This design comes from an exercise in tuning for small area on the open sky130 flow, not from production work. At most, simulation tests tie the RTL to the original design; equivalence was not proved. Not every run is shown, and edits may drop behaviour that the tests do not exercise. The RTL of run 17 was laid out without a check of its function. Power figures rest on the tool's default switching activity, not on a simulated workload.

==> flow/design.v <==
module ACTIVEPRO (
    input       RESET,
    input       SYS_CLOCK,                
    output reg  ACTIVE_DATA ,             
    output reg  ACTIVE_CLOCK,             
    input [511:0] ACTIVE_MESSAGE,         
    input [5:0] ACTIVE_CHANNEL,           
    input  ACTIVE_WR                      
    );
    localparam L = 513;
    reg          busy;                    
    reg          idle;                    
    reg [10:0]   cnt;                     
    reg [5:0]    X;                       
    reg [L-1:0]  ring;
    wire [L-1:0] mp;
    genvar g;
    generate
        for (g = 0; g < 512; g = g + 1) begin : perm
            assign mp[(2*g) % L] = ACTIVE_MESSAGE[g];
        end
    endgenerate
    assign mp[511] = 1'b0;
    always @ (posedge SYS_CLOCK)
        ring <= ~(({ring[L-2:0], ring[L-1]} | {L{idle}}) & (mp | {L{busy}}));
    wire [63:0] tap;
    generate
        for (g = 0; g < 64; g = g + 1) begin : taps
            assign tap[g] = ring[(16*g + 46) % L];
        end
    endgenerate
    reg [5:0] NEW_X;
    always @*
    begin
        NEW_X = 6'd63;
        for (int x = 63; x >= 1; x--)
            if (ACTIVE_MESSAGE[8*x +: 8] == 8'h0)
                NEW_X = x - 1;
    end
    wire [6:0] B = cnt[10:4];             
    wire [2:0] bitn = cnt[3:1];
    wire       last = (B == {1'b0, X});
    wire [7:0] SECOND_BYTE = {2'b01, ACTIVE_CHANNEL};
    reg        dbit;
    always @*
    begin
        if (B[6] && B[1:0] == 2'b01)       dbit = (bitn != 3'd0);
        else if (B[6] && B[1:0] == 2'b10)  dbit = SECOND_BYTE[7-bitn];
        else                               dbit = ~tap[X];
    end
    always @ (posedge SYS_CLOCK)
    begin
        cnt <= busy ? cnt + 11'd1 : {7'd125, 4'd1};
        if (!busy) X <= NEW_X;
    end
    always @ (posedge SYS_CLOCK)
    begin
        if (RESET)
        begin
            busy <= 1'b0;
            idle <= 1'b1;
            ACTIVE_CLOCK <= 1'b0;
            ACTIVE_DATA <= 1'b0;
        end
        else
        begin
            busy <= busy ? !last : ACTIVE_WR;
            idle <= idle ? !ACTIVE_WR : last;
            if (busy)
            begin
                ACTIVE_CLOCK <= !cnt[0];
                if (cnt[0]) ACTIVE_DATA <= dbit;
            end
        end
    end
endmodule
==> flow/constraint.sdc <==
create_clock -name core_clock -period 10.0 [get_ports {SYS_CLOCK}]
set_input_delay 2.0000 -clock core_clock [delete_from_list [all_inputs] [get_ports {SYS_CLOCK}]]
set_output_delay 2.0000 -clock core_clock [all_outputs]
set_load 0.01 [all_outputs]
==> flow/run.sh <==
#!/bin/bash
# synth_recipe.tcl (not shown) runs the flow's synth.tcl, then flattens the netlist and writes it again
# the make line also repeats each setting of config.mk as NAME=value (left out here)
make -C /OpenROAD-flow-scripts/flow DESIGN_CONFIG=/design/flow/config.mk WORK_HOME=/design/flow/orfs CLKGATE_MAP_FILE= SYNTH_SCRIPT=/design/flow/synth_recipe.tcl finish
==> flow/config.mk <==
export PLATFORM = sky130hd
export DESIGN_NAME = ACTIVEPRO
export DESIGN_NICKNAME = ACTIVEPRO
export VERILOG_FILES = /design/flow/design.v
export SDC_FILE = /design/flow/constraint.sdc
export NUM_CORES = 4
export LEC_CHECK = 0
export CAP_MARGIN = 20
export CORE_MARGIN = 2
export CORE_UTILIZATION = 50
export PLACE_DENSITY = 0.6
export SLEW_MARGIN = 20
==> qor.csv, run 1 <==
stage,metric,value,unit
status,status,no timing/DRC/antenna violations,
clocking,htreeDepth,2,
global_routing,met3_usage,7.45,%
setup_path,cp_common_cell,o2111ai_1,
clocking,post_cts_buffers,0,
cells_and_area,inv_count,9,
setup_path,startpoint,ACTIVE_MESSAGE[503],
synthesis,synth_top_family_by_area,compound AO/OA/AOI/OAI gates,
setup_path,rr_worst_depth,8,
timing,worst_slack,5.94,ns
global_routing,top_usage_layer,met2,
power_and_ir_drop,switching_power,1150,uW
power_and_ir_drop,clkPwrFrac,39.7,%
route,drt_iter0_drc,1115,
hold_path,hold_end,ring[16],
cells_and_area,antennaDiodeCount,7,
timing,finalCritPeriodShare,40.6,%
synthesis,synth_edf_count,6,
clocking,clock-sinks,534,
synthesis,yosysTopAreaCellShare,61.4,%
floorplan,fp.dieW,190,um
timing,timing.fmax,246,MHz
cells_and_area,seq_cells,534,
setup_path,rr_endpoint,ACTIVE_DATA,
synthesis,yosys.area_share.simple,9.64,%
timing,final_max_slew_viol_count,0,
synthesis,async_flop_share,0,%
cells_and_area,nClkBuffers,76,
cells_and_area,multi_input_area,5950,um2
floorplan,fp.dieArea,35900,um2
cells_and_area,fill_cells,2558,
synthesis,avgSynthCellArea,10.7,um2
cells_and_area,comb.multi_input.count,943,
power_and_ir_drop,power_frac_comb,11.2,%
cells_and_area,drive_gt1_share,5.03,%
hold_path,hold_depth,1,
synthesis,synth_cell_types,52,
setup_path,reg2reg_from,X[1],
route,dr.pass1.iters,5,
power_and_ir_drop,total_power,5040,uW
route,drtAntennaViolNets,0,
timing,setup_tns,0,ns
run_1/io_fan.png
The bar under the picture is 50 um long.
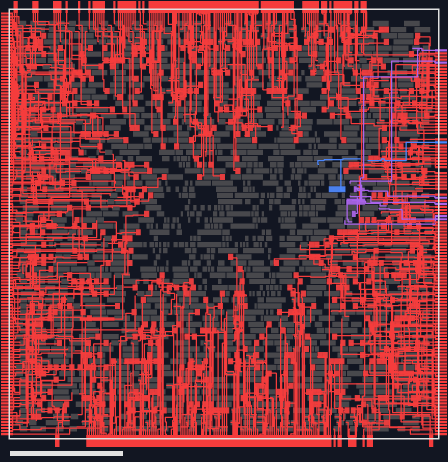
- `ACTIVE_DATA`: blue (bits 1; direction output; end cells 1; buffers 1; wire 77.1 um)
- `ACTIVE_MESSAGE`: red (bits 512; direction input; end cells 638; buffers 512; wire 23.1 mm)
- `ACTIVE_CHANNEL`: purple (bits 6; direction input; end cells 3; buffers 6; wire 408 um)
IO Pins: 523
number of port buffers: 522

run_1/cell_density.png
19 x 19 tiles, from black (low) to pale yellow (high), 0 to 100% covered.
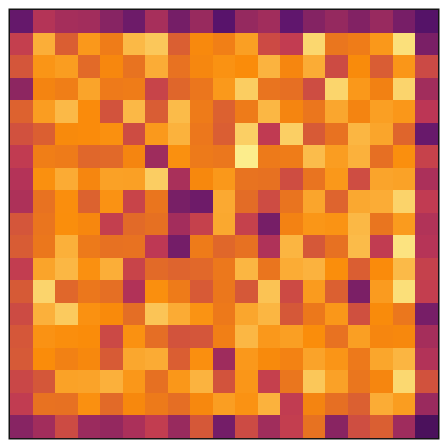
- tiles over 75% full: 35%
- mean over tiles: 66%
- fullest tile: 96%
CORE AREA: 33700 um2
Initial Utilization: 51.1%

run_1/flops_by_reg.png
The bar under the picture is 50 um long. Other sequential cells in the stronger gray, the rest of the logic in the fainter gray.
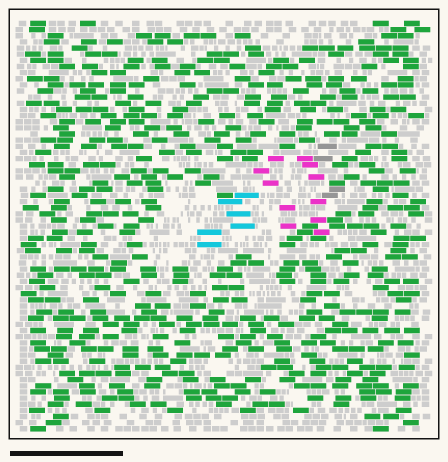
- `ring`: green (placed flops 513; where spread over the die)
- `X`: cyan (placed flops 6; where center)
- `cnt`: magenta (placed flops 11)
- not colored: 4
P_seq: 2470 uW
FF+latch area: 10800 um2
Seq area share: 44.0%
Final Util: 72.5%

run_1/routing.png
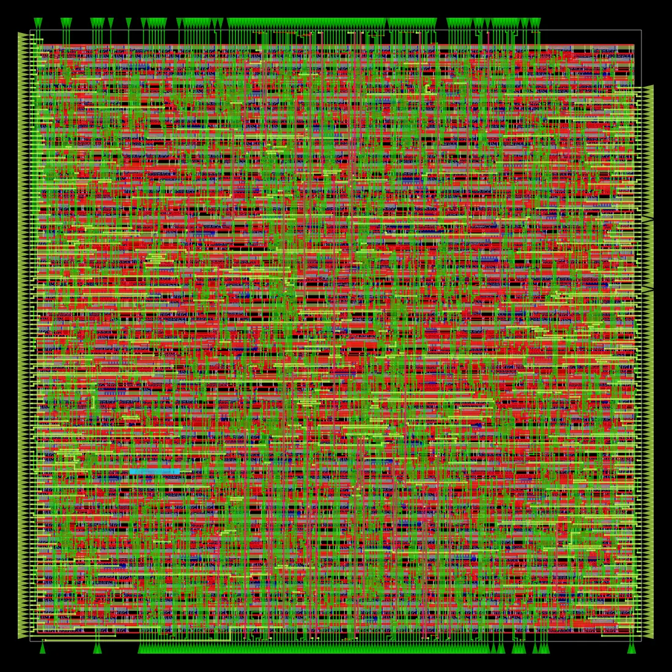
top sig layer: met5
WL met2: 28800 um
WL final: 59200 um
wire per inst: 23.1 um

==> inputs of run 2 (changes only) <==
--- a/flow/config.mk
+++ b/flow/config.mk
@@ -9,4 +9,6 @@
 export CORE_MARGIN = 2
 export CORE_UTILIZATION = 50
+export CTS_BUF_LIST = sky130_fd_sc_hd__clkbuf_4 sky130_fd_sc_hd__clkbuf_8
+export CTS_CLUSTER_SIZE = 30
 export PLACE_DENSITY = 0.6
 export SLEW_MARGIN = 20
==> run 2 against run 1 <==
- sequential share of layout area about the same
- critical path type unchanged
- synthesized cell count unchanged
- highest routed layer unchanged
- still clean
- worst hold slack worse by 0.012 ns
==> qor.csv, run 2 <==
stage,metric,value,unit
global_routing,grt_pass1_vias,15600,
clocking,cts.path.max_buffers,3,
clocking,clk_pin_slew,0.07,ns
cells_and_area,regArea,10800,um2
cells_and_area,multi_input_area_share,24.4,%
cells_and_area,antennaDiodeCount,10,
route,top_layer,met5,
setup_path,reg2reg_from,X[1],
global_routing,top_usage_layer,met2,
setup_path,startpoint,ACTIVE_MESSAGE[431],
floorplan,fp.dieArea,35900,um2
cells_and_area,signal_buffers,529,
setup_path,rr_endpoint,ACTIVE_DATA,
setup_path,reg2reg_slack,6.63,ns
route,dr.pass1.iters,5,
global_routing,grt_use_met2,53.2,%
power_and_ir_drop,p_seq_share,49.7,%
setup_path,arrival,4.50,ns
synthesis,synth_cell_types,52,
global_routing,grtUsageMet1,38.2,%
cells_and_area,top_area_cell_class,sequential cells,
route,wl_met2,28700,um
synthesis,ys_seq_area_share,62.4,%
cells_and_area,syn_to_final_growth,41.9,%
cells_and_area,inv_count,9,
synthesis,avgSynthCellArea,10.7,um2
route,drt_iter0_drc,1143,
power_and_ir_drop,swShare,23.8,%
synthesis,synth_area,17200,um2
cells_and_area,fill_cells,2581,
hold_path,hp-start,ring[380],
synthesis,yosys.area_share.simple,9.64,%
synthesis,synth-main-ff-cell,dfxtp_1,
place,io_buffers,522,
cells_and_area,final_core_util,72.5,%
hold_path,hold_depth,1,
timing,final_max_slew_viol_count,0,
clocking,clock-sinks,534,
clocking,cts_resized,0,
timing,timing.fmax,250,MHz
cells_and_area,seq_share,44.0,%
cells_and_area,drive_gt1_share,7.68,%
clocking,htreeDepth,3,
cells_and_area,multi_input_area,5950,um2
timing,worst_slack,6.00,ns
setup_path,rr_worst_depth,8,
power_and_ir_drop,peakVddDrop,0.111,mV
cells_and_area,design_area,24400,um2
power_and_ir_drop,power_frac_comb,11.3,%
route,drtAntennaViolNets,0,
cells_and_area,bufAreaShareNonClock,21.7,%
synthesis,async_flop_share,0,%
setup_path,crit_cells,8,
power_and_ir_drop,power-top-group,registers,
cells_and_area,reg_top3,"ring x513, cnt x11, X x6",
power_and_ir_drop,powerSeq,2470,uW
timing,setup_tns,0,ns
cells_and_area,stdcell_count,2620,
floorplan,fp.dieH,190,um
status,status,no timing/DRC/antenna violations,
floorplan,pin_count,523,
synthesis,muxShareOfSynthArea,2.44,%
setup_path,cp_num_buf_inv,1,
timing,timing.final.crit_period,4.00,ns
place,place_congestion,0.937,
synthesis,synth_top_family_by_area,compound AO/OA/AOI/OAI gates,
route,avgRoutedWirePerCell,22.7,um
power_and_ir_drop,total_power,4970,uW
timing,finalCritPeriodShare,40.0,%
floorplan,core_area,33700,um2
synthesis,yosysTopAreaCellShare,61.4,%
hold_path,hold_end,ring[381],
synthesis,synthCells,1609,
timing,finalSetupViolCount,0,
place,dp.cells,2463,
place,place_area,22600,um2
setup_path,crit_end,X[2],
global_routing,grt-ovfl-total,0,
power_and_ir_drop,switching_power,1180,uW
global_routing,met3_usage,8.58,%
cells_and_area,largest_reg_flops,513,
cells_and_area,nClkBuffers,125,
setup_path,worst_path_largest_cell_delay,0.89,ns
timing,tightest_slew,1.21,ns
cells_and_area,comb.multi_input.count,943,
clocking,root_buffer,clkbuf_8,
synthesis,synth_edf_count,6,
setup_path,crit_fanout,4,
cells_and_area,clockNetworkAreaShare,7.33,%
synthesis,synth_xor_area_share,0.763,%
clocking,cts_buffers,81,
power_and_ir_drop,power.density,204,nW/um2
synthesis,synth_seq_cells,534,
floorplan,fp.dieW,190,um
floorplan,start_util,51.1,%
synthesis,synth_commonest_cells,"dfxtp_1, o22ai_1, clkbuf_1",
place,preCtsSetupSlack,5.37,ns
setup_path,slowest_stage,nor4_1,
cells_and_area,seq_cells,534,
timing,relSlewSlack,19.2,%
clocking,post_cts_buffers,0,
global_routing,grt_max_degree,265,
global_routing,grt_pass1_wl,87200,um
run_2/clk_routes.png
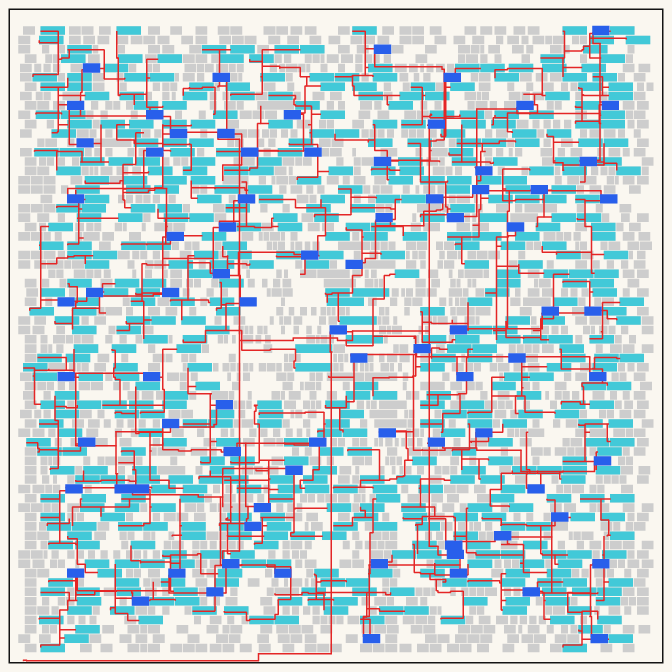
- clock wires: red (length 6240 um)
- flip-flops: cyan (count 534)
- clock drivers: blue (count 81)
- routed clock nets: 82
- flops lie: spread over the die
Clk. pwr: 1940 uW
Worst-Skew Late Latency: 0.62 ns
clock power share: 39.0%

run_2/routing.png
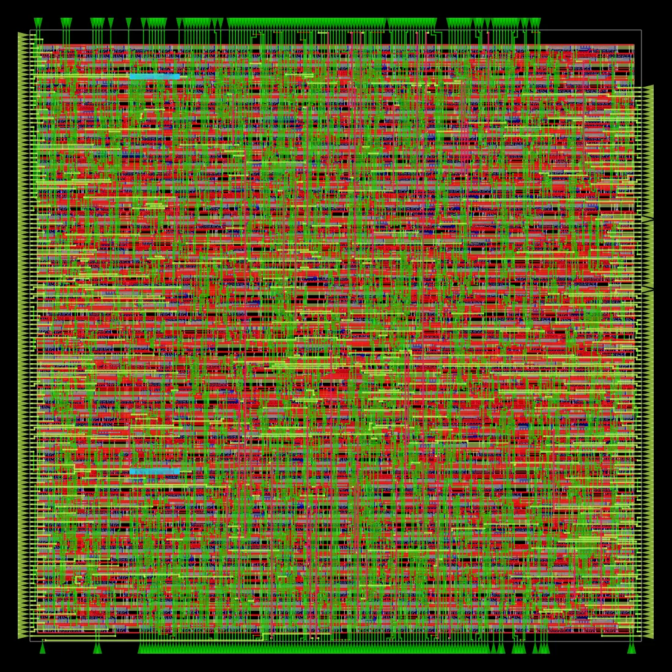
via count: 15600
M1 wire length: 24100 um
WL final: 59400 um

==> inputs of run 3 (changes only) <==
==> flow/config.mk (replaced) <==
export PLATFORM = sky130hd
export DESIGN_NAME = ACTIVEPRO
export DESIGN_NICKNAME = ACTIVEPRO
export VERILOG_FILES = /design/flow/design.v
export SDC_FILE = /design/flow/constraint.sdc
export NUM_CORES = 4
export LEC_CHECK = 0
export CAP_MARGIN = 20
export CORE_MARGIN = 2
export CORE_UTILIZATION = 75
export CTS_BUF_LIST = sky130_fd_sc_hd__clkbuf_4
export CTS_CLUSTER_SIZE = 20
export PLACE_DENSITY = 0.85
export SLEW_MARGIN = 20
==> run 3 against run 2 <==
- area after synthesis stayed put
- synthesized cell count stayed put
- the run now fails in global placement (3_3_place_gp)
==> qor.csv, run 3 <==
stage,metric,value,unit
synthesis,yosysTopAreaCellShare,61.4,%
synthesis,yosys.area_share.simple,9.64,%
synthesis,synth_compound_gate_area_share,21.7,%
synthesis,async_flop_share,0,%
synthesis,yosys_warnings,1,
status,lastStage,global placement (3_3_place_gp),
synthesis,synth_top_family_by_area,compound AO/OA/AOI/OAI gates,
synthesis,synth_edf_count,6,
synthesis,synth_seq_cells,534,
synthesis,synth_commonest_cells,"dfxtp_1, o22ai_1, clkbuf_1",
synthesis,synth.most_common_cell,dfxtp_1,
synthesis,synthCells,1609,
floorplan,start_util,76.3,%
synthesis,synth-main-ff-cell,dfxtp_1,
synthesis,synth_xor_area_share,0.763,%
synthesis,synth_nets,2131,
status,status,did not finish,
synthesis,synth_cell_types,52,
floorplan,pin_count,523,
synthesis,synth_area_leaders,"dfxtp_1, o22ai_1, nor4_1, clkbuf_1, nand2_1",
synthesis,synth_area,17200,um2
synthesis,muxShareOfSynthArea,2.44,%
floorplan,fp.dieH,156,um
floorplan,rows,55,
status,stop_error,[ERROR GPL-0301] Utilization 104.841 % exceeds 100%.,
synthesis,ys_seq_area_share,62.4,%
place,io_buffers,522,
synthesis,synthAdderAreaFrac,0.0727,%
synthesis,avgSynthCellArea,10.7,um2
synthesis,yosysTopAreaCell,dfxtp_1,
floorplan,fp.dieW,156,um
==> inputs of run 4 (changes only) <==
==> flow/flow/run.sh (new file) <==
#!/bin/bash
# Standard layout, with the port buffers made from the smallest buffer cell.
set -euo pipefail
export BUFFER_PORTS_ARGS="-buffer_cell sky130_fd_sc_hd__buf_1"
bash standard.sh finish > standard_flow.log 2>&1
==> flow/standard.sh (new file) <==
#!/bin/bash
# synth_recipe.tcl (not shown) runs the flow's synth.tcl, then flattens the netlist and writes it again
# the make line also repeats each setting of config.mk as NAME=value (left out here)
make -C /OpenROAD-flow-scripts/flow DESIGN_CONFIG=/design/flow/config.mk WORK_HOME=/design/flow/orfs CLKGATE_MAP_FILE= SYNTH_SCRIPT=/design/flow/synth_recipe.tcl "${@:-finish}"
--- a/flow/config.mk
+++ b/flow/config.mk
@@ -8,7 +8,5 @@
 export CAP_MARGIN = 20
 export CORE_MARGIN = 2
-export CORE_UTILIZATION = 75
-export CTS_BUF_LIST = sky130_fd_sc_hd__clkbuf_4
-export CTS_CLUSTER_SIZE = 20
-export PLACE_DENSITY = 0.85
+export CORE_UTILIZATION = 50
+export PLACE_DENSITY = 0.6
 export SLEW_MARGIN = 20
removed: flow/run.sh
==> run 4 against run 3 <==
- the run now finishes clean
- synthesized cell count is the same
- area after synthesis is the same
==> qor.csv, run 4 <==
stage,metric,value,unit
synthesis,yosysTopAreaCellShare,61.4,%
setup_path,slowest_stage,nor4_1,
clocking,clock-sinks,534,
hold_path,hold_depth,1,
timing,worst_slack,6.17,ns
cells_and_area,multi_input_area,5950,um2
power_and_ir_drop,swShare,23.7,%
synthesis,synthAdderAreaFrac,0.0727,%
power_and_ir_drop,power.density,231,nW/um2
synthesis,synth_xor_area_share,0.763,%
route,drt_iter0_drc,1092,
cells_and_area,design_area,21100,um2
timing,tightest_slew,1.22,ns
synthesis,yosysTopAreaCell,dfxtp_1,
global_routing,grtUsageMet1,38.7,%
cells_and_area,syn_to_final_growth,22.6,%
route,wl_met2,27200,um
timing,final_max_slew_viol_count,0,
cells_and_area,multi_input_area_share,28.2,%
clocking,clk_pin_slew,0.06,ns
clocking,htreeDepth,2,
hold_path,hp-start,ring[172],
synthesis,muxShareOfSynthArea,2.44,%
setup_path,rr_worst_depth,8,
power_and_ir_drop,peakVddDrop,0.151,mV
setup_path,crit_fanout,4,
synthesis,synth_compound_gate_area_share,21.7,%
place,dp.cells,2462,
power_and_ir_drop,power_frac_comb,8.7,%
clocking,cts_resized,0,
place,preCtsSetupSlack,5.68,ns
timing,timing.fmax,261,MHz
setup_path,crit_cells,8,
setup_path,reg2reg_slack,6.75,ns
cells_and_area,signal_buffers,528,
timing,finalCritPeriodShare,38.3,%
cells_and_area,nClkBuffers,77,
cells_and_area,reg_top3,"ring x513, cnt x11, X x6",
floorplan,core_area,33700,um2
cells_and_area,comb.multi_input.count,943,
global_routing,top_usage_layer,met2,
setup_path,reg2reg_from,X[1],
cells_and_area,seq_cells,534,
clocking,post_cts_buffers,0,
status,status,no timing/DRC/antenna violations,
cells_and_area,top_area_cell_class,sequential cells,
setup_path,cp_num_buf_inv,1,
synthesis,synth_area,17200,um2
power_and_ir_drop,powerClk,1980,uW
floorplan,rows,67,
clocking,root_buffer,clkbuf_16,
route,routed_wl,56800,um
floorplan,fp.dieW,190,um
cells_and_area,stdcell_count,2562,
timing,setup_tns,0,ns
synthesis,synth_seq_cells,534,
place,io_buffers,522,
power_and_ir_drop,clkPwrFrac,40.7,%
floorplan,fp.dieH,190,um
place,place_area,19300,um2
power_and_ir_drop,total_power,4880,uW
global_routing,grt_use_met2,50.5,%
cells_and_area,inv_count,9,
synthesis,synth_edf_count,6,
cells_and_area,bufAreaShareNonClock,9.68,%
power_and_ir_drop,switching_power,1160,uW
route,drtAntennaViolNets,0,
cells_and_area,drive_gt1_share,4.84,%
route,via_count,15300,
cells_and_area,regArea,10800,um2
global_routing,met3_usage,6.79,%
synthesis,yosys_warnings,1,
global_routing,grt_pass1_wl,83600,um
setup_path,startpoint,ACTIVE_MESSAGE[431],
cells_and_area,final_core_util,62.6,%
cells_and_area,seq_share,51.0,%
power_and_ir_drop,powerSeq,2470,uW
clocking,worstSkewPairLatency,0.58,ns
synthesis,synth-main-ff-cell,dfxtp_1,
cells_and_area,antennaDiodeCount,5,
route,dr.pass1.iters,5,
timing,timing.final.crit_period,3.83,ns
place,place_congestion,0.921,
setup_path,rr_endpoint,ACTIVE_DATA,
synthesis,avgSynthCellArea,10.7,um2
clocking,cts_buffers,52,
route,top_layer,met5,
run_4/routing.png
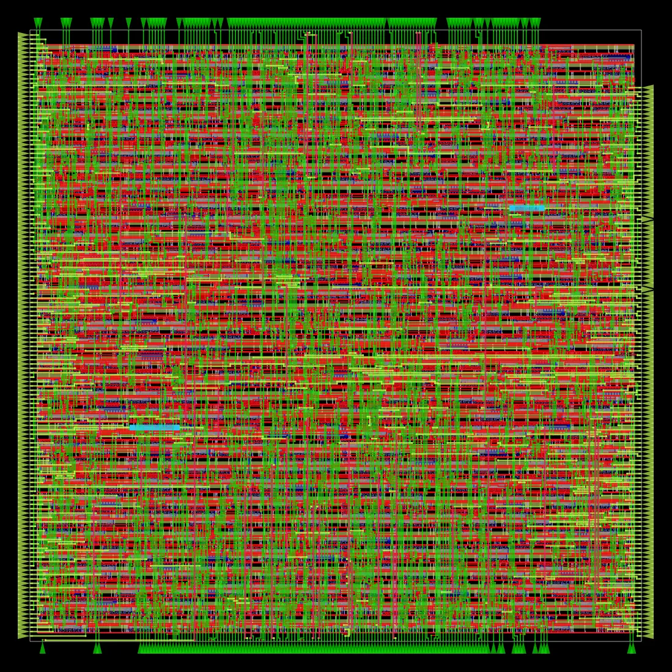
M1 wire length: 23500 um
wire per inst: 22.2 um

run_4/io_fan.png
The bar under the picture is 50 um long.
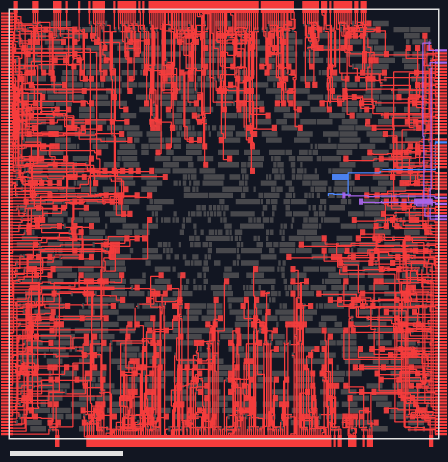
- `ACTIVE_DATA`: blue (bits 1; direction output; end cells 1; buffers 1; wire 70.8 um)
- `ACTIVE_MESSAGE`: red (bits 512; direction input; end cells 638; buffers 512; wire 21.1 mm)
- `ACTIVE_CHANNEL`: purple (bits 6; direction input; end cells 3; buffers 6; wire 257 um)

==> inputs of run 5 (changes only) <==
--- a/flow/design.v
+++ b/flow/design.v
@@ -30,14 +30,24 @@
         end
     endgenerate
-    reg [5:0] NEW_X;
-    always @*
-    begin
-        NEW_X = 6'd63;
-        for (int x = 63; x >= 1; x--)
-            if (ACTIVE_MESSAGE[8*x +: 8] == 8'h0)
-                NEW_X = x - 1;
-    end
     wire [6:0] B = cnt[10:4];             
     wire [2:0] bitn = cnt[3:1];
+    wire [31:0] det;
+    generate
+        for (g = 0; g < 32; g = g + 1) begin : dets
+            localparam integer Q = (16*(2*g+2) + 2*(g % 8)) % L;
+            assign det[g] = &{ring[(Q+14) % L], ring[(Q+12) % L], ring[(Q+10) % L], ring[(Q+8) % L],
+                              ring[(Q+6) % L],  ring[(Q+4) % L],  ring[(Q+2) % L],  ring[Q]};
+        end
+    endgenerate
+    wire       search = B[6] & (B[1] ^ B[0]) & cnt[0];    
+    wire [3:0] hit;
+    generate
+        for (g = 0; g < 4; g = g + 1) begin : hits
+            assign hit[g] = det[8*g + bitn];
+        end
+    endgenerate
+    wire [1:0] a = hit[0] ? 2'd0 : hit[1] ? 2'd1 : hit[2] ? 2'd2 : 2'd3;
+    wire [5:0] cand = {a, bitn, ~B[1]};
+    wire       take = search & (|hit) & (cand < X);
     wire       last = (B == {1'b0, X});
     wire [7:0] SECOND_BYTE = {2'b01, ACTIVE_CHANNEL};
@@ -52,5 +62,6 @@
     begin
         cnt <= busy ? cnt + 11'd1 : {7'd125, 4'd1};
-        if (!busy) X <= NEW_X;
+        if (!busy)     X <= 6'd63;
+        else if (take) X <= cand;
     end
     always @ (posedge SYS_CLOCK)
--- a/flow/config.mk
+++ b/flow/config.mk
@@ -9,4 +9,7 @@
 export CORE_MARGIN = 2
 export CORE_UTILIZATION = 50
+export CTS_BUF_LIST = sky130_fd_sc_hd__clkbuf_16
+export CTS_CLUSTER_DIAMETER = 60
+export CTS_CLUSTER_SIZE = 36
 export PLACE_DENSITY = 0.6
 export SLEW_MARGIN = 20
run_5/io_fan.png
The bar under the picture is 50 um long.
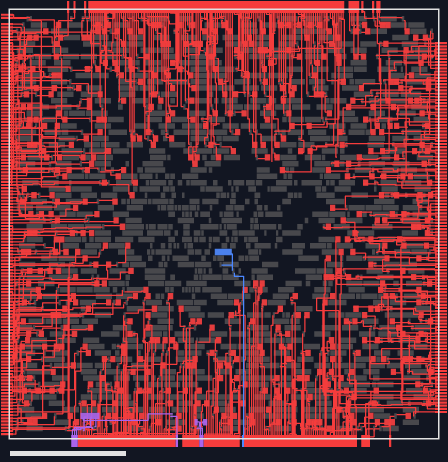
- `ACTIVE_DATA`: blue (bits 1; direction output; end cells 1; buffers 1; wire 87.2 um)
- `ACTIVE_MESSAGE`: red (bits 512; direction input; end cells 512; buffers 512; wire 16600 um)
- `ACTIVE_CHANNEL`: purple (bits 6; direction input; end cells 3; buffers 6; wire 119 um)

==> run 5 against run 4 <==
- clock-buffer cell count is 40 lower
- area after synthesis shrank 5.3%
- largest power group unchanged
- worst hold slack improved by 0.0067 ns
- power is 9.0% lower
- worst setup slack improved by 0.37 ns
- die area decreased by 5.1%
- sequential power barely moved
==> qor.csv, run 5 <==
stage,metric,value,unit
status,status,no timing/DRC/antenna violations,
cells_and_area,multi_input_area,5060,um2
floorplan,pin_count,523,
power_and_ir_drop,total_power,4440,uW
synthesis,synth_cell_types,46,
route,drt_iter0_drc,888,
cells_and_area,top_area_cell_class,sequential cells,
setup_path,reg2reg_slack,6.54,ns
synthesis,synth_xor_area_share,0.698,%
cells_and_area,bufAreaShareNonClock,10.5,%
cells_and_area,stdcell_count,2350,
route,avgRoutedWirePerCell,21.1,um
route,wl_met1,19800,um
setup_path,crit_fanout,17,
cells_and_area,design_area,19700,um2
floorplan,start_util,50.4,%
synthesis,async_flop_share,0,%
hold_path,hp-start,ring[386],
cells_and_area,signal_buffers,531,
power_and_ir_drop,swShare,25.7,%
power_and_ir_drop,powerSeq,2500,uW
power_and_ir_drop,p_seq_share,56.3,%
power_and_ir_drop,power.density,226,nW/um2
clocking,htreeDepth,2,
synthesis,synth-main-ff-cell,dfxtp_1,
synthesis,ys_seq_area_share,65.5,%
cells_and_area,inv_count,12,
floorplan,core_area,32400,um2
clocking,clock-sinks,534,
cells_and_area,multi_input_area_share,25.7,%
synthesis,synth_edf_count,0,
setup_path,startpoint,cnt[3],
route,dr.pass1.iters,7,
synthesis,synth_top_family_by_area,compound AO/OA/AOI/OAI gates,
cells_and_area,reg_top3,"ring x513, cnt x11, X x6",
cells_and_area,nClkBuffers,37,
power_and_ir_drop,clkPwrFrac,34.8,%
cells_and_area,largest_reg_flops,513,
synthesis,synth_nets,1960,
global_routing,top_usage_layer,met2,
setup_path,crit_end,X[0],
cells_and_area,syn_to_final_growth,20.7,%
clocking,cts_resized,0,
synthesis,synthCells,1430,
timing,timing.final.crit_period,3.46,ns
synthesis,synthAdderAreaFrac,0.690,%
hold_path,hold_end,ring[387],
power_and_ir_drop,peakVddDrop,0.147,mV
cells_and_area,drive_gt1_share,5.12,%
synthesis,yosysTopAreaCell,dfxtp_1,
setup_path,cp_num_buf_inv,1,
cells_and_area,clockNetworkAreaShare,6.18,%
floorplan,fp.dieW,185,um
synthesis,synth_seq_cells,534,
global_routing,grt-ovfl-total,0,
route,drtAntennaViolNets,0,
timing,finalCritPeriodShare,34.6,%
synthesis,synth_compound_gate_area_share,21.4,%
cells_and_area,final_core_util,60.8,%
timing,final_max_slew_viol_count,0,
clocking,clk_pin_slew,0.09,ns
global_routing,grt_pass1_vias,12800,
setup_path,rr_endpoint,X[0],
timing,finalSetupViolCount,0,
run_5/routing.png
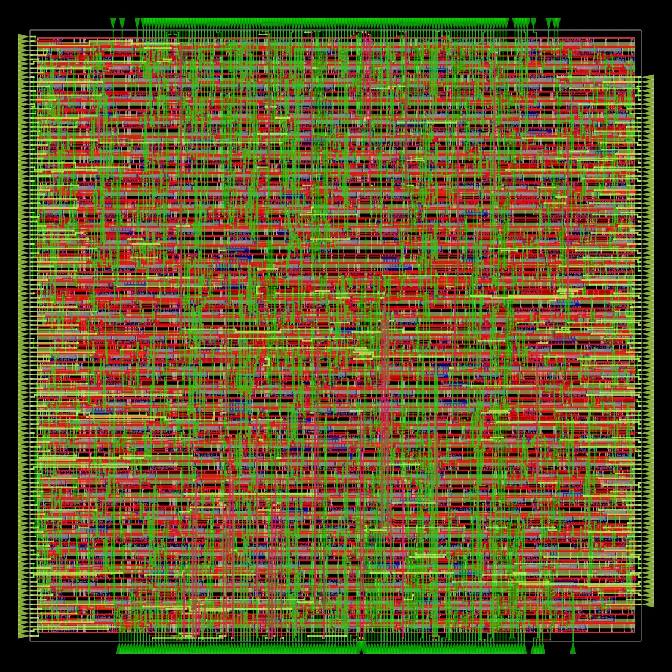
via count: 13400
WL final: 49600 um
WL met2: 24200 um
top sig layer: met4
GRT Util Overall: 27.5%

==> inputs of run 6 (changes only) <==
--- a/flow/config.mk
+++ b/flow/config.mk
@@ -9,7 +9,4 @@
 export CORE_MARGIN = 2
 export CORE_UTILIZATION = 50
-export CTS_BUF_LIST = sky130_fd_sc_hd__clkbuf_16
-export CTS_CLUSTER_DIAMETER = 60
-export CTS_CLUSTER_SIZE = 36
 export PLACE_DENSITY = 0.6
 export SLEW_MARGIN = 20
run_6/flops_by_reg.png
The bar under the picture is 50 um long. Other sequential cells in the stronger gray, the rest of the logic in the fainter gray.
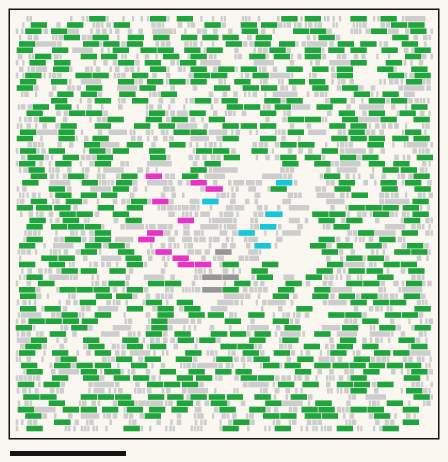
- `X`: cyan (placed flops 6; where center)
- `cnt`: magenta (placed flops 11; where center)
- `ring`: green (placed flops 513; where spread over the die)
- not colored: 4
P_seq: 2500 uW
Seq area share: 53.0%
FF+latch area: 10700 um2
Final Util: 62.4%

==> run 6 against run 5 <==
- still clean on timing, DRC and antenna
- worst hold slack got worse by 0.0019 ns
- die area is the same
- maximum frequency is 1.1% lower
- sequential share of layout area fell by 1.4 points
- clock power rose by about 30%
- synthesized cell count unchanged
- clock skew fell by 0.0093 ns
- non-clock buffer count fell by 1
- utilization increased by 1.6 points
- sequential cell count did not move
- power up 10%
- clock-buffer cell count grew 36
- critical endpoint unchanged
- largest cell class unchanged
==> qor.csv, run 6 <==
stage,metric,value,unit
global_routing,met3_usage,7.37,%
clocking,htreeDepth,2,
setup_path,slowest_stage,dfxtp_1,
power_and_ir_drop,powerClk,2010,uW
cells_and_area,top_area_cell_class,sequential cells,
setup_path,arrival,3.88,ns
power_and_ir_drop,swShare,23.5,%
synthesis,synth_area,16300,um2
place,place_congestion,0.829,
synthesis,synth_seq_cells,534,
route,wl_met2,24900,um
timing,worst_slack,6.51,ns
cells_and_area,antennaDiodeCount,12,
setup_path,rr_worst_depth,10,
timing,relSlewSlack,21.2,%
synthesis,synth_compound_gate_area_share,21.4,%
setup_path,startpoint,cnt[3],
clocking,clk_pin_slew,0.06,ns
setup_path,crit_cells,10,
floorplan,fp.dieArea,34100,um2
place,preCtsSetupSlack,6.04,ns
synthesis,synth_cell_types,46,
route,wl_met1,20300,um
synthesis,synth_xor_area_share,0.698,%
hold_path,hp-start,ring[118],
clocking,cts_resized,0,
cells_and_area,reg_top3,"ring x513, cnt x11, X x6",
cells_and_area,signal_buffers,530,
route,routed_wl,50500,um
synthesis,synthCells,1430,
synthesis,yosysTopAreaCell,dfxtp_1,
cells_and_area,inv_count,12,
cells_and_area,stdcell_count,2383,
global_routing,grt-ovfl-total,0,
global_routing,top_usage_layer,met2,
cells_and_area,fill_cells,2850,
setup_path,worst_path_largest_cell_delay,0.84,ns
synthesis,yosysTopAreaCellShare,65.5,%
power_and_ir_drop,total_power,4900,uW
power_and_ir_drop,power.density,243,nW/um2
setup_path,reg2reg_slack,6.51,ns
floorplan,fp.dieH,185,um
synthesis,muxShareOfSynthArea,2.68,%
status,status,no timing/DRC/antenna violations,
clocking,root_buffer,clkbuf_16,
route,drtAntennaViolNets,0,
synthesis,avgSynthCellArea,11.4,um2
synthesis,ys_seq_area_share,65.5,%
power_and_ir_drop,p_seq_share,51.0,%
floorplan,start_util,50.4,%
synthesis,synth_nets,1960,
setup_path,reg2reg_from,cnt[3],
cells_and_area,clockNetworkAreaShare,8.75,%
global_routing,grt_pass1_vias,13100,
route,drt_iter0_drc,903,
cells_and_area,final_common_cell,dfxtp_1,
hold_path,hold_depth,1,
floorplan,pin_count,523,
place,dp.cells,2275,
hold_path,min-delay-path-class,flop to flop,
setup_path,crit_end,X[0],
clocking,cts.path.max_buffers,3,
cells_and_area,seq_cells,534,
setup_path,cp_num_buf_inv,1,
clocking,worstSkewPairLatency,0.57,ns
synthesis,synth_top_family_by_area,compound AO/OA/AOI/OAI gates,
synthesis,async_flop_share,0,%
cells_and_area,design_area,20200,um2
setup_path,crit_fanout,17,
timing,timing.fmax,286,MHz
synthesis,synth-main-ff-cell,dfxtp_1,
cells_and_area,multi_input_area,5060,um2
synthesis,synth_edf_count,0,
synthesis,synth_commonest_cells,"dfxtp_1, o22ai_1, clkbuf_1",
route,via_count,13500,
timing,tightest_slew,1.18,ns
cells_and_area,comb.multi_input.count,757,
synthesis,synth.most_common_cell,dfxtp_1,
global_routing,grtUsageMet1,33.6,%
synthesis,synth_area_leaders,"dfxtp_1, o22ai_1, mux4_2, nand4_1, clkbuf_1",
cells_and_area,nClkBuffers,73,
clocking,clock-sinks,534,
floorplan,core_area,32400,um2
timing,final_max_slew_viol_count,0,
place,io_buffers,522,
timing,setup_tns,0,ns
global_routing,grt_use_total,28.0,%
synthesis,synthAdderAreaFrac,0.690,%
power_and_ir_drop,switching_power,1150,uW
route,dr.pass1.iters,5,
global_routing,grt_pass1_wl,73700,um
power_and_ir_drop,power-top-group,registers,
floorplan,rows,66,
hold_path,hold_end,ring[119],
cells_and_area,bufAreaShareNonClock,10.1,%
power_and_ir_drop,peakVddDrop,0.184,mV
cells_and_area,multi_input_area_share,25.1,%
cells_and_area,drive_gt1_share,6.38,%
global_routing,grt_max_degree,242,
clocking,post_cts_buffers,0,
place,place_area,18400,um2
timing,finalSetupViolCount,0,
power_and_ir_drop,clkPwrFrac,40.9,%
route,top_layer,met4,
timing,timing.final.crit_period,3.49,ns
setup_path,rr_endpoint,X[0],
timing,finalCritPeriodShare,34.9,%
global_routing,grt_use_met2,47.9,%
run_6/io_fan.png
The bar under the picture is 50 um long.
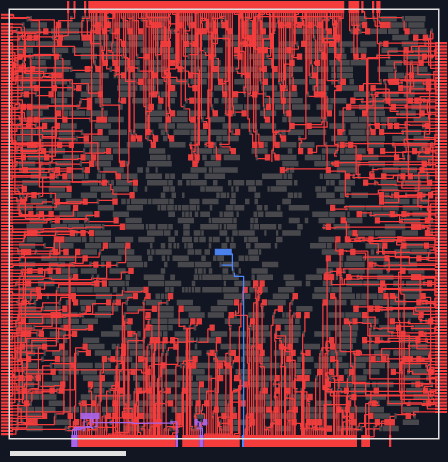
- `ACTIVE_CHANNEL`: purple (bits 6; direction input; end cells 3; buffers 6; wire 117 um)
- `ACTIVE_DATA`: blue (bits 1; direction output; end cells 1; buffers 1; wire 87.2 um)
- `ACTIVE_MESSAGE`: red (bits 512; direction input; end cells 512; buffers 512; wire 16700 um)

run_6/cell_density.png
18 x 18 tiles, from black (low) to pale yellow (high), 0 to 100% covered.
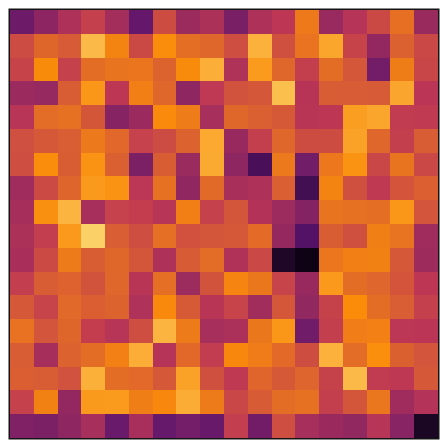

==> inputs of run 7 (changes only) <==
--- a/flow/config.mk
+++ b/flow/config.mk
@@ -9,4 +9,7 @@
 export CORE_MARGIN = 2
 export CORE_UTILIZATION = 50
+export CTS_BUF_LIST = sky130_fd_sc_hd__clkbuf_16
+export CTS_CLUSTER_DIAMETER = 80
+export CTS_CLUSTER_SIZE = 30
 export PLACE_DENSITY = 0.6
 export SLEW_MARGIN = 20
run_7/cell_density.png
18 x 18 tiles, from black (low) to pale yellow (high), 0 to 100% covered.
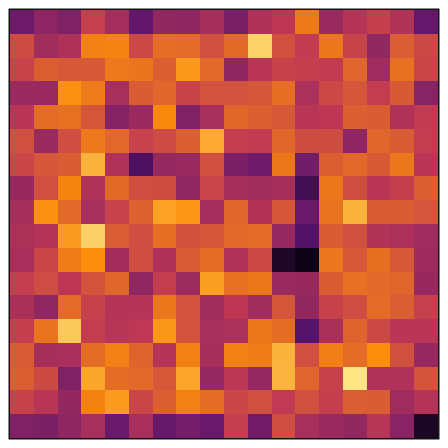
- tiles over 75% full: 6.8%
- fullest tile: 94%
- mean over tiles: 54%
Final Util: 59.0%
Initial Utilization: 50.4%

==> run 7 against run 6 <==
- clock power down 47%
- critical path depth did not move
- maximum frequency up 0.13%
- final cell count shrank 2.9%
- power decreased by 19%
- combinational power barely moved
- clock skew up 0.0016 ns
- via count shrank 2.3%
- largest cell class unchanged
==> qor.csv, run 7 <==
stage,metric,value,unit
status,status,no timing/DRC/antenna violations,
synthesis,synthAdderAreaFrac,0.690,%
setup_path,worst_path_largest_cell_delay,0.85,ns
clocking,worstSkewPairLatency,0.55,ns
place,place_congestion,0.829,
synthesis,yosys_warnings,1,
synthesis,synth_top_family_by_area,compound AO/OA/AOI/OAI gates,
floorplan,fp.dieW,185,um
floorplan,rows,66,
global_routing,grt-ovfl-total,0,
setup_path,cp_num_buf_inv,1,
timing,timing.final.crit_period,3.49,ns
synthesis,yosysTopAreaCellShare,65.5,%
floorplan,core_area,32400,um2
timing,tightest_slew,1.13,ns
cells_and_area,clockNetworkAreaShare,3.28,%
place,preCtsSetupSlack,6.04,ns
power_and_ir_drop,peakVddDrop,0.164,mV
cells_and_area,design_area,19100,um2
power_and_ir_drop,p_seq_share,63.0,%
clocking,post_cts_buffers,0,
power_and_ir_drop,powerSeq,2500,uW
power_and_ir_drop,power.density,208,nW/um2
timing,setup_tns,0,ns
synthesis,synth_area,16300,um2
cells_and_area,drive_gt1_share,3.54,%
place,place_area,18400,um2
cells_and_area,seq_cells,534,
synthesis,yosysTopAreaCell,dfxtp_1,
cells_and_area,antennaDiodeCount,11,
cells_and_area,seq_share,56.1,%
synthesis,ys_seq_area_share,65.5,%
global_routing,grtUsageMet1,33.0,%
setup_path,cp_common_cell,nor4_1,
synthesis,synth_edf_count,0,
timing,relSlewSlack,24.8,%
cells_and_area,bufAreaShareNonClock,10.9,%
power_and_ir_drop,swShare,24.9,%
synthesis,synth_cell_types,46,
cells_and_area,syn_to_final_growth,17.0,%
power_and_ir_drop,power_frac_comb,10.0,%
hold_path,hold_depth,1,
global_routing,grt_use_met2,46.1,%
synthesis,synth_xor_area_share,0.698,%
place,io_buffers,522,
cells_and_area,multi_input_area,5060,um2
clocking,cts_buffers,22,
global_routing,grt_max_degree,242,
synthesis,synth_nets,1960,
power_and_ir_drop,clkPwrFrac,27.0,%
hold_path,min-delay-path-class,flop to flop,
cells_and_area,final_common_cell,dfxtp_1,
hold_path,hold_end,ring[307],
synthesis,muxShareOfSynthArea,2.68,%
floorplan,fp.dieH,185,um
cells_and_area,signal_buffers,531,
synthesis,synth_commonest_cells,"dfxtp_1, o22ai_1, clkbuf_1",
synthesis,synth_compound_gate_area_share,21.4,%
setup_path,reg2reg_slack,6.51,ns
cells_and_area,multi_input_area_share,26.5,%
timing,finalSetupViolCount,0,
power_and_ir_drop,total_power,3960,uW
route,dr.pass1.iters,6,
clocking,root_buffer,clkbuf_16,
cells_and_area,stdcell_count,2315,
global_routing,grt_pass1_vias,12500,
run_7/routing.png
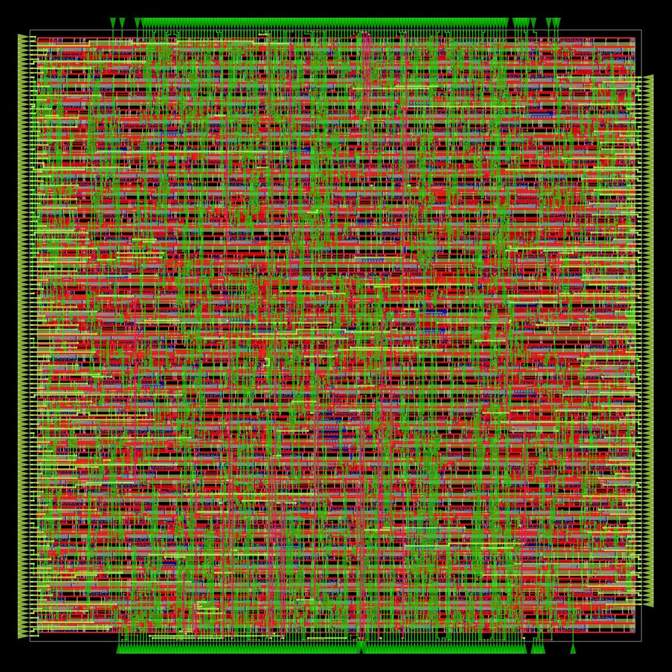
metal3 WL: 3750 um
M1 wire length: 19900 um
WL final: 49300 um
WL met2: 24000 um
via count: 13200

==> inputs of run 8 (changes only) <==
--- a/flow/config.mk
+++ b/flow/config.mk
@@ -6,5 +6,5 @@
 export NUM_CORES = 4
 export LEC_CHECK = 0
-export CAP_MARGIN = 20
+export CAP_MARGIN = 0
 export CORE_MARGIN = 2
 export CORE_UTILIZATION = 50
@@ -13,3 +13,3 @@
 export CTS_CLUSTER_SIZE = 30
 export PLACE_DENSITY = 0.6
-export SLEW_MARGIN = 20
+export SLEW_MARGIN = 0
run_8/ir_drop.png
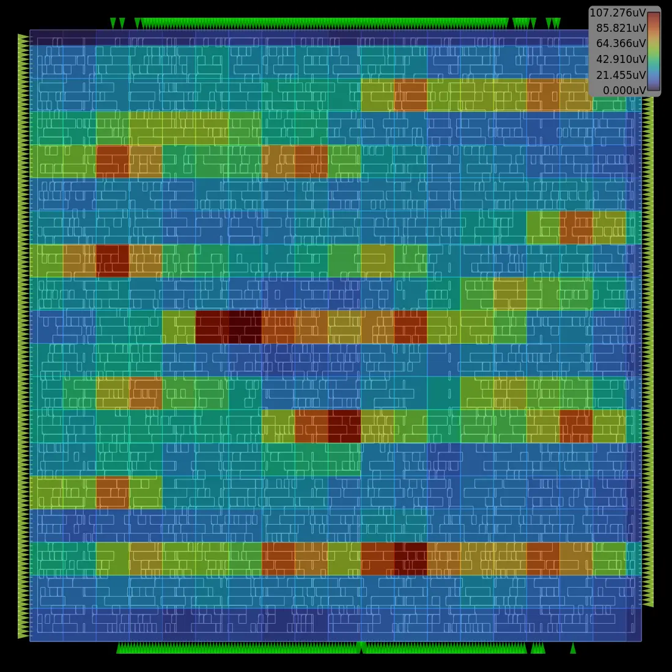
Int Power: 2980 uW
Cell Pwr Density: 208 nW/um2
Switch Pwr: 984 uW

run_8/io_fan.png
The bar under the picture is 50 um long.
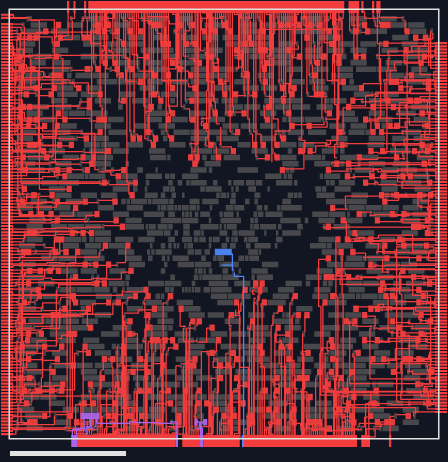
- `ACTIVE_DATA`: blue (bits 1; direction output; end cells 1; buffers 1; wire 87.2 um)
- `ACTIVE_CHANNEL`: purple (bits 6; direction input; end cells 3; buffers 6; wire 116 um)
- `ACTIVE_MESSAGE`: red (bits 512; direction input; end cells 512; buffers 512; wire 16600 um)

==> run 8 against run 7 <==
- critical path type unchanged
- area after synthesis is the same
- sequential share of layout area grew 0.078 points
- non-clock buffer count shrank 1
- worst hold slack gained 0.0017 ns
- clock power is essentially flat
==> qor.csv, run 8 <==
stage,metric,value,unit
status,status,no timing/DRC/antenna violations,
floorplan,fp.dieArea,34100,um2
timing,relSlewSlack,19.9,%
cells_and_area,syn_to_final_growth,16.8,%
setup_path,rr_worst_depth,10,
synthesis,synth_nets,1960,
clocking,cts_resized,0,
power_and_ir_drop,total_power,3960,uW
synthesis,synth_top_family_by_area,compound AO/OA/AOI/OAI gates,
cells_and_area,multi_input_area,5060,um2
hold_path,hold_depth,1,
synthesis,muxShareOfSynthArea,2.68,%
route,drtAntennaViolNets,0,
floorplan,core_area,32400,um2
cells_and_area,nClkBuffers,23,
setup_path,rr_endpoint,X[0],
timing,finalSetupViolCount,0,
floorplan,rows,66,
place,preCtsSetupSlack,6.04,ns
setup_path,crit_cells,10,
global_routing,grt_pass1_vias,12500,
hold_path,hp-start,ring[452],
synthesis,avgSynthCellArea,11.4,um2
synthesis,synth_compound_gate_area_share,21.4,%
cells_and_area,multi_input_area_share,26.6,%
clocking,post_cts_buffers,0,
power_and_ir_drop,powerSeq,2500,uW
power_and_ir_drop,powerClk,1070,uW
setup_path,crit_fanout,21,
hold_path,hold_end,ring[453],
synthesis,synth_commonest_cells,"dfxtp_1, o22ai_1, clkbuf_1",
route,dr.pass1.iters,5,
floorplan,start_util,50.4,%
synthesis,yosysTopAreaCellShare,65.5,%
setup_path,worst_path_largest_cell_delay,1.09,ns
synthesis,synthCells,1430,
cells_and_area,signal_buffers,530,
synthesis,synth_seq_cells,534,
route,avgRoutedWirePerCell,21.3,um
global_routing,grt_use_total,27.1,%
floorplan,fp.dieH,185,um
synthesis,synth_xor_area_share,0.698,%
global_routing,grt_max_degree,242,
synthesis,async_flop_share,0,%
floorplan,pin_count,523,
synthesis,synth_area,16300,um2
cells_and_area,seq_cells,534,
cells_and_area,bufAreaShareNonClock,10.7,%
place,place_area,18400,um2
floorplan,fp.dieW,185,um
cells_and_area,top_area_cell_class,sequential cells,
cells_and_area,final_core_util,58.9,%
clocking,root_buffer,clkbuf_16,
place,dp.cells,2275,
synthesis,synthAdderAreaFrac,0.690,%
timing,timing.final.crit_period,3.82,ns
timing,worst_slack,6.18,ns
clocking,cts.path.max_buffers,3,
timing,setup_tns,0,ns
setup_path,reg2reg_from,cnt[1],
run_8/clk_routes.png
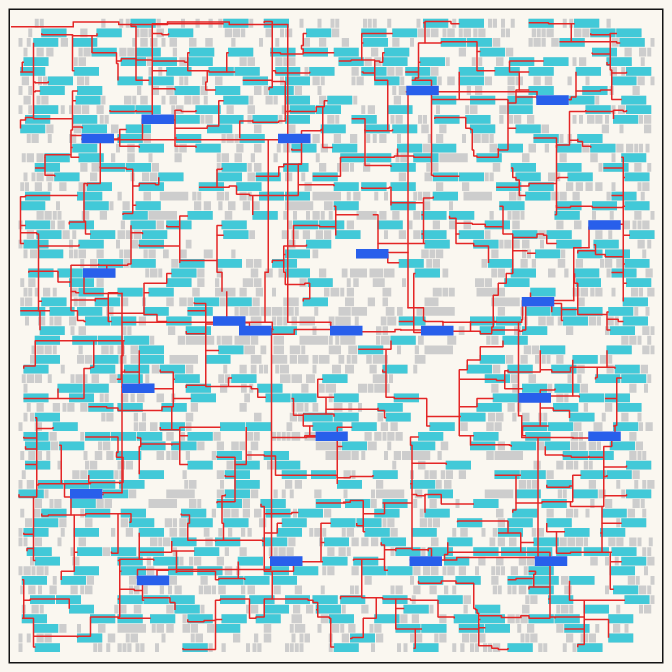

==> inputs of run 9 (changes only) <==
--- a/flow/config.mk
+++ b/flow/config.mk
@@ -11,5 +11,5 @@
 export CTS_BUF_LIST = sky130_fd_sc_hd__clkbuf_16
 export CTS_CLUSTER_DIAMETER = 80
-export CTS_CLUSTER_SIZE = 30
+export CTS_CLUSTER_SIZE = 32
 export PLACE_DENSITY = 0.6
 export SLEW_MARGIN = 0
run_9/clk_routes.png
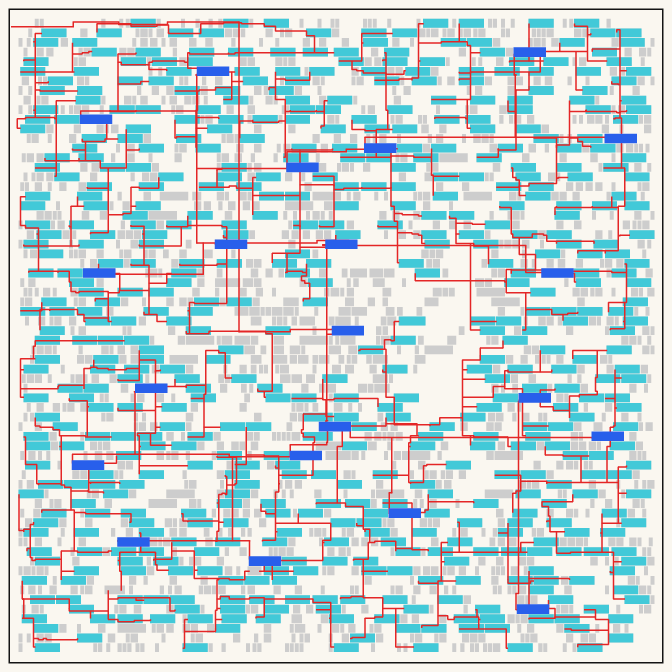
- clock drivers: blue (count 21)
- flip-flops: cyan (count 534)
- clock wires: red (length 5100 um)
- routed clock nets: 22
- flops lie: spread over the die
clock power share: 26.5%
Clk. pwr: 1040 uW
clock skew: 0.0253 ns
Worst-Skew Late Latency: 0.55 ns

==> run 9 against run 8 <==
- sequential cell count unchanged
- non-clock buffer count unchanged
- clock power about the same
- final cell count decreased by 0.13%
- die area unchanged
- worst setup slack got worse by 0.098 ns
- power decreased by 0.63%
- worst hold slack got worse by 0.0037 ns
- synthesized cell count unchanged
- highest routed layer unchanged
==> qor.csv, run 9 <==
stage,metric,value,unit
cells_and_area,fill_cells,2973,
synthesis,yosysTopAreaCellShare,65.5,%
place,io_buffers,522,
cells_and_area,bufAreaShareNonClock,10.8,%
timing,worst_slack,6.08,ns
place,preCtsSetupSlack,6.04,ns
cells_and_area,inv_count,12,
global_routing,grt_pass1_wl,71300,um
clocking,cts.path.max_buffers,3,
route,wl_met1,19800,um
cells_and_area,final_common_cell,dfxtp_1,
hold_path,hp-start,ring[4],
synthesis,yosys_warnings,1,
cells_and_area,reg_top3,"ring x513, cnt x11, X x6",
global_routing,grt_max_degree,242,
synthesis,ys_seq_area_share,65.5,%
synthesis,synth_cell_types,46,
synthesis,synth_xor_area_share,0.698,%
cells_and_area,multi_input_area_share,26.6,%
place,dp.cells,2275,
setup_path,rr_endpoint,X[0],
setup_path,crit_cells,10,
timing,relSlewSlack,21.9,%
setup_path,startpoint,cnt[1],
route,via_count,13200,
global_routing,grt-ovfl-total,0,
place,place_area,18400,um2
power_and_ir_drop,swShare,25.1,%
route,top_layer,met4,
route,drt_iter0_drc,956,
cells_and_area,drive_gt1_share,3.28,%
power_and_ir_drop,switching_power,989,uW
setup_path,worst_path_largest_cell_delay,1.11,ns
synthesis,synth.most_common_cell,dfxtp_1,
cells_and_area,antennaDiodeCount,10,
floorplan,core_area,32400,um2
synthesis,synth_seq_cells,534,
cells_and_area,largest_reg_flops,513,
cells_and_area,top_area_cell_class,sequential cells,
clocking,root_buffer,clkbuf_16,
timing,timing.fmax,255,MHz
status,status,no timing/DRC/antenna violations,
place,place_congestion,0.829,
cells_and_area,syn_to_final_growth,16.5,%
clocking,clk_pin_slew,0.12,ns
cells_and_area,seq_share,56.3,%
synthesis,synth_compound_gate_area_share,21.4,%
cells_and_area,clockNetworkAreaShare,3.05,%
power_and_ir_drop,p_int,2950,uW
route,drtAntennaViolNets,0,
power_and_ir_drop,p_seq_share,63.5,%
floorplan,fp.dieW,185,um
route,routed_wl,49400,um
timing,setup_tns,0,ns
setup_path,crit_fanout,21,
setup_path,arrival,4.31,ns
cells_and_area,multi_input_area,5060,um2
synthesis,synth_edf_count,0,
cells_and_area,nClkBuffers,21,
synthesis,synth_top_family_by_area,compound AO/OA/AOI/OAI gates,
run_9/io_fan.png
The bar under the picture is 50 um long.
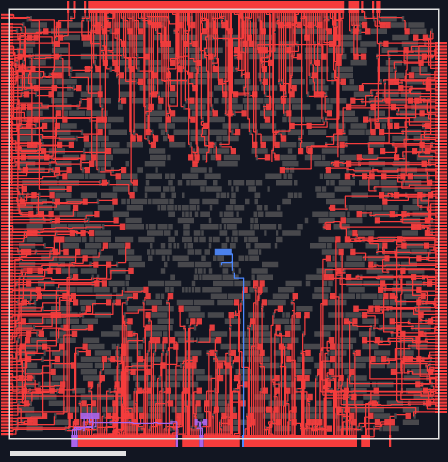
- `ACTIVE_CHANNEL`: purple (bits 6; direction input; end cells 3; buffers 6; wire 117 um)
- `ACTIVE_DATA`: blue (bits 1; direction output; end cells 1; buffers 1; wire 88.4 um)
- `ACTIVE_MESSAGE`: red (bits 512; direction input; end cells 512; buffers 512; wire 16600 um)

run_9/cell_density.png
18 x 18 tiles, from black (low) to pale yellow (high), 0 to 100% covered.
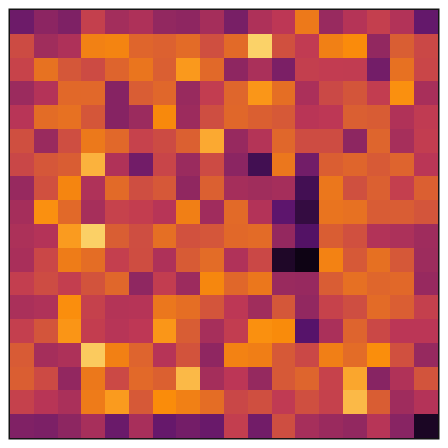

==> inputs of run 10 (changes only) <==
--- a/flow/config.mk
+++ b/flow/config.mk
@@ -9,7 +9,7 @@
 export CORE_MARGIN = 2
 export CORE_UTILIZATION = 50
-export CTS_BUF_LIST = sky130_fd_sc_hd__clkbuf_16
+export CTS_BUF_LIST = sky130_fd_sc_hd__clkbuf_8 sky130_fd_sc_hd__clkbuf_16
 export CTS_CLUSTER_DIAMETER = 80
-export CTS_CLUSTER_SIZE = 32
+export CTS_CLUSTER_SIZE = 20
 export PLACE_DENSITY = 0.6
 export SLEW_MARGIN = 0
run_10/cell_density.png
18 x 18 tiles, from black (low) to pale yellow (high), 0 to 100% covered.
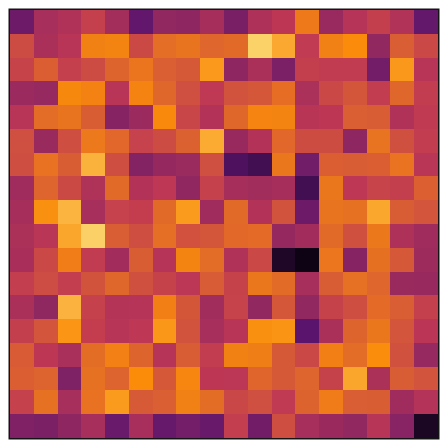
- fullest tile: 90%
- tiles over 75% full: 6.2%
- mean over tiles: 55%
CORE AREA: 32400 um2
Final Util: 59.5%

==> run 10 against run 9 <==
- routed wire length up 0.64%
- power up 5.0%
- sequential power about the same
- non-clock buffer count unchanged
- worst setup slack better by 0.035 ns
- maximum frequency up 0.91%
- combinational power about the same
- final cell count up 0.48%
- die area unchanged
==> qor.csv, run 10 <==
stage,metric,value,unit
status,status,no timing/DRC/antenna violations,
global_routing,grt_use_met2,46.3,%
cells_and_area,top_area_cell_class,sequential cells,
floorplan,fp.dieH,185,um
hold_path,hold_end,ring[64],
clocking,cts_buffers,30,
global_routing,grt_pass1_vias,12600,
route,dr.pass1.iters,5,
route,via_count,13300,
timing,timing.fmax,257,MHz
setup_path,cp_num_buf_inv,1,
synthesis,synth_commonest_cells,"dfxtp_1, o22ai_1, clkbuf_1",
synthesis,async_flop_share,0,%
synthesis,synth_top_family_by_area,compound AO/OA/AOI/OAI gates,
clocking,clk_pin_slew,0.09,ns
cells_and_area,signal_buffers,530,
synthesis,synth_edf_count,0,
timing,finalCritPeriodShare,38.9,%
setup_path,crit_fanout,21,
synthesis,muxShareOfSynthArea,2.68,%
cells_and_area,fill_cells,2941,
synthesis,synth.most_common_cell,dfxtp_1,
route,drt_iter0_drc,973,
setup_path,worst_path_largest_cell_delay,1.09,ns
timing,final_max_slew_viol_count,0,
power_and_ir_drop,power_frac_comb,9.6,%
synthesis,synth-main-ff-cell,dfxtp_1,
hold_path,min-delay-path-class,flop to flop,
cells_and_area,multi_input_area_share,26.3,%
cells_and_area,nClkBuffers,32,
setup_path,crit_cells,10,
power_and_ir_drop,p_int,3130,uW
synthesis,yosys.area_share.simple,5.53,%
place,dp.cells,2275,
hold_path,hp-start,ring[63],
power_and_ir_drop,p_seq_share,60.5,%
synthesis,yosys_warnings,1,
power_and_ir_drop,total_power,4130,uW
route,wl_met1,19800,um
setup_path,slowest_stage,dfxtp_1,
clocking,htreeDepth,1,
synthesis,yosysTopAreaCellShare,65.5,%
floorplan,start_util,50.4,%
setup_path,rr_worst_depth,10,
route,avgRoutedWirePerCell,21.4,um
power_and_ir_drop,power-top-group,registers,
cells_and_area,drive_gt1_share,3.75,%
floorplan,fp.dieArea,34100,um2
clocking,clock-sinks,534,
cells_and_area,comb.multi_input.count,757,
setup_path,arrival,4.29,ns
synthesis,yosysTopAreaCell,dfxtp_1,
synthesis,synth_area,16300,um2
timing,finalSetupViolCount,0,
cells_and_area,seq_cells,534,
route,drtAntennaViolNets,0,
cells_and_area,antennaDiodeCount,13,
cells_and_area,clockNetworkAreaShare,4.27,%
route,routed_wl,49700,um
global_routing,grt-ovfl-total,0,
synthesis,synth_xor_area_share,0.698,%
run_10/clk_routes.png
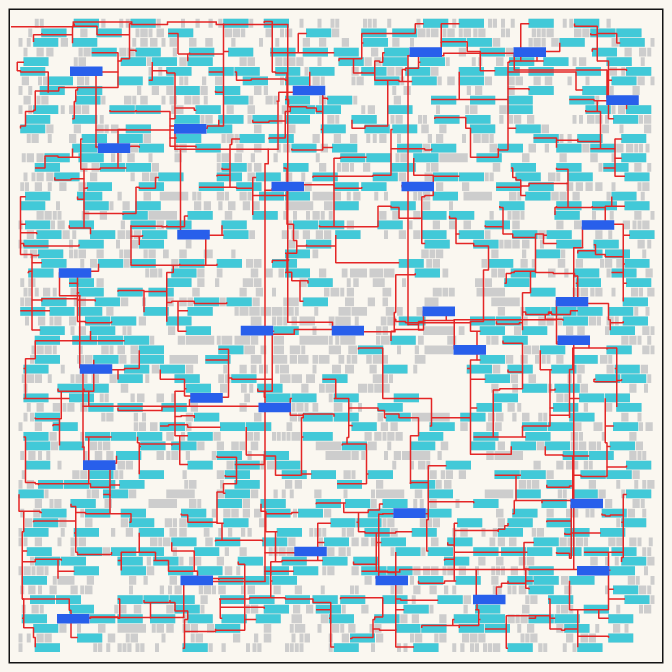
- flip-flops: cyan (count 534)
- clock drivers: blue (count 30)
- clock wires: red (length 5170 um)
- routed clock nets: 31
- flops lie: spread over the die
clock skew: 0.0135 ns
clock power share: 30.0%
Clk. pwr: 1240 uW
Worst-Skew Late Latency: 0.58 ns

==> inputs of run 11 (changes only) <==
--- a/flow/config.mk
+++ b/flow/config.mk
@@ -9,7 +9,7 @@
 export CORE_MARGIN = 2
 export CORE_UTILIZATION = 50
-export CTS_BUF_LIST = sky130_fd_sc_hd__clkbuf_8 sky130_fd_sc_hd__clkbuf_16
-export CTS_CLUSTER_DIAMETER = 80
-export CTS_CLUSTER_SIZE = 20
+export CTS_BUF_LIST = sky130_fd_sc_hd__clkbuf_8
+export CTS_CLUSTER_DIAMETER = 70
+export CTS_CLUSTER_SIZE = 18
 export PLACE_DENSITY = 0.6
 export SLEW_MARGIN = 0
run_11/flops_by_reg.png
The bar under the picture is 50 um long. Other sequential cells in the stronger gray, the rest of the logic in the fainter gray.
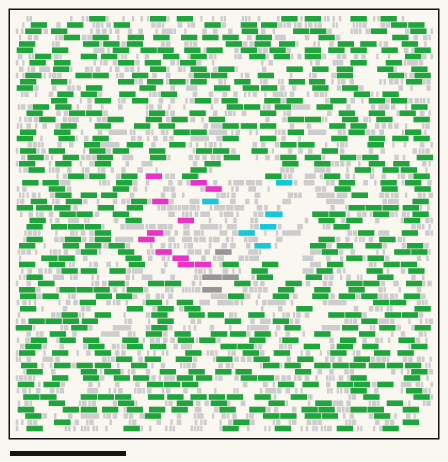
- `ring`: green (placed flops 513; where spread over the die)
- `cnt`: magenta (placed flops 11; where center)
- `X`: cyan (placed flops 6; where center)
Seq area share: 56.4%
FF+latch area: 10700 um2
Final Util: 58.6%

run_11/clk_routes.png
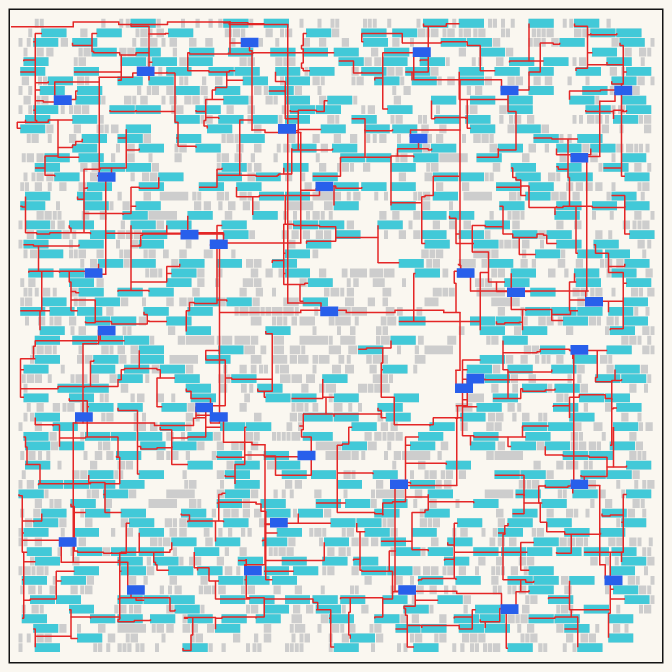
- flip-flops: cyan (count 534)
- clock wires: red (length 5290 um)
- clock drivers: blue (count 35)
- routed clock nets: 36
- flops lie: spread over the die
clock power share: 25.4%
Worst-Skew Late Latency: 0.57 ns

==> run 11 against run 10 <==
- sequential share of layout area is 0.83 points higher
- die area stayed put
- worst hold slack hardly changed
- clock-buffer cell count grew 7
- utilization down 0.88 points
- clock power shrank about 20%
- non-clock buffer count unchanged
- maximum frequency is essentially flat
- worst setup slack better by 0.0024 ns
- register-to-register slack about the same
- critical path type unchanged
- highest routed layer unchanged
==> qor.csv, run 11 <==
stage,metric,value,unit
setup_path,arrival,4.29,ns
timing,finalSetupViolCount,0,
cells_and_area,reg_top3,"ring x513, cnt x11, X x6",
route,wl_met3,3800,um
place,place_congestion,0.829,
cells_and_area,seq_cells,534,
power_and_ir_drop,peakVddDrop,0.127,mV
power_and_ir_drop,p_int,2900,uW
clocking,clock-sinks,534,
cells_and_area,design_area,19000,um2
clocking,clk_pin_slew,0.11,ns
synthesis,synth_edf_count,0,
power_and_ir_drop,swShare,25.2,%
floorplan,fp.dieW,185,um
cells_and_area,multi_input_area,5060,um2
power_and_ir_drop,powerClk,987,uW
floorplan,rows,66,
cells_and_area,signal_buffers,530,
clocking,cts.path.max_buffers,3,
global_routing,grt_max_degree,242,
cells_and_area,stdcell_count,2327,
synthesis,synth_seq_cells,534,
cells_and_area,drive_gt1_share,4.06,%
setup_path,cp_num_buf_inv,1,
hold_path,hp-start,ring[123],
place,preCtsSetupSlack,6.04,ns
cells_and_area,final_common_cell,dfxtp_1,
power_and_ir_drop,p_seq_share,64.4,%
route,avgRoutedWirePerCell,21.3,um
setup_path,crit_end,X[0],
route,via_count,13300,
cells_and_area,syn_to_final_growth,16.3,%
synthesis,synth_area_leaders,"dfxtp_1, o22ai_1, mux4_2, nand4_1, clkbuf_1",
timing,tightest_slew,1.15,ns
place,io_buffers,522,
cells_and_area,antennaDiodeCount,11,
setup_path,startpoint,cnt[1],
global_routing,grt-ovfl-total,0,
power_and_ir_drop,power.density,204,nW/um2
global_routing,grtUsageMet1,33.2,%
global_routing,grt_pass1_wl,71500,um
setup_path,slowest_stage,dfxtp_1,
clocking,post_cts_buffers,0,
synthesis,synth_top_family_by_area,compound AO/OA/AOI/OAI gates,
cells_and_area,largest_reg_flops,513,
synthesis,avgSynthCellArea,11.4,um2
cells_and_area,bufAreaShareNonClock,10.8,%
synthesis,yosys_warnings,1,
timing,skew,0.0113,ns
synthesis,yosysTopAreaCell,dfxtp_1,
synthesis,synth.most_common_cell,dfxtp_1,
hold_path,hold_depth,1,
floorplan,pin_count,523,
setup_path,crit_cells,10,
global_routing,top_usage_layer,met2,
setup_path,worst_path_largest_cell_delay,1.10,ns
synthesis,async_flop_share,0,%
synthesis,synth_area,16300,um2
synthesis,synth_xor_area_share,0.698,%
clocking,root_buffer,clkbuf_8,
route,wl_met1,19900,um
synthesis,synthCells,1430,
route,routed_wl,49500,um
timing,setup_tns,0,ns
floorplan,core_area,32400,um2
timing,final_max_slew_viol_count,0,
status,status,no timing/DRC/antenna violations,
cells_and_area,fill_cells,2984,
synthesis,yosysTopAreaCellShare,65.5,%
clocking,htreeDepth,2,
setup_path,reg2reg_slack,6.12,ns
cells_and_area,nClkBuffers,39,
cells_and_area,clockNetworkAreaShare,2.87,%
timing,timing.final.crit_period,3.88,ns
route,drt_iter0_drc,893,
global_routing,grt_pass1_vias,12700,
route,dr.pass1.iters,5,
timing,timing.fmax,257,MHz
setup_path,reg2reg_from,cnt[1],
place,place_area,18400,um2
route,drtAntennaViolNets,0,
synthesis,synth_commonest_cells,"dfxtp_1, o22ai_1, clkbuf_1",
hold_path,min-delay-path-class,flop to flop,
cells_and_area,top_area_cell_class,sequential cells,
synthesis,synth_compound_gate_area_share,21.4,%
cells_and_area,inv_count,12,
power_and_ir_drop,powerSeq,2500,uW
floorplan,fp.dieArea,34100,um2
synthesis,synthAdderAreaFrac,0.690,%
synthesis,synth_nets,1960,
setup_path,rr_endpoint,X[0],
cells_and_area,multi_input_area_share,26.7,%
clocking,cts_resized,0,
setup_path,rr_worst_depth,10,
power_and_ir_drop,switching_power,978,uW
place,dp.cells,2275,
floorplan,fp.dieH,185,um
timing,worst_slack,6.12,ns
hold_path,hold_end,ring[124],
timing,relSlewSlack,23.1,%
route,top_layer,met4,
global_routing,grt_use_total,27.4,%
clocking,cts_buffers,35,
timing,finalCritPeriodShare,38.8,%
==> inputs of run 12 (changes only) <==
--- a/flow/config.mk
+++ b/flow/config.mk
@@ -10,6 +10,8 @@
 export CORE_UTILIZATION = 50
 export CTS_BUF_LIST = sky130_fd_sc_hd__clkbuf_8
-export CTS_CLUSTER_DIAMETER = 70
+export CTS_CLUSTER_DIAMETER = 100
 export CTS_CLUSTER_SIZE = 18
+export GPL_ROUTABILITY_DRIVEN = 0
+export GPL_TIMING_DRIVEN = 0
 export PLACE_DENSITY = 0.6
 export SLEW_MARGIN = 0
run_12/clk_routes.png
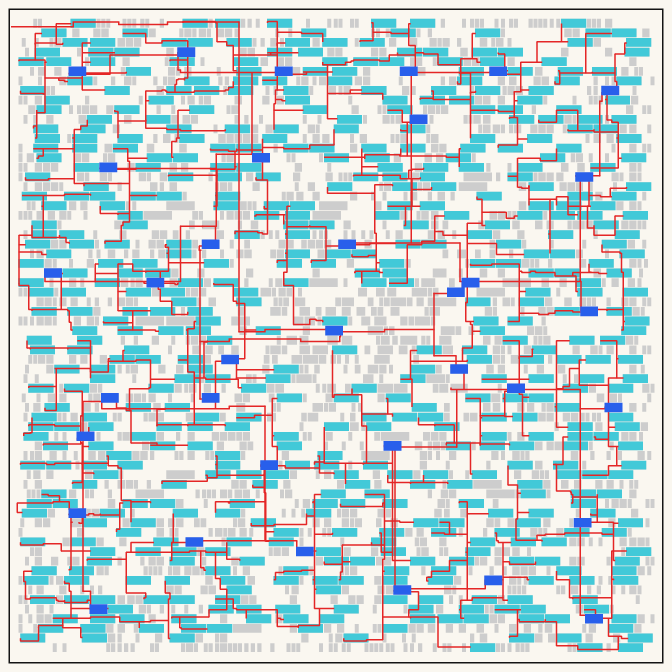
- clock drivers: blue (count 35)
- clock wires: red (length 5420 um)
- flip-flops: cyan (count 534)
- routed clock nets: 36
clock skew: 0.0270 ns
Clk. pwr: 984 uW
clock power share: 25.2%

==> run 12 against run 11 <==
- still clean
- cell area rose by 2.1%
- global-route usage up 2.3 points
- power increased by 0.73%
- worst hold slack lost 0.0032 ns
- sequential power is essentially flat
- maximum frequency is 18% higher
- routed wire length grew 6.7%
- clock skew is 0.016 ns higher
- sequential cell count is the same
- critical endpoint is now X[4]
- largest power group unchanged
==> qor.csv, run 12 <==
stage,metric,value,unit
status,status,no timing/DRC/antenna violations,
synthesis,synth_seq_cells,534,
route,via_count,13900,
setup_path,crit_fanout,10,
cells_and_area,regArea,10700,um2
cells_and_area,seq_cells,534,
floorplan,fp.dieArea,34100,um2
cells_and_area,antennaDiodeCount,10,
hold_path,hp-start,ring[11],
power_and_ir_drop,p_int,2900,uW
setup_path,slowest_stage,o311ai_1,
setup_path,worst_path_largest_cell_delay,0.57,ns
cells_and_area,seq_share,55.2,%
route,routed_wl,52800,um
setup_path,cp_num_buf_inv,2,
timing,finalSetupViolCount,0,
cells_and_area,comb.multi_input.count,757,
power_and_ir_drop,swShare,25.9,%
global_routing,top_usage_layer,met2,
place,io_buffers,522,
floorplan,core_area,32400,um2
floorplan,start_util,50.4,%
cells_and_area,nClkBuffers,37,
cells_and_area,stdcell_count,2442,
cells_and_area,top_area_cell_class,sequential cells,
setup_path,rr_worst_depth,11,
timing,worst_slack,6.71,ns
hold_path,min-delay-path-class,flop to flop,
cells_and_area,multi_input_area_share,26.1,%
timing,tightest_slew,0.772,ns
global_routing,grtUsageMet1,35.7,%
global_routing,grt_use_met2,52.0,%
setup_path,startpoint,cnt[1],
power_and_ir_drop,power.density,202,nW/um2
route,drtAntennaViolNets,0,
place,preCtsSetupSlack,6.50,ns
synthesis,synth_top_family_by_area,compound AO/OA/AOI/OAI gates,
route,wl_met3,4340,um
setup_path,arrival,3.73,ns
synthesis,yosysTopAreaCell,dfxtp_1,
clocking,root_buffer,clkbuf_8,
synthesis,yosysTopAreaCellShare,65.5,%
timing,timing.fmax,304,MHz
timing,finalCritPeriodShare,32.9,%
route,wl_met2,26200,um
timing,timing.final.crit_period,3.29,ns
synthesis,synth_commonest_cells,"dfxtp_1, o22ai_1, clkbuf_1",
setup_path,crit_end,X[4],
place,place_area,18800,um2
cells_and_area,reg_top3,"ring x513, cnt x11, X x6",
cells_and_area,bufAreaShareNonClock,12.8,%
power_and_ir_drop,powerSeq,2480,uW
synthesis,synthAdderAreaFrac,0.690,%
synthesis,synth_compound_gate_area_share,21.4,%
cells_and_area,multi_input_area,5060,um2
setup_path,reg2reg_slack,6.71,ns
run_12/io_fan.png
The bar under the picture is 50 um long.
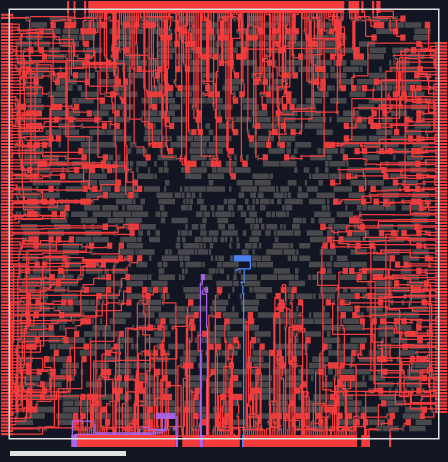
- `ACTIVE_CHANNEL`: purple (bits 6; direction input; end cells 3; buffers 6; wire 313 um)
- `ACTIVE_MESSAGE`: red (bits 512; direction input; end cells 512; buffers 512; wire 17500 um)
- `ACTIVE_DATA`: blue (bits 1; direction output; end cells 1; buffers 1; wire 83.8 um)

run_12/cell_density.png
18 x 18 tiles, from black (low) to pale yellow (high), 0 to 100% covered.
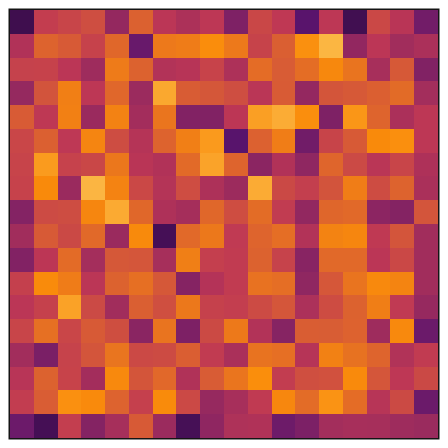

==> inputs of run 13 (changes only) <==
--- a/flow/config.mk
+++ b/flow/config.mk
@@ -12,6 +12,4 @@
 export CTS_CLUSTER_DIAMETER = 100
 export CTS_CLUSTER_SIZE = 18
-export GPL_ROUTABILITY_DRIVEN = 0
-export GPL_TIMING_DRIVEN = 0
 export PLACE_DENSITY = 0.6
 export SLEW_MARGIN = 0
run_13/cell_density.png
18 x 18 tiles, from black (low) to pale yellow (high), 0 to 100% covered.
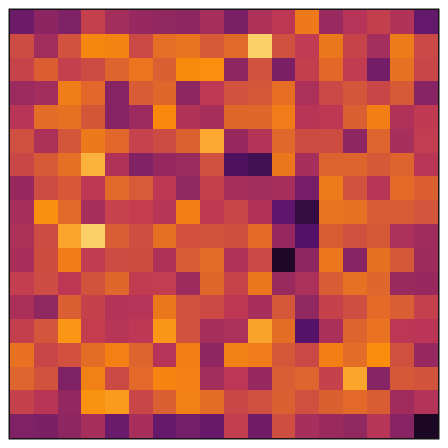
- tiles over 75% full: 4.3%
- fullest tile: 90%
- mean over tiles: 54%
Final Util: 58.6%

==> run 13 against run 12 <==
- still clean
- global-route usage is 2.3 points lower
- worst setup slack worse by 0.65 ns
- maximum frequency is 16% lower
- sequential share of layout area is 1.2 points higher
- routed wire length is 6.0% lower
- non-clock buffer count is 119 lower
- register-to-register slack worse by 0.65 ns
- final cell count is 4.7% lower
- sequential cell count stayed put
- clock power is 1% lower
- worst hold slack better by 0.0083 ns
- largest cell class unchanged
==> qor.csv, run 13 <==
stage,metric,value,unit
route,wl_met2,24300,um
cells_and_area,top_area_cell_class,sequential cells,
power_and_ir_drop,clkPwrFrac,25.1,%
global_routing,grt_use_total,27.4,%
global_routing,grt_pass1_vias,12700,
cells_and_area,bufAreaShareNonClock,10.8,%
timing,relSlewSlack,20.8,%
place,io_buffers,522,
cells_and_area,syn_to_final_growth,16.2,%
cells_and_area,multi_input_area_share,26.7,%
synthesis,synthCells,1430,
power_and_ir_drop,swShare,25.3,%
synthesis,synth_compound_gate_area_share,21.4,%
cells_and_area,largest_reg_flops,513,
route,top_layer,met4,
synthesis,async_flop_share,0,%
timing,finalCritPeriodShare,39.3,%
floorplan,start_util,50.4,%
synthesis,yosys.area_share.simple,5.53,%
synthesis,synth-main-ff-cell,dfxtp_1,
setup_path,slowest_stage,dfxtp_1,
place,place_area,18400,um2
setup_path,crit_fanout,21,
synthesis,synth_area_leaders,"dfxtp_1, o22ai_1, mux4_2, nand4_1, clkbuf_1",
floorplan,fp.dieArea,34100,um2
status,status,no timing/DRC/antenna violations,
synthesis,ys_seq_area_share,65.5,%
place,dp.cells,2275,
global_routing,grt-ovfl-total,0,
timing,timing.fmax,254,MHz
timing,worst_slack,6.07,ns
cells_and_area,signal_buffers,530,
setup_path,reg2reg_from,cnt[1],
cells_and_area,final_common_cell,dfxtp_1,
global_routing,grtUsageMet1,32.9,%
timing,tightest_slew,1.19,ns
clocking,cts_buffers,35,
setup_path,crit_end,X[0],
floorplan,rows,66,
clocking,clock-sinks,534,
clocking,post_cts_buffers,0,
setup_path,rr_worst_depth,10,
clocking,cts_resized,0,
synthesis,yosysTopAreaCellShare,65.5,%
timing,setup_tns,0,ns
timing,finalSetupViolCount,0,
global_routing,met3_usage,7.11,%
cells_and_area,fill_cells,2970,
setup_path,reg2reg_slack,6.07,ns
global_routing,grt_use_met2,46.4,%
cells_and_area,design_area,19000,um2
power_and_ir_drop,peakVddDrop,0.140,mV
power_and_ir_drop,p_int,2890,uW
global_routing,top_usage_layer,met2,
setup_path,startpoint,cnt[1],
cells_and_area,regArea,10700,um2
power_and_ir_drop,power.density,204,nW/um2
cells_and_area,antennaDiodeCount,13,
setup_path,worst_path_largest_cell_delay,1.12,ns
setup_path,arrival,4.34,ns
clocking,htreeDepth,2,
synthesis,yosysTopAreaCell,dfxtp_1,
synthesis,synth_top_family_by_area,compound AO/OA/AOI/OAI gates,
cells_and_area,drive_gt1_share,4.01,%
floorplan,fp.dieW,185,um
synthesis,synthAdderAreaFrac,0.690,%
run_13/routing.png
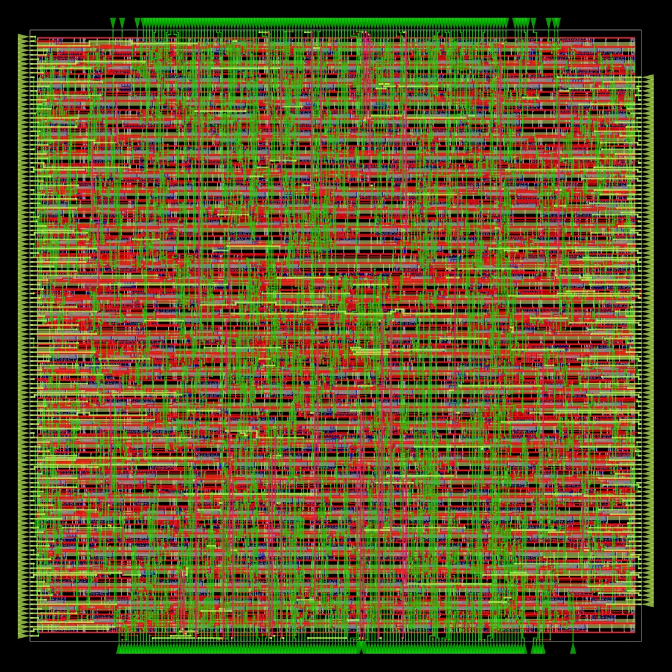
metal3 WL: 3810 um
M1 wire length: 19800 um
via count: 13300
WL final: 49600 um

==> inputs of run 14 (changes only) <==
--- a/flow/config.mk
+++ b/flow/config.mk
@@ -11,5 +11,5 @@
 export CTS_BUF_LIST = sky130_fd_sc_hd__clkbuf_8
 export CTS_CLUSTER_DIAMETER = 100
-export CTS_CLUSTER_SIZE = 18
+export CTS_CLUSTER_SIZE = 19
 export PLACE_DENSITY = 0.6
 export SLEW_MARGIN = 0
==> run 14 against run 13 <==
- global-route usage unchanged
- utilization about the same
- first-iteration DRC count decreased by 11%
- highest routed layer unchanged
- largest power group unchanged
- via count decreased by 0.22%
- combinational power about the same
- non-clock buffer count unchanged
- critical path depth unchanged
- worst hold slack got worse by 0.015 ns
- area after synthesis unchanged
==> qor.csv, run 14 <==
stage,metric,value,unit
status,status,no timing/DRC/antenna violations,
setup_path,reg2reg_from,cnt[1],
global_routing,grt_use_total,27.4,%
floorplan,start_util,50.4,%
power_and_ir_drop,powerClk,984,uW
cells_and_area,inv_count,12,
route,drt_iter0_drc,852,
cells_and_area,syn_to_final_growth,16.3,%
place,place_area,18400,um2
power_and_ir_drop,p_seq_share,64.5,%
global_routing,met3_usage,7.31,%
setup_path,slowest_stage,dfxtp_1,
floorplan,fp.dieArea,34100,um2
synthesis,yosysTopAreaCellShare,65.5,%
cells_and_area,signal_buffers,530,
cells_and_area,fill_cells,2984,
cells_and_area,largest_reg_flops,513,
hold_path,hold_depth,1,
synthesis,synth_top_family_by_area,compound AO/OA/AOI/OAI gates,
setup_path,arrival,4.31,ns
synthesis,synth_area_leaders,"dfxtp_1, o22ai_1, mux4_2, nand4_1, clkbuf_1",
setup_path,rr_worst_depth,10,
synthesis,synth_edf_count,0,
clocking,cts_resized,0,
timing,final_max_slew_viol_count,0,
floorplan,pin_count,523,
cells_and_area,final_core_util,58.6,%
timing,tightest_slew,1.45,ns
setup_path,rr_endpoint,X[0],
place,io_buffers,522,
cells_and_area,final_common_cell,dfxtp_1,
global_routing,top_usage_layer,met2,
power_and_ir_drop,power_frac_comb,10.2,%
setup_path,crit_end,X[0],
synthesis,synth.most_common_cell,dfxtp_1,
floorplan,fp.dieH,185,um
route,via_count,13300,
cells_and_area,multi_input_area,5060,um2
cells_and_area,stdcell_count,2326,
power_and_ir_drop,total_power,3880,uW
run_14/io_fan.png
The bar under the picture is 50 um long.
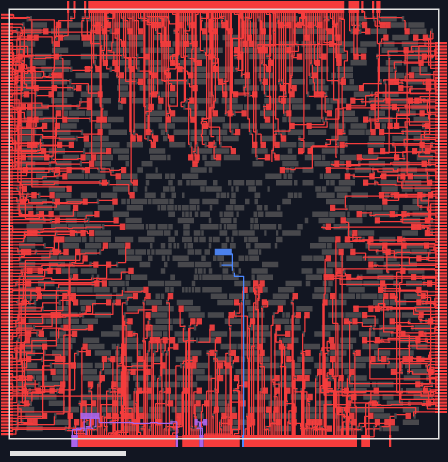
- `ACTIVE_MESSAGE`: red (bits 512; direction input; end cells 512; buffers 512; wire 16600 um)
- `ACTIVE_DATA`: blue (bits 1; direction output; end cells 1; buffers 1; wire 87.2 um)
- `ACTIVE_CHANNEL`: purple (bits 6; direction input; end cells 3; buffers 6; wire 116 um)

run_14/clk_routes.png
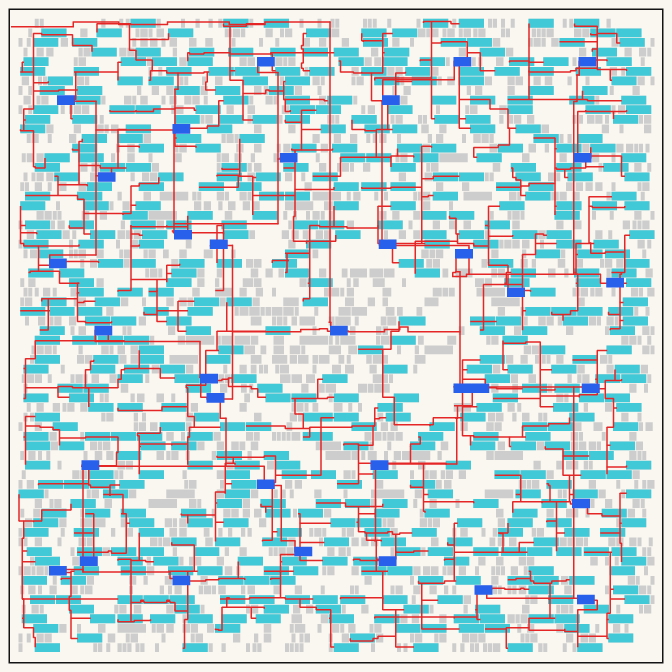
- clock drivers: blue (count 34)
- clock wires: red (length 5360 um)
- flip-flops: cyan (count 534)
- routed clock nets: 35
clock power share: 25.4%
clock skew: 0.0254 ns

==> inputs of run 15 (changes only) <==
--- a/flow/config.mk
+++ b/flow/config.mk
@@ -8,8 +8,8 @@
 export CAP_MARGIN = 0
 export CORE_MARGIN = 2
-export CORE_UTILIZATION = 50
+export CORE_UTILIZATION = 60
 export CTS_BUF_LIST = sky130_fd_sc_hd__clkbuf_8
 export CTS_CLUSTER_DIAMETER = 100
-export CTS_CLUSTER_SIZE = 19
-export PLACE_DENSITY = 0.6
+export CTS_CLUSTER_SIZE = 18
+export PLACE_DENSITY = 0.7
 export SLEW_MARGIN = 0
run_15/io_fan.png
The bar under the picture is 50 um long.
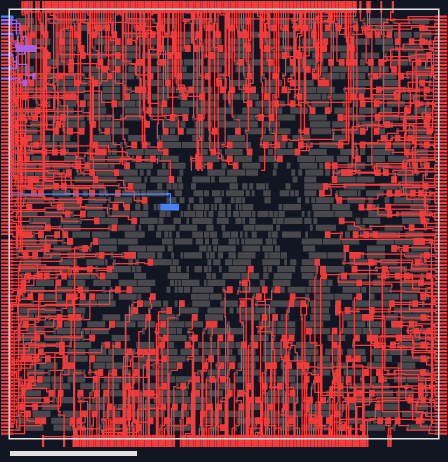
- `ACTIVE_DATA`: blue (bits 1; direction output; end cells 1; buffers 1; wire 145 um)
- `ACTIVE_MESSAGE`: red (bits 512; direction input; end cells 512; buffers 512; wire 16700 um)
- `ACTIVE_CHANNEL`: purple (bits 6; direction input; end cells 3; buffers 6; wire 75.0 um)

run_15/routing.png
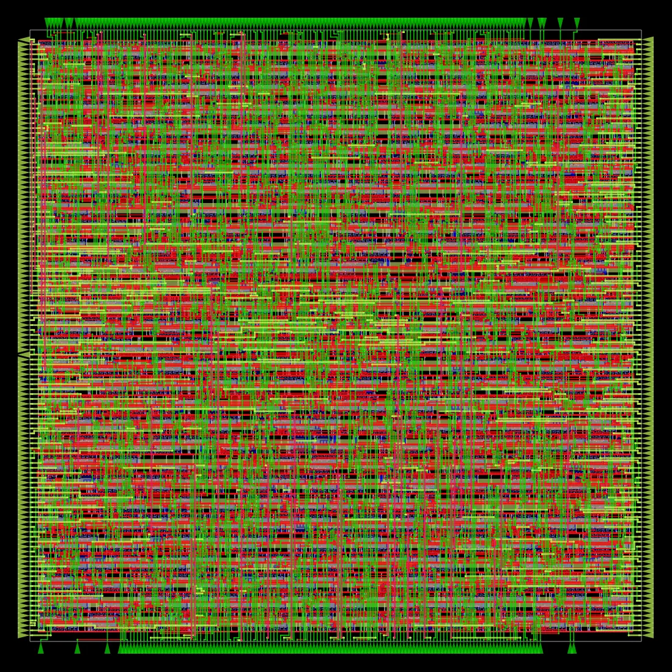
WL final: 48000 um
wire per inst: 21.5 um
via count: 13500

==> run 15 against run 14 <==
- clock-buffer cell count unchanged
- via count rose by 2.0%
- worst setup slack gained 0.47 ns
- die area shrank 16%
==> qor.csv, run 15 <==
stage,metric,value,unit
hold_path,min-delay-path-class,flop to flop,
clocking,cts.path.max_buffers,3,
floorplan,fp.dieW,169,um
timing,worst_slack,6.57,ns
route,wl_met1,18500,um
cells_and_area,seq_share,56.7,%
setup_path,worst_path_largest_cell_delay,0.87,ns
cells_and_area,reg_top3,"ring x513, cnt x11, X x6",
hold_path,hp-start,ring[84],
global_routing,grt-ovfl-total,0,
synthesis,yosysTopAreaCellShare,65.5,%
synthesis,synth_compound_gate_area_share,21.4,%
timing,setup_tns,0,ns
setup_path,crit_end,X[4],
timing,tightest_slew,1.18,ns
synthesis,synth_nets,1960,
place,place_area,18300,um2
route,drt_iter0_drc,1153,
place,preCtsSetupSlack,6.41,ns
synthesis,synth_commonest_cells,"dfxtp_1, o22ai_1, clkbuf_1",
timing,skew,0.0129,ns
cells_and_area,regArea,10700,um2
status,status,no timing/DRC/antenna violations,
cells_and_area,fill_cells,2201,
floorplan,fp.dieArea,28500,um2
cells_and_area,seq_cells,534,
setup_path,startpoint,cnt[3],
setup_path,crit_cells,10,
clocking,cts_resized,0,
cells_and_area,clockNetworkAreaShare,2.79,%
route,dr.pass1.iters,5,
cells_and_area,multi_input_area_share,26.9,%
clocking,cts_buffers,35,
power_and_ir_drop,swShare,25.0,%
setup_path,slowest_stage,dfxtp_1,
synthesis,synth_area_leaders,"dfxtp_1, o22ai_1, mux4_2, nand4_1, clkbuf_1",
clocking,htreeDepth,2,
synthesis,synthAdderAreaFrac,0.690,%
cells_and_area,comb.multi_input.count,757,
timing,finalCritPeriodShare,34.3,%
synthesis,yosys_warnings,1,
place,dp.cells,2174,
route,top_layer,met4,
cells_and_area,syn_to_final_growth,15.6,%
synthesis,synth_area,16300,um2
setup_path,arrival,3.82,ns
setup_path,cp_num_buf_inv,1,
cells_and_area,bufAreaShareNonClock,10.9,%
clocking,clk_pin_slew,0.11,ns
global_routing,grt_max_degree,247,
synthesis,synth_xor_area_share,0.698,%
power_and_ir_drop,power-top-group,registers,
synthesis,synth_edf_count,0,
cells_and_area,stdcell_count,2231,
timing,timing.fmax,291,MHz
route,wl_met2,23500,um
global_routing,grt_use_total,31.7,%
power_and_ir_drop,clkPwrFrac,24.9,%
power_and_ir_drop,power.density,204,nW/um2
global_routing,grtUsageMet1,38.1,%
synthesis,synth_top_family_by_area,compound AO/OA/AOI/OAI gates,
timing,timing.final.crit_period,3.43,ns
==> inputs of run 16 (changes only) <==
--- a/flow/config.mk
+++ b/flow/config.mk
@@ -9,7 +9,7 @@
 export CORE_MARGIN = 2
 export CORE_UTILIZATION = 60
-export CTS_BUF_LIST = sky130_fd_sc_hd__clkbuf_8
-export CTS_CLUSTER_DIAMETER = 100
-export CTS_CLUSTER_SIZE = 18
-export PLACE_DENSITY = 0.7
+export CTS_BUF_LIST = sky130_fd_sc_hd__clkbuf_16
+export CTS_CLUSTER_DIAMETER = 70
+export CTS_CLUSTER_SIZE = 32
+export PLACE_DENSITY = 0.75
 export SLEW_MARGIN = 0
==> run 16 against run 15 <==
- non-clock buffer count fell by 1
- largest cell class unchanged
- still clean on timing, DRC and antenna
- routed wire length rose by 1.6%
- critical path type unchanged
- clock-buffer cell count fell by 10
- global-route usage rose by 0.67 points
==> qor.csv, run 16 <==
stage,metric,value,unit
status,status,no timing/DRC/antenna violations,
timing,tightest_slew,1.10,ns
global_routing,top_usage_layer,met2,
timing,timing.fmax,276,MHz
place,dp.cells,2173,
synthesis,synth_edf_count,0,
cells_and_area,inv_count,12,
global_routing,grt_max_degree,245,
synthesis,synth.most_common_cell,dfxtp_1,
place,place_area,18300,um2
hold_path,min-delay-path-class,flop to flop,
power_and_ir_drop,peakVddDrop,0.205,mV
hold_path,hold_end,ring[88],
floorplan,core_area,26800,um2
route,wl_met2,23800,um
floorplan,fp.dieArea,28500,um2
floorplan,pin_count,523,
clocking,clk_pin_slew,0.11,ns
cells_and_area,drive_gt1_share,4.21,%
global_routing,grt_pass1_wl,71800,um
cells_and_area,seq_cells,534,
timing,final_max_slew_viol_count,0,
route,routed_wl,48800,um
synthesis,synthCells,1430,
synthesis,synth_area_leaders,"dfxtp_1, o22ai_1, mux4_2, nand4_1, clkbuf_1",
cells_and_area,multi_input_area_share,26.3,%
route,drt_iter0_drc,1069,
cells_and_area,largest_reg_flops,513,
setup_path,reg2reg_from,cnt[2],
clocking,cts_resized,0,
place,place_congestion,0.890,
synthesis,synthAdderAreaFrac,0.690,%
cells_and_area,signal_buffers,529,
cells_and_area,stdcell_count,2228,
place,preCtsSetupSlack,6.52,ns
setup_path,crit_fanout,23,
clocking,clock-sinks,534,
global_routing,grt_use_total,32.3,%
clocking,root_buffer,clkbuf_16,
timing,worst_slack,6.38,ns
cells_and_area,design_area,19200,um2
cells_and_area,syn_to_final_growth,17.9,%
global_routing,met3_usage,7.65,%
timing,relSlewSlack,26.4,%
floorplan,rows,60,
route,wl_met3,3870,um
floorplan,fp.dieW,169,um
route,top_layer,met4,
synthesis,synth_seq_cells,534,
cells_and_area,final_common_cell,dfxtp_1,
synthesis,yosys.area_share.simple,5.53,%
cells_and_area,reg_top3,"ring x513, cnt x11, X x6",
setup_path,arrival,4.02,ns
cells_and_area,seq_share,55.6,%
power_and_ir_drop,swShare,26.4,%
synthesis,avgSynthCellArea,11.4,um2
clocking,post_cts_buffers,0,
setup_path,crit_end,X[0],
route,drtAntennaViolNets,0,
cells_and_area,largest_register,ring,
global_routing,grt-ovfl-total,0,
cells_and_area,final_core_util,71.7,%
global_routing,grtUsageMet1,39.1,%
hold_path,hold_depth,1,
cells_and_area,regArea,10700,um2
power_and_ir_drop,p_seq_share,59.5,%
setup_path,crit_cells,10,
synthesis,synth_commonest_cells,"dfxtp_1, o22ai_1, clkbuf_1",
setup_path,rr_worst_depth,10,
cells_and_area,antennaDiodeCount,12,
synthesis,synth_xor_area_share,0.698,%
timing,finalCritPeriodShare,36.2,%
setup_path,worst_path_largest_cell_delay,0.97,ns
floorplan,fp.dieH,169,um
timing,setup_tns,0,ns
setup_path,cp_num_buf_inv,1,
setup_path,rr_endpoint,X[0],
clocking,cts.path.max_buffers,3,
route,via_count,13600,
power_and_ir_drop,powerSeq,2510,uW
cells_and_area,top_area_cell_class,sequential cells,
cells_and_area,clockNetworkAreaShare,4.80,%
synthesis,synth_top_family_by_area,compound AO/OA/AOI/OAI gates,
cells_and_area,nClkBuffers,27,
synthesis,synth_compound_gate_area_share,21.4,%
setup_path,reg2reg_slack,6.38,ns
clocking,htreeDepth,1,
route,avgRoutedWirePerCell,21.9,um
synthesis,synth_cell_types,46,
route,wl_met1,18900,um
cells_and_area,multi_input_area,5060,um2
power_and_ir_drop,power-top-group,registers,
clocking,cts_buffers,26,
synthesis,yosys_warnings,1,
synthesis,yosysTopAreaCellShare,65.5,%
synthesis,async_flop_share,0,%
run_16/clk_routes.png
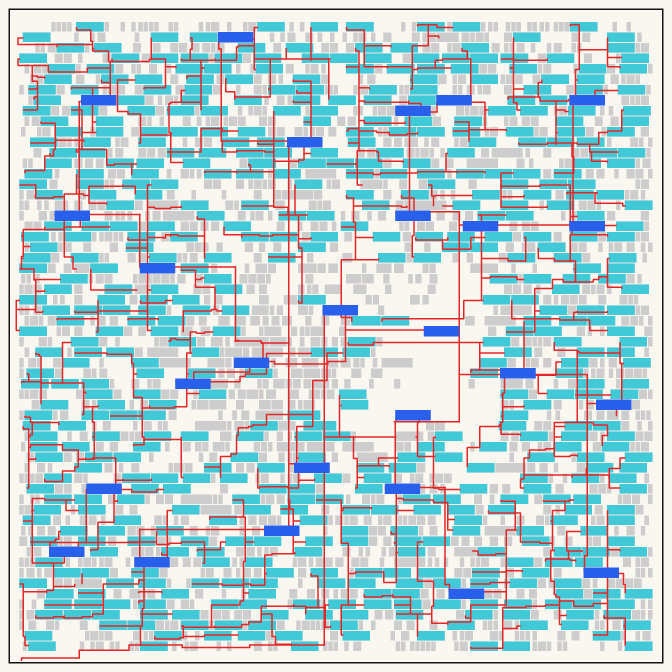
- flip-flops: cyan (count 534)
- clock drivers: blue (count 26)
- clock wires: red (length 4920 um)
- flops lie: spread over the die
clock power share: 31.1%
Clk. pwr: 1310 uW
Worst-Skew Late Latency: 0.59 ns
clock skew: 0.0347 ns

run_16/ir_drop.png
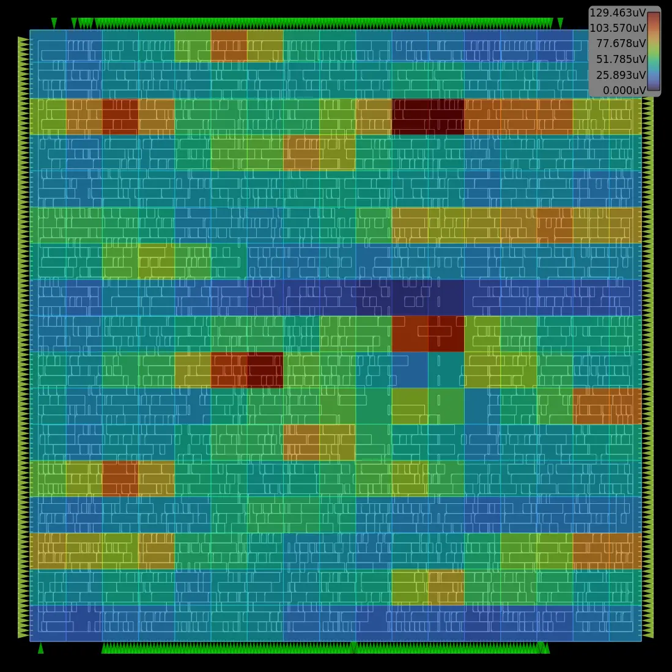
Int Power: 3100 uW
Cell Pwr Density: 219 nW/um2
Final Power: 4210 uW
Switch Pwr: 1110 uW

==> inputs of run 17 (changes only) <==
==> flow/design.v (replaced) <==
module ACTIVEPRO (
    input       RESET,
    input       SYS_CLOCK,                
    output reg  ACTIVE_DATA ,             
    output reg  ACTIVE_CLOCK,             
    input [511:0] ACTIVE_MESSAGE,         
    input [5:0] ACTIVE_CHANNEL,           
    input  ACTIVE_WR                      
    );
    reg [63:0][7:0] ACTIVE_MESSAGE_LATCHED; 
    reg [7:0] MESSAGE_LENGTH;
    reg [14:0] state;
    wire clockstate;
    wire [2:0] bitcount;
    wire [7:0] bytecount;
    assign clockstate = state[0];
    assign bitcount[2:0] = state[3:1];
    assign bytecount[7:0] = state[11:4];
    wire [7:0] FIRST_BYTE;
    assign FIRST_BYTE = 8'h7F;
    wire [7:0] SECOND_BYTE;
    assign SECOND_BYTE = (ACTIVE_CHANNEL & 8'h3F) | 8'h40;
    reg [7:0] clock_divider;
    reg [7:0] NEW_LENGTH;
    always @*
    begin
        NEW_LENGTH = 8'd66;
        for (int x = 63; x >= 1; x--)
            if (ACTIVE_MESSAGE[8*x +: 8] == 8'h0)
                NEW_LENGTH = x + 2;         
    end
    always @ (posedge SYS_CLOCK)
    begin
        if (RESET)
        begin
            state <= 0;
            ACTIVE_CLOCK <= 0;
            ACTIVE_DATA <= 0;
        end
        else
        begin
            if (state)
            begin
                state <= state + 1;
                if (clockstate == 1)    
                begin
                    ACTIVE_CLOCK <= 0;
                    if (bytecount == 0)
                        ACTIVE_DATA <= FIRST_BYTE[7-bitcount];
                    else if (bytecount == 1)
                        ACTIVE_DATA <= SECOND_BYTE[7-bitcount];
                    else
                        ACTIVE_DATA <= ACTIVE_MESSAGE_LATCHED[MESSAGE_LENGTH - bytecount - 1][7-bitcount];
                end
                else if (clockstate == 0)  ACTIVE_CLOCK <= 1;
                if (bytecount >= MESSAGE_LENGTH) state <= 0;
            end
            else         
            begin
                if (ACTIVE_WR) 
                begin
                    state <= 1;      
                    ACTIVE_MESSAGE_LATCHED <= ACTIVE_MESSAGE;
                    MESSAGE_LENGTH <= NEW_LENGTH;
                end
            end
        end
    end
endmodule 
==> flow/run.sh (new file) <==
#!/bin/bash
# synth_recipe.tcl (not shown) runs the flow's synth.tcl, then flattens the netlist and writes it again
# the make line also repeats each setting of config.mk as NAME=value (left out here)
make -C /OpenROAD-flow-scripts/flow DESIGN_CONFIG=/design/flow/config.mk WORK_HOME=/design/flow/orfs CLKGATE_MAP_FILE= SYNTH_SCRIPT=/design/flow/synth_recipe.tcl finish
==> flow/config.mk (replaced) <==
export PLATFORM = sky130hd
export DESIGN_NAME = ACTIVEPRO
export DESIGN_NICKNAME = ACTIVEPRO
export VERILOG_FILES = /design/flow/design.v
export SDC_FILE = /design/flow/constraint.sdc
export NUM_CORES = 4
export LEC_CHECK = 0
export CAP_MARGIN = 20
export CORE_MARGIN = 2
export CORE_UTILIZATION = 50
export PLACE_DENSITY = 0.6
export SLEW_MARGIN = 20
removed: flow/flow/run.sh
removed: flow/standard.sh
run_17/clk_routes.png
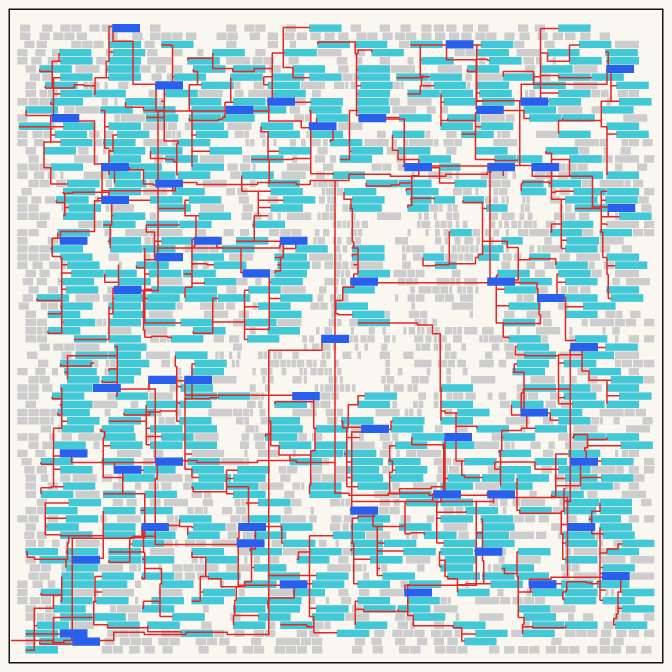
- clock drivers: blue (count 55)
- clock wires: red (length 6020 um)
- flip-flops: cyan (count 536)
- flops lie: spread over the die
- routed clock nets: 56
clock power share: 38.2%
Clk. pwr: 1990 uW
Worst-Skew Late Latency: 0.61 ns

run_17/io_fan.png
The bar under the picture is 50 um long.
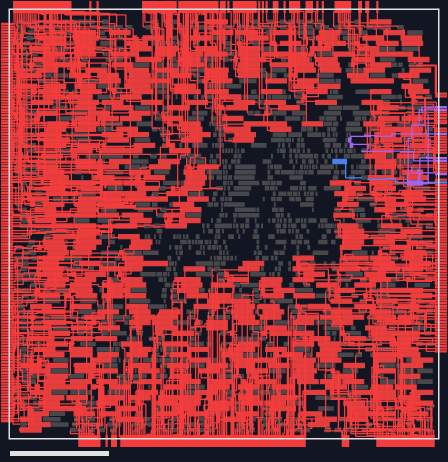
- `ACTIVE_CHANNEL`: purple (bits 6; direction input; end cells 3; buffers 6; wire 272 um)
- `ACTIVE_MESSAGE`: red (bits 512; direction input; end cells 638; buffers 512; wire 27.4 mm)
- `ACTIVE_DATA`: blue (bits 1; direction output; end cells 1; buffers 1; wire 54.0 um)

==> run 17 against run 16 <==
- still clean on timing, DRC and antenna
- global-route usage decreased by 3.3 points
- critical path depth unchanged
- cell area increased by 58%
- clock skew down 0.019 ns
- highest routed layer is now met5
==> qor.csv, run 17 <==
stage,metric,value,unit
power_and_ir_drop,p_seq_share,50.9,%
clocking,cts.path.max_buffers,3,
setup_path,rr_worst_depth,10,
power_and_ir_drop,swShare,21.9,%
power_and_ir_drop,peakVddDrop,0.121,mV
power_and_ir_drop,power_frac_comb,10.9,%
route,wl_met2,34100,um
clocking,clk_pin_slew,0.06,ns
cells_and_area,inv_count,19,
cells_and_area,syn_to_final_growth,33.8,%
synthesis,synth_cell_types,61,
floorplan,fp.dieArea,47000,um2
place,io_buffers,522,
clocking,clock-sinks,536,
floorplan,fp.dieH,217,um
synthesis,synth_top_family_by_area,multiplexers,
cells_and_area,antennaDiodeCount,11,
cells_and_area,seq_share,52.6,%
synthesis,yosys_warnings,1,
cells_and_area,nClkBuffers,63,
route,top_layer,met5,
cells_and_area,regArea,15900,um2
cells_and_area,largest_register,ACTIVE_MESSAGE_LATCHED,
cells_and_area,design_area,30300,um2
timing,timing.final.crit_period,4.50,ns
cells_and_area,fill_cells,3055,
cells_and_area,drive_gt1_share,12.6,%
synthesis,synth-main-ff-cell,edfxtp_1,
route,drtAntennaViolNets,0,
global_routing,grtUsageMet1,37.5,%
timing,timing.fmax,222,MHz
cells_and_area,final_common_cell,clkdlybuf4s50_1,
synthesis,synth_area_leaders,"edfxtp_1, mux4_2, nor4_1, nand2_1, dfxtp_1",
timing,finalSetupViolCount,0,
route,drt_iter0_drc,1511,
synthesis,synth_compound_gate_area_share,5.38,%
setup_path,cp_num_buf_inv,1,
setup_path,crit_cells,10,
clocking,cts_buffers,55,
synthesis,synth_nets,1833,
setup_path,worst_path_largest_cell_delay,0.91,ns
clocking,post_cts_buffers,0,
floorplan,fp.dieW,217,um
status,status,no timing/DRC/antenna violations,
cells_and_area,multi_input_area,6410,um2
place,dp.cells,2382,
global_routing,grt_pass1_wl,98600,um
setup_path,startpoint,ACTIVE_MESSAGE[441],
power_and_ir_drop,powerSeq,2660,uW
hold_path,hold_end,state[11],
timing,skew,0.0153,ns
global_routing,grt_pass1_vias,15600,
floorplan,start_util,51.0,%
power_and_ir_drop,switching_power,1140,uW
synthesis,yosys.area_share.simple,8.34,%
hold_path,hold_depth,2,
synthesis,avgSynthCellArea,17.4,um2
cells_and_area,seq_cells,536,
place,place_area,28500,um2
synthesis,synth_xor_area_share,0.735,%
cells_and_area,reg_top3,"ACTIVE_MESSAGE_LATCHED x512, state x15, MESSAGE_LENGTH x7",
cells_and_area,signal_buffers,538,
synthesis,synth.most_common_cell,edfxtp_1,
synthesis,synth_commonest_cells,"edfxtp_1, mux4_2, nor4_1",
power_and_ir_drop,p_int,4080,uW
setup_path,arrival,4.83,ns
synthesis,synth_edf_count,519,
synthesis,yosysTopAreaCell,edfxtp_1,
cells_and_area,bufAreaShareNonClock,17.7,%
floorplan,rows,77,
place,preCtsSetupSlack,4.99,ns
floorplan,core_area,44400,um2
route,wl_met3,6720,um
setup_path,reg2reg_from,state[1],
global_routing,grt_use_total,29.1,%
floorplan,pin_count,523,
global_routing,grt-ovfl-total,0,
global_routing,grt_use_met2,49.1,%
timing,finalCritPeriodShare,45.0,%
synthesis,synth_seq_cells,536,
hold_path,min-delay-path-class,flop to flop,
hold_path,hp-start,state[9],
synthesis,synthCells,1301,
route,wl_met1,26000,um

==> notes/layouts.md <==
Pictures saved along the way, in no particular order.

Routed clock nets over the placement.
shot_01.png
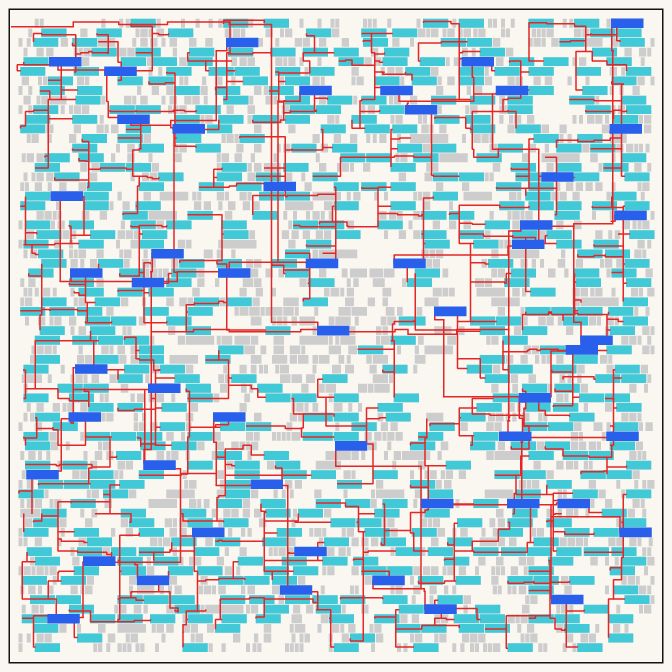
shot_02.png
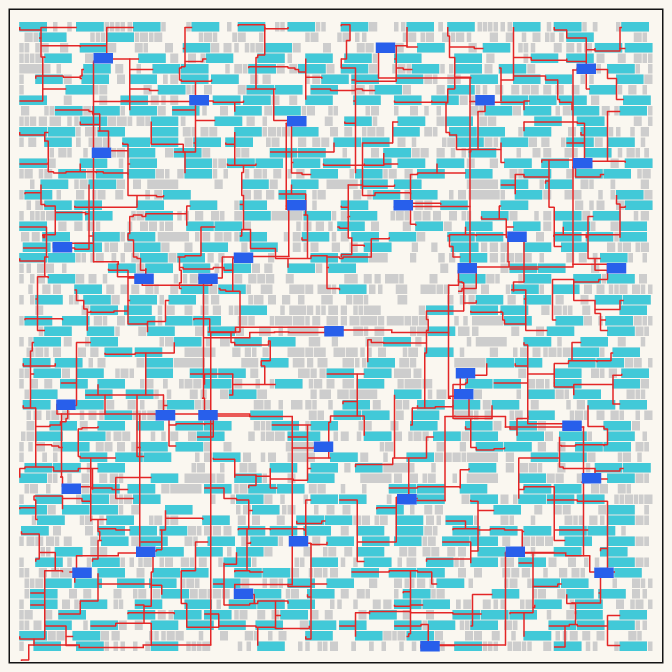
shot_03.png
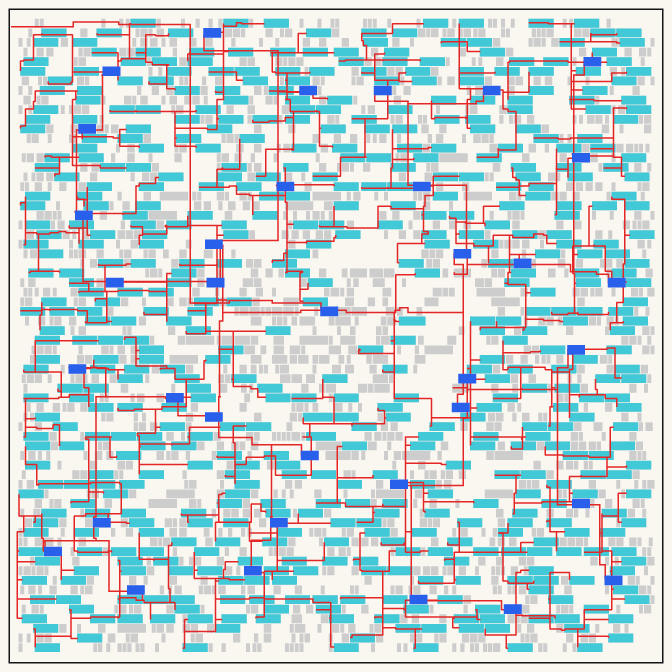
shot_04.png
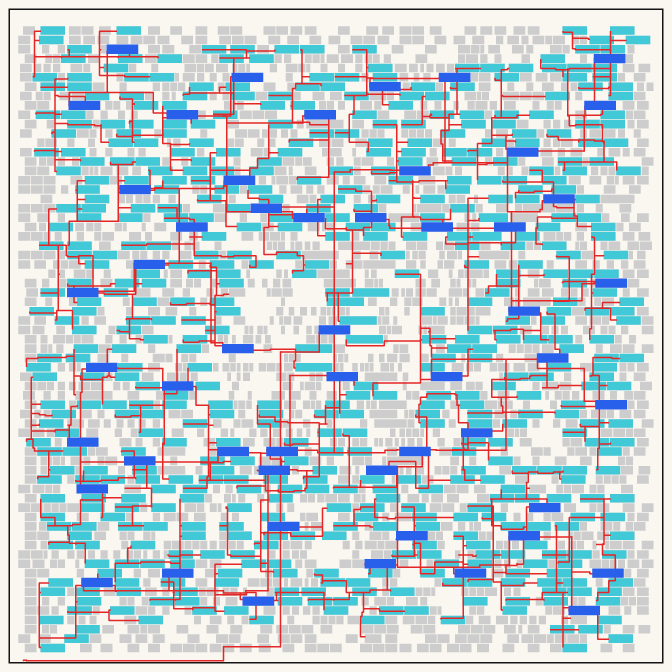
shot_05.png
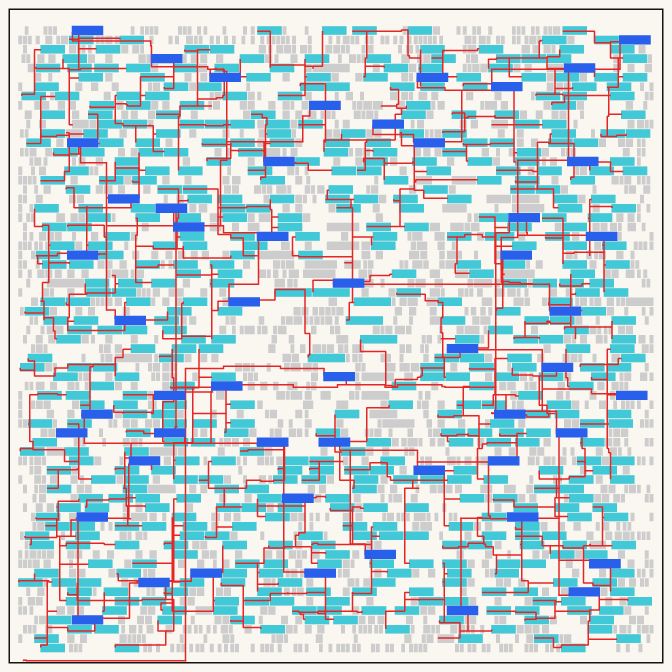
For run 6, see shot_01.png.
For run 15, see shot_02.png.
For run 1, see shot_04.png.
For run 13, see shot_03.png.
For run 4, see shot_05.png.

Key to shot_04.png:
- clock wires: red (length 5630 um)
- flip-flops: cyan (count 534)
- clock drivers: blue (count 52)
- routed clock nets: 53
- flops lie: spread over the die


==> notes/layouts.md <==
Pictures saved along the way, in no particular order.

Wires at chosen ports, followed through buffers.
The bar under the picture is 50 um long.
picture 1
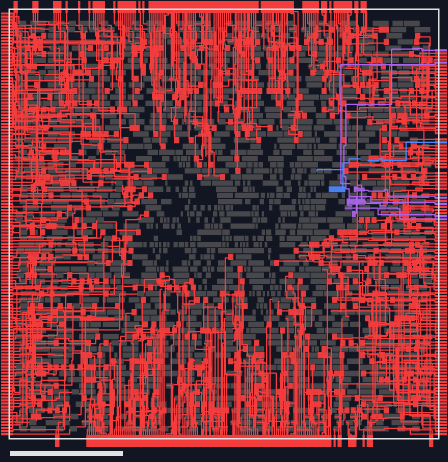
picture 2
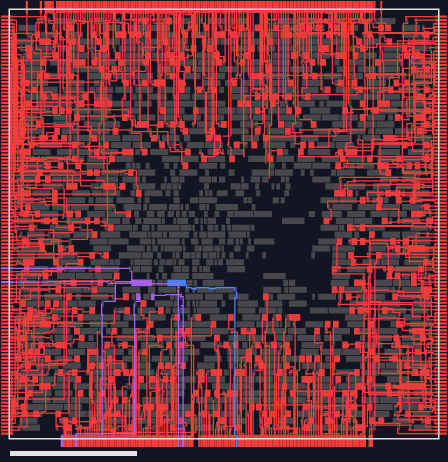
- picture 2 = run 16
- picture 1 = run 2
Of these, largest die: picture 1
Of these, most cells: picture 1

==> afterwards: timing with drivers on the ports <==
In the flow no input, the clock included, has a driving cell. The finished layouts below were timed again as built, in two steps. Step 1, drivers: a clkbuf_16 drives SYS_CLOCK and a buf_2 each remaining input, both assumed. Step 2 moves the port delays by t, midway between the first and last clock arrival at a register: inputs arrive t later, outputs are due t later. That takes back most of the time a late clock gives input paths. Three values: ideal, step 1, step 2; two values: the first two.
| run | t, ns | setup slack, ns | worst hold slack (ns) |
|---|---|---|---|
| run 1 | 0.607 | 5.942 / 5.963 / 5.356 | 0.409 / 0.409 / 0.409 |
| run 2 | 0.659 | 6.003 / 6.028 / 5.370 | 0.398 / 0.398 / 0.398 |
| run 4 | 0.619 | 6.170 / 6.199 / 5.581 | 0.404 / 0.404 / 0.404 |
| run 5 | 0.585 | 6.542 / 6.542 / 6.041 | 0.410 / 0.410 / 0.410 |
| run 6 | 0.615 | 6.505 / 6.505 / 6.094 | 0.408 / 0.408 / 0.408 |
| run 7 | 0.595 | 6.510 / 6.510 / 6.125 | 0.418 / 0.418 / 0.418 |
| run 8 | 0.595 | 6.176 / 6.176 / 6.092 | 0.420 / 0.420 / 0.420 |
| run 9 | 0.599 | 6.078 / 6.078 / 6.078 | 0.416 / 0.416 / 0.416 |
| run 10 | 0.625 | 6.113 / 6.113 / 6.061 | 0.412 / 0.412 / 0.412 |
| run 11 | 0.613 | 6.116 / 6.116 / 6.110 | 0.412 / 0.412 / 0.412 |
| run 12 | 0.613 | 6.714 / 6.714 / 6.469 | 0.409 / 0.409 / 0.409 |
| run 13 | 0.615 | 6.068 / 6.068 / 6.068 | 0.417 / 0.417 / 0.417 |
| run 14 | 0.610 | 6.101 / 6.101 / 6.101 | 0.402 / 0.402 / 0.402 |
| run 15 | 0.598 | 6.568 / 6.568 / 6.391 | 0.413 / 0.413 / 0.413 |
| run 16 | 0.624 | 6.378 / 6.378 / 6.378 | 0.412 / 0.412 / 0.412 |
| run 17 | 0.661 | 5.495 / 5.524 / 4.869 | 0.498 / 0.498 / 0.498 |
After both steps every run listed still meets setup and hold. For run 2, which loses most, drivers alone change the setup slack by +0.025 ns; drivers and shift together by -0.633 ns.
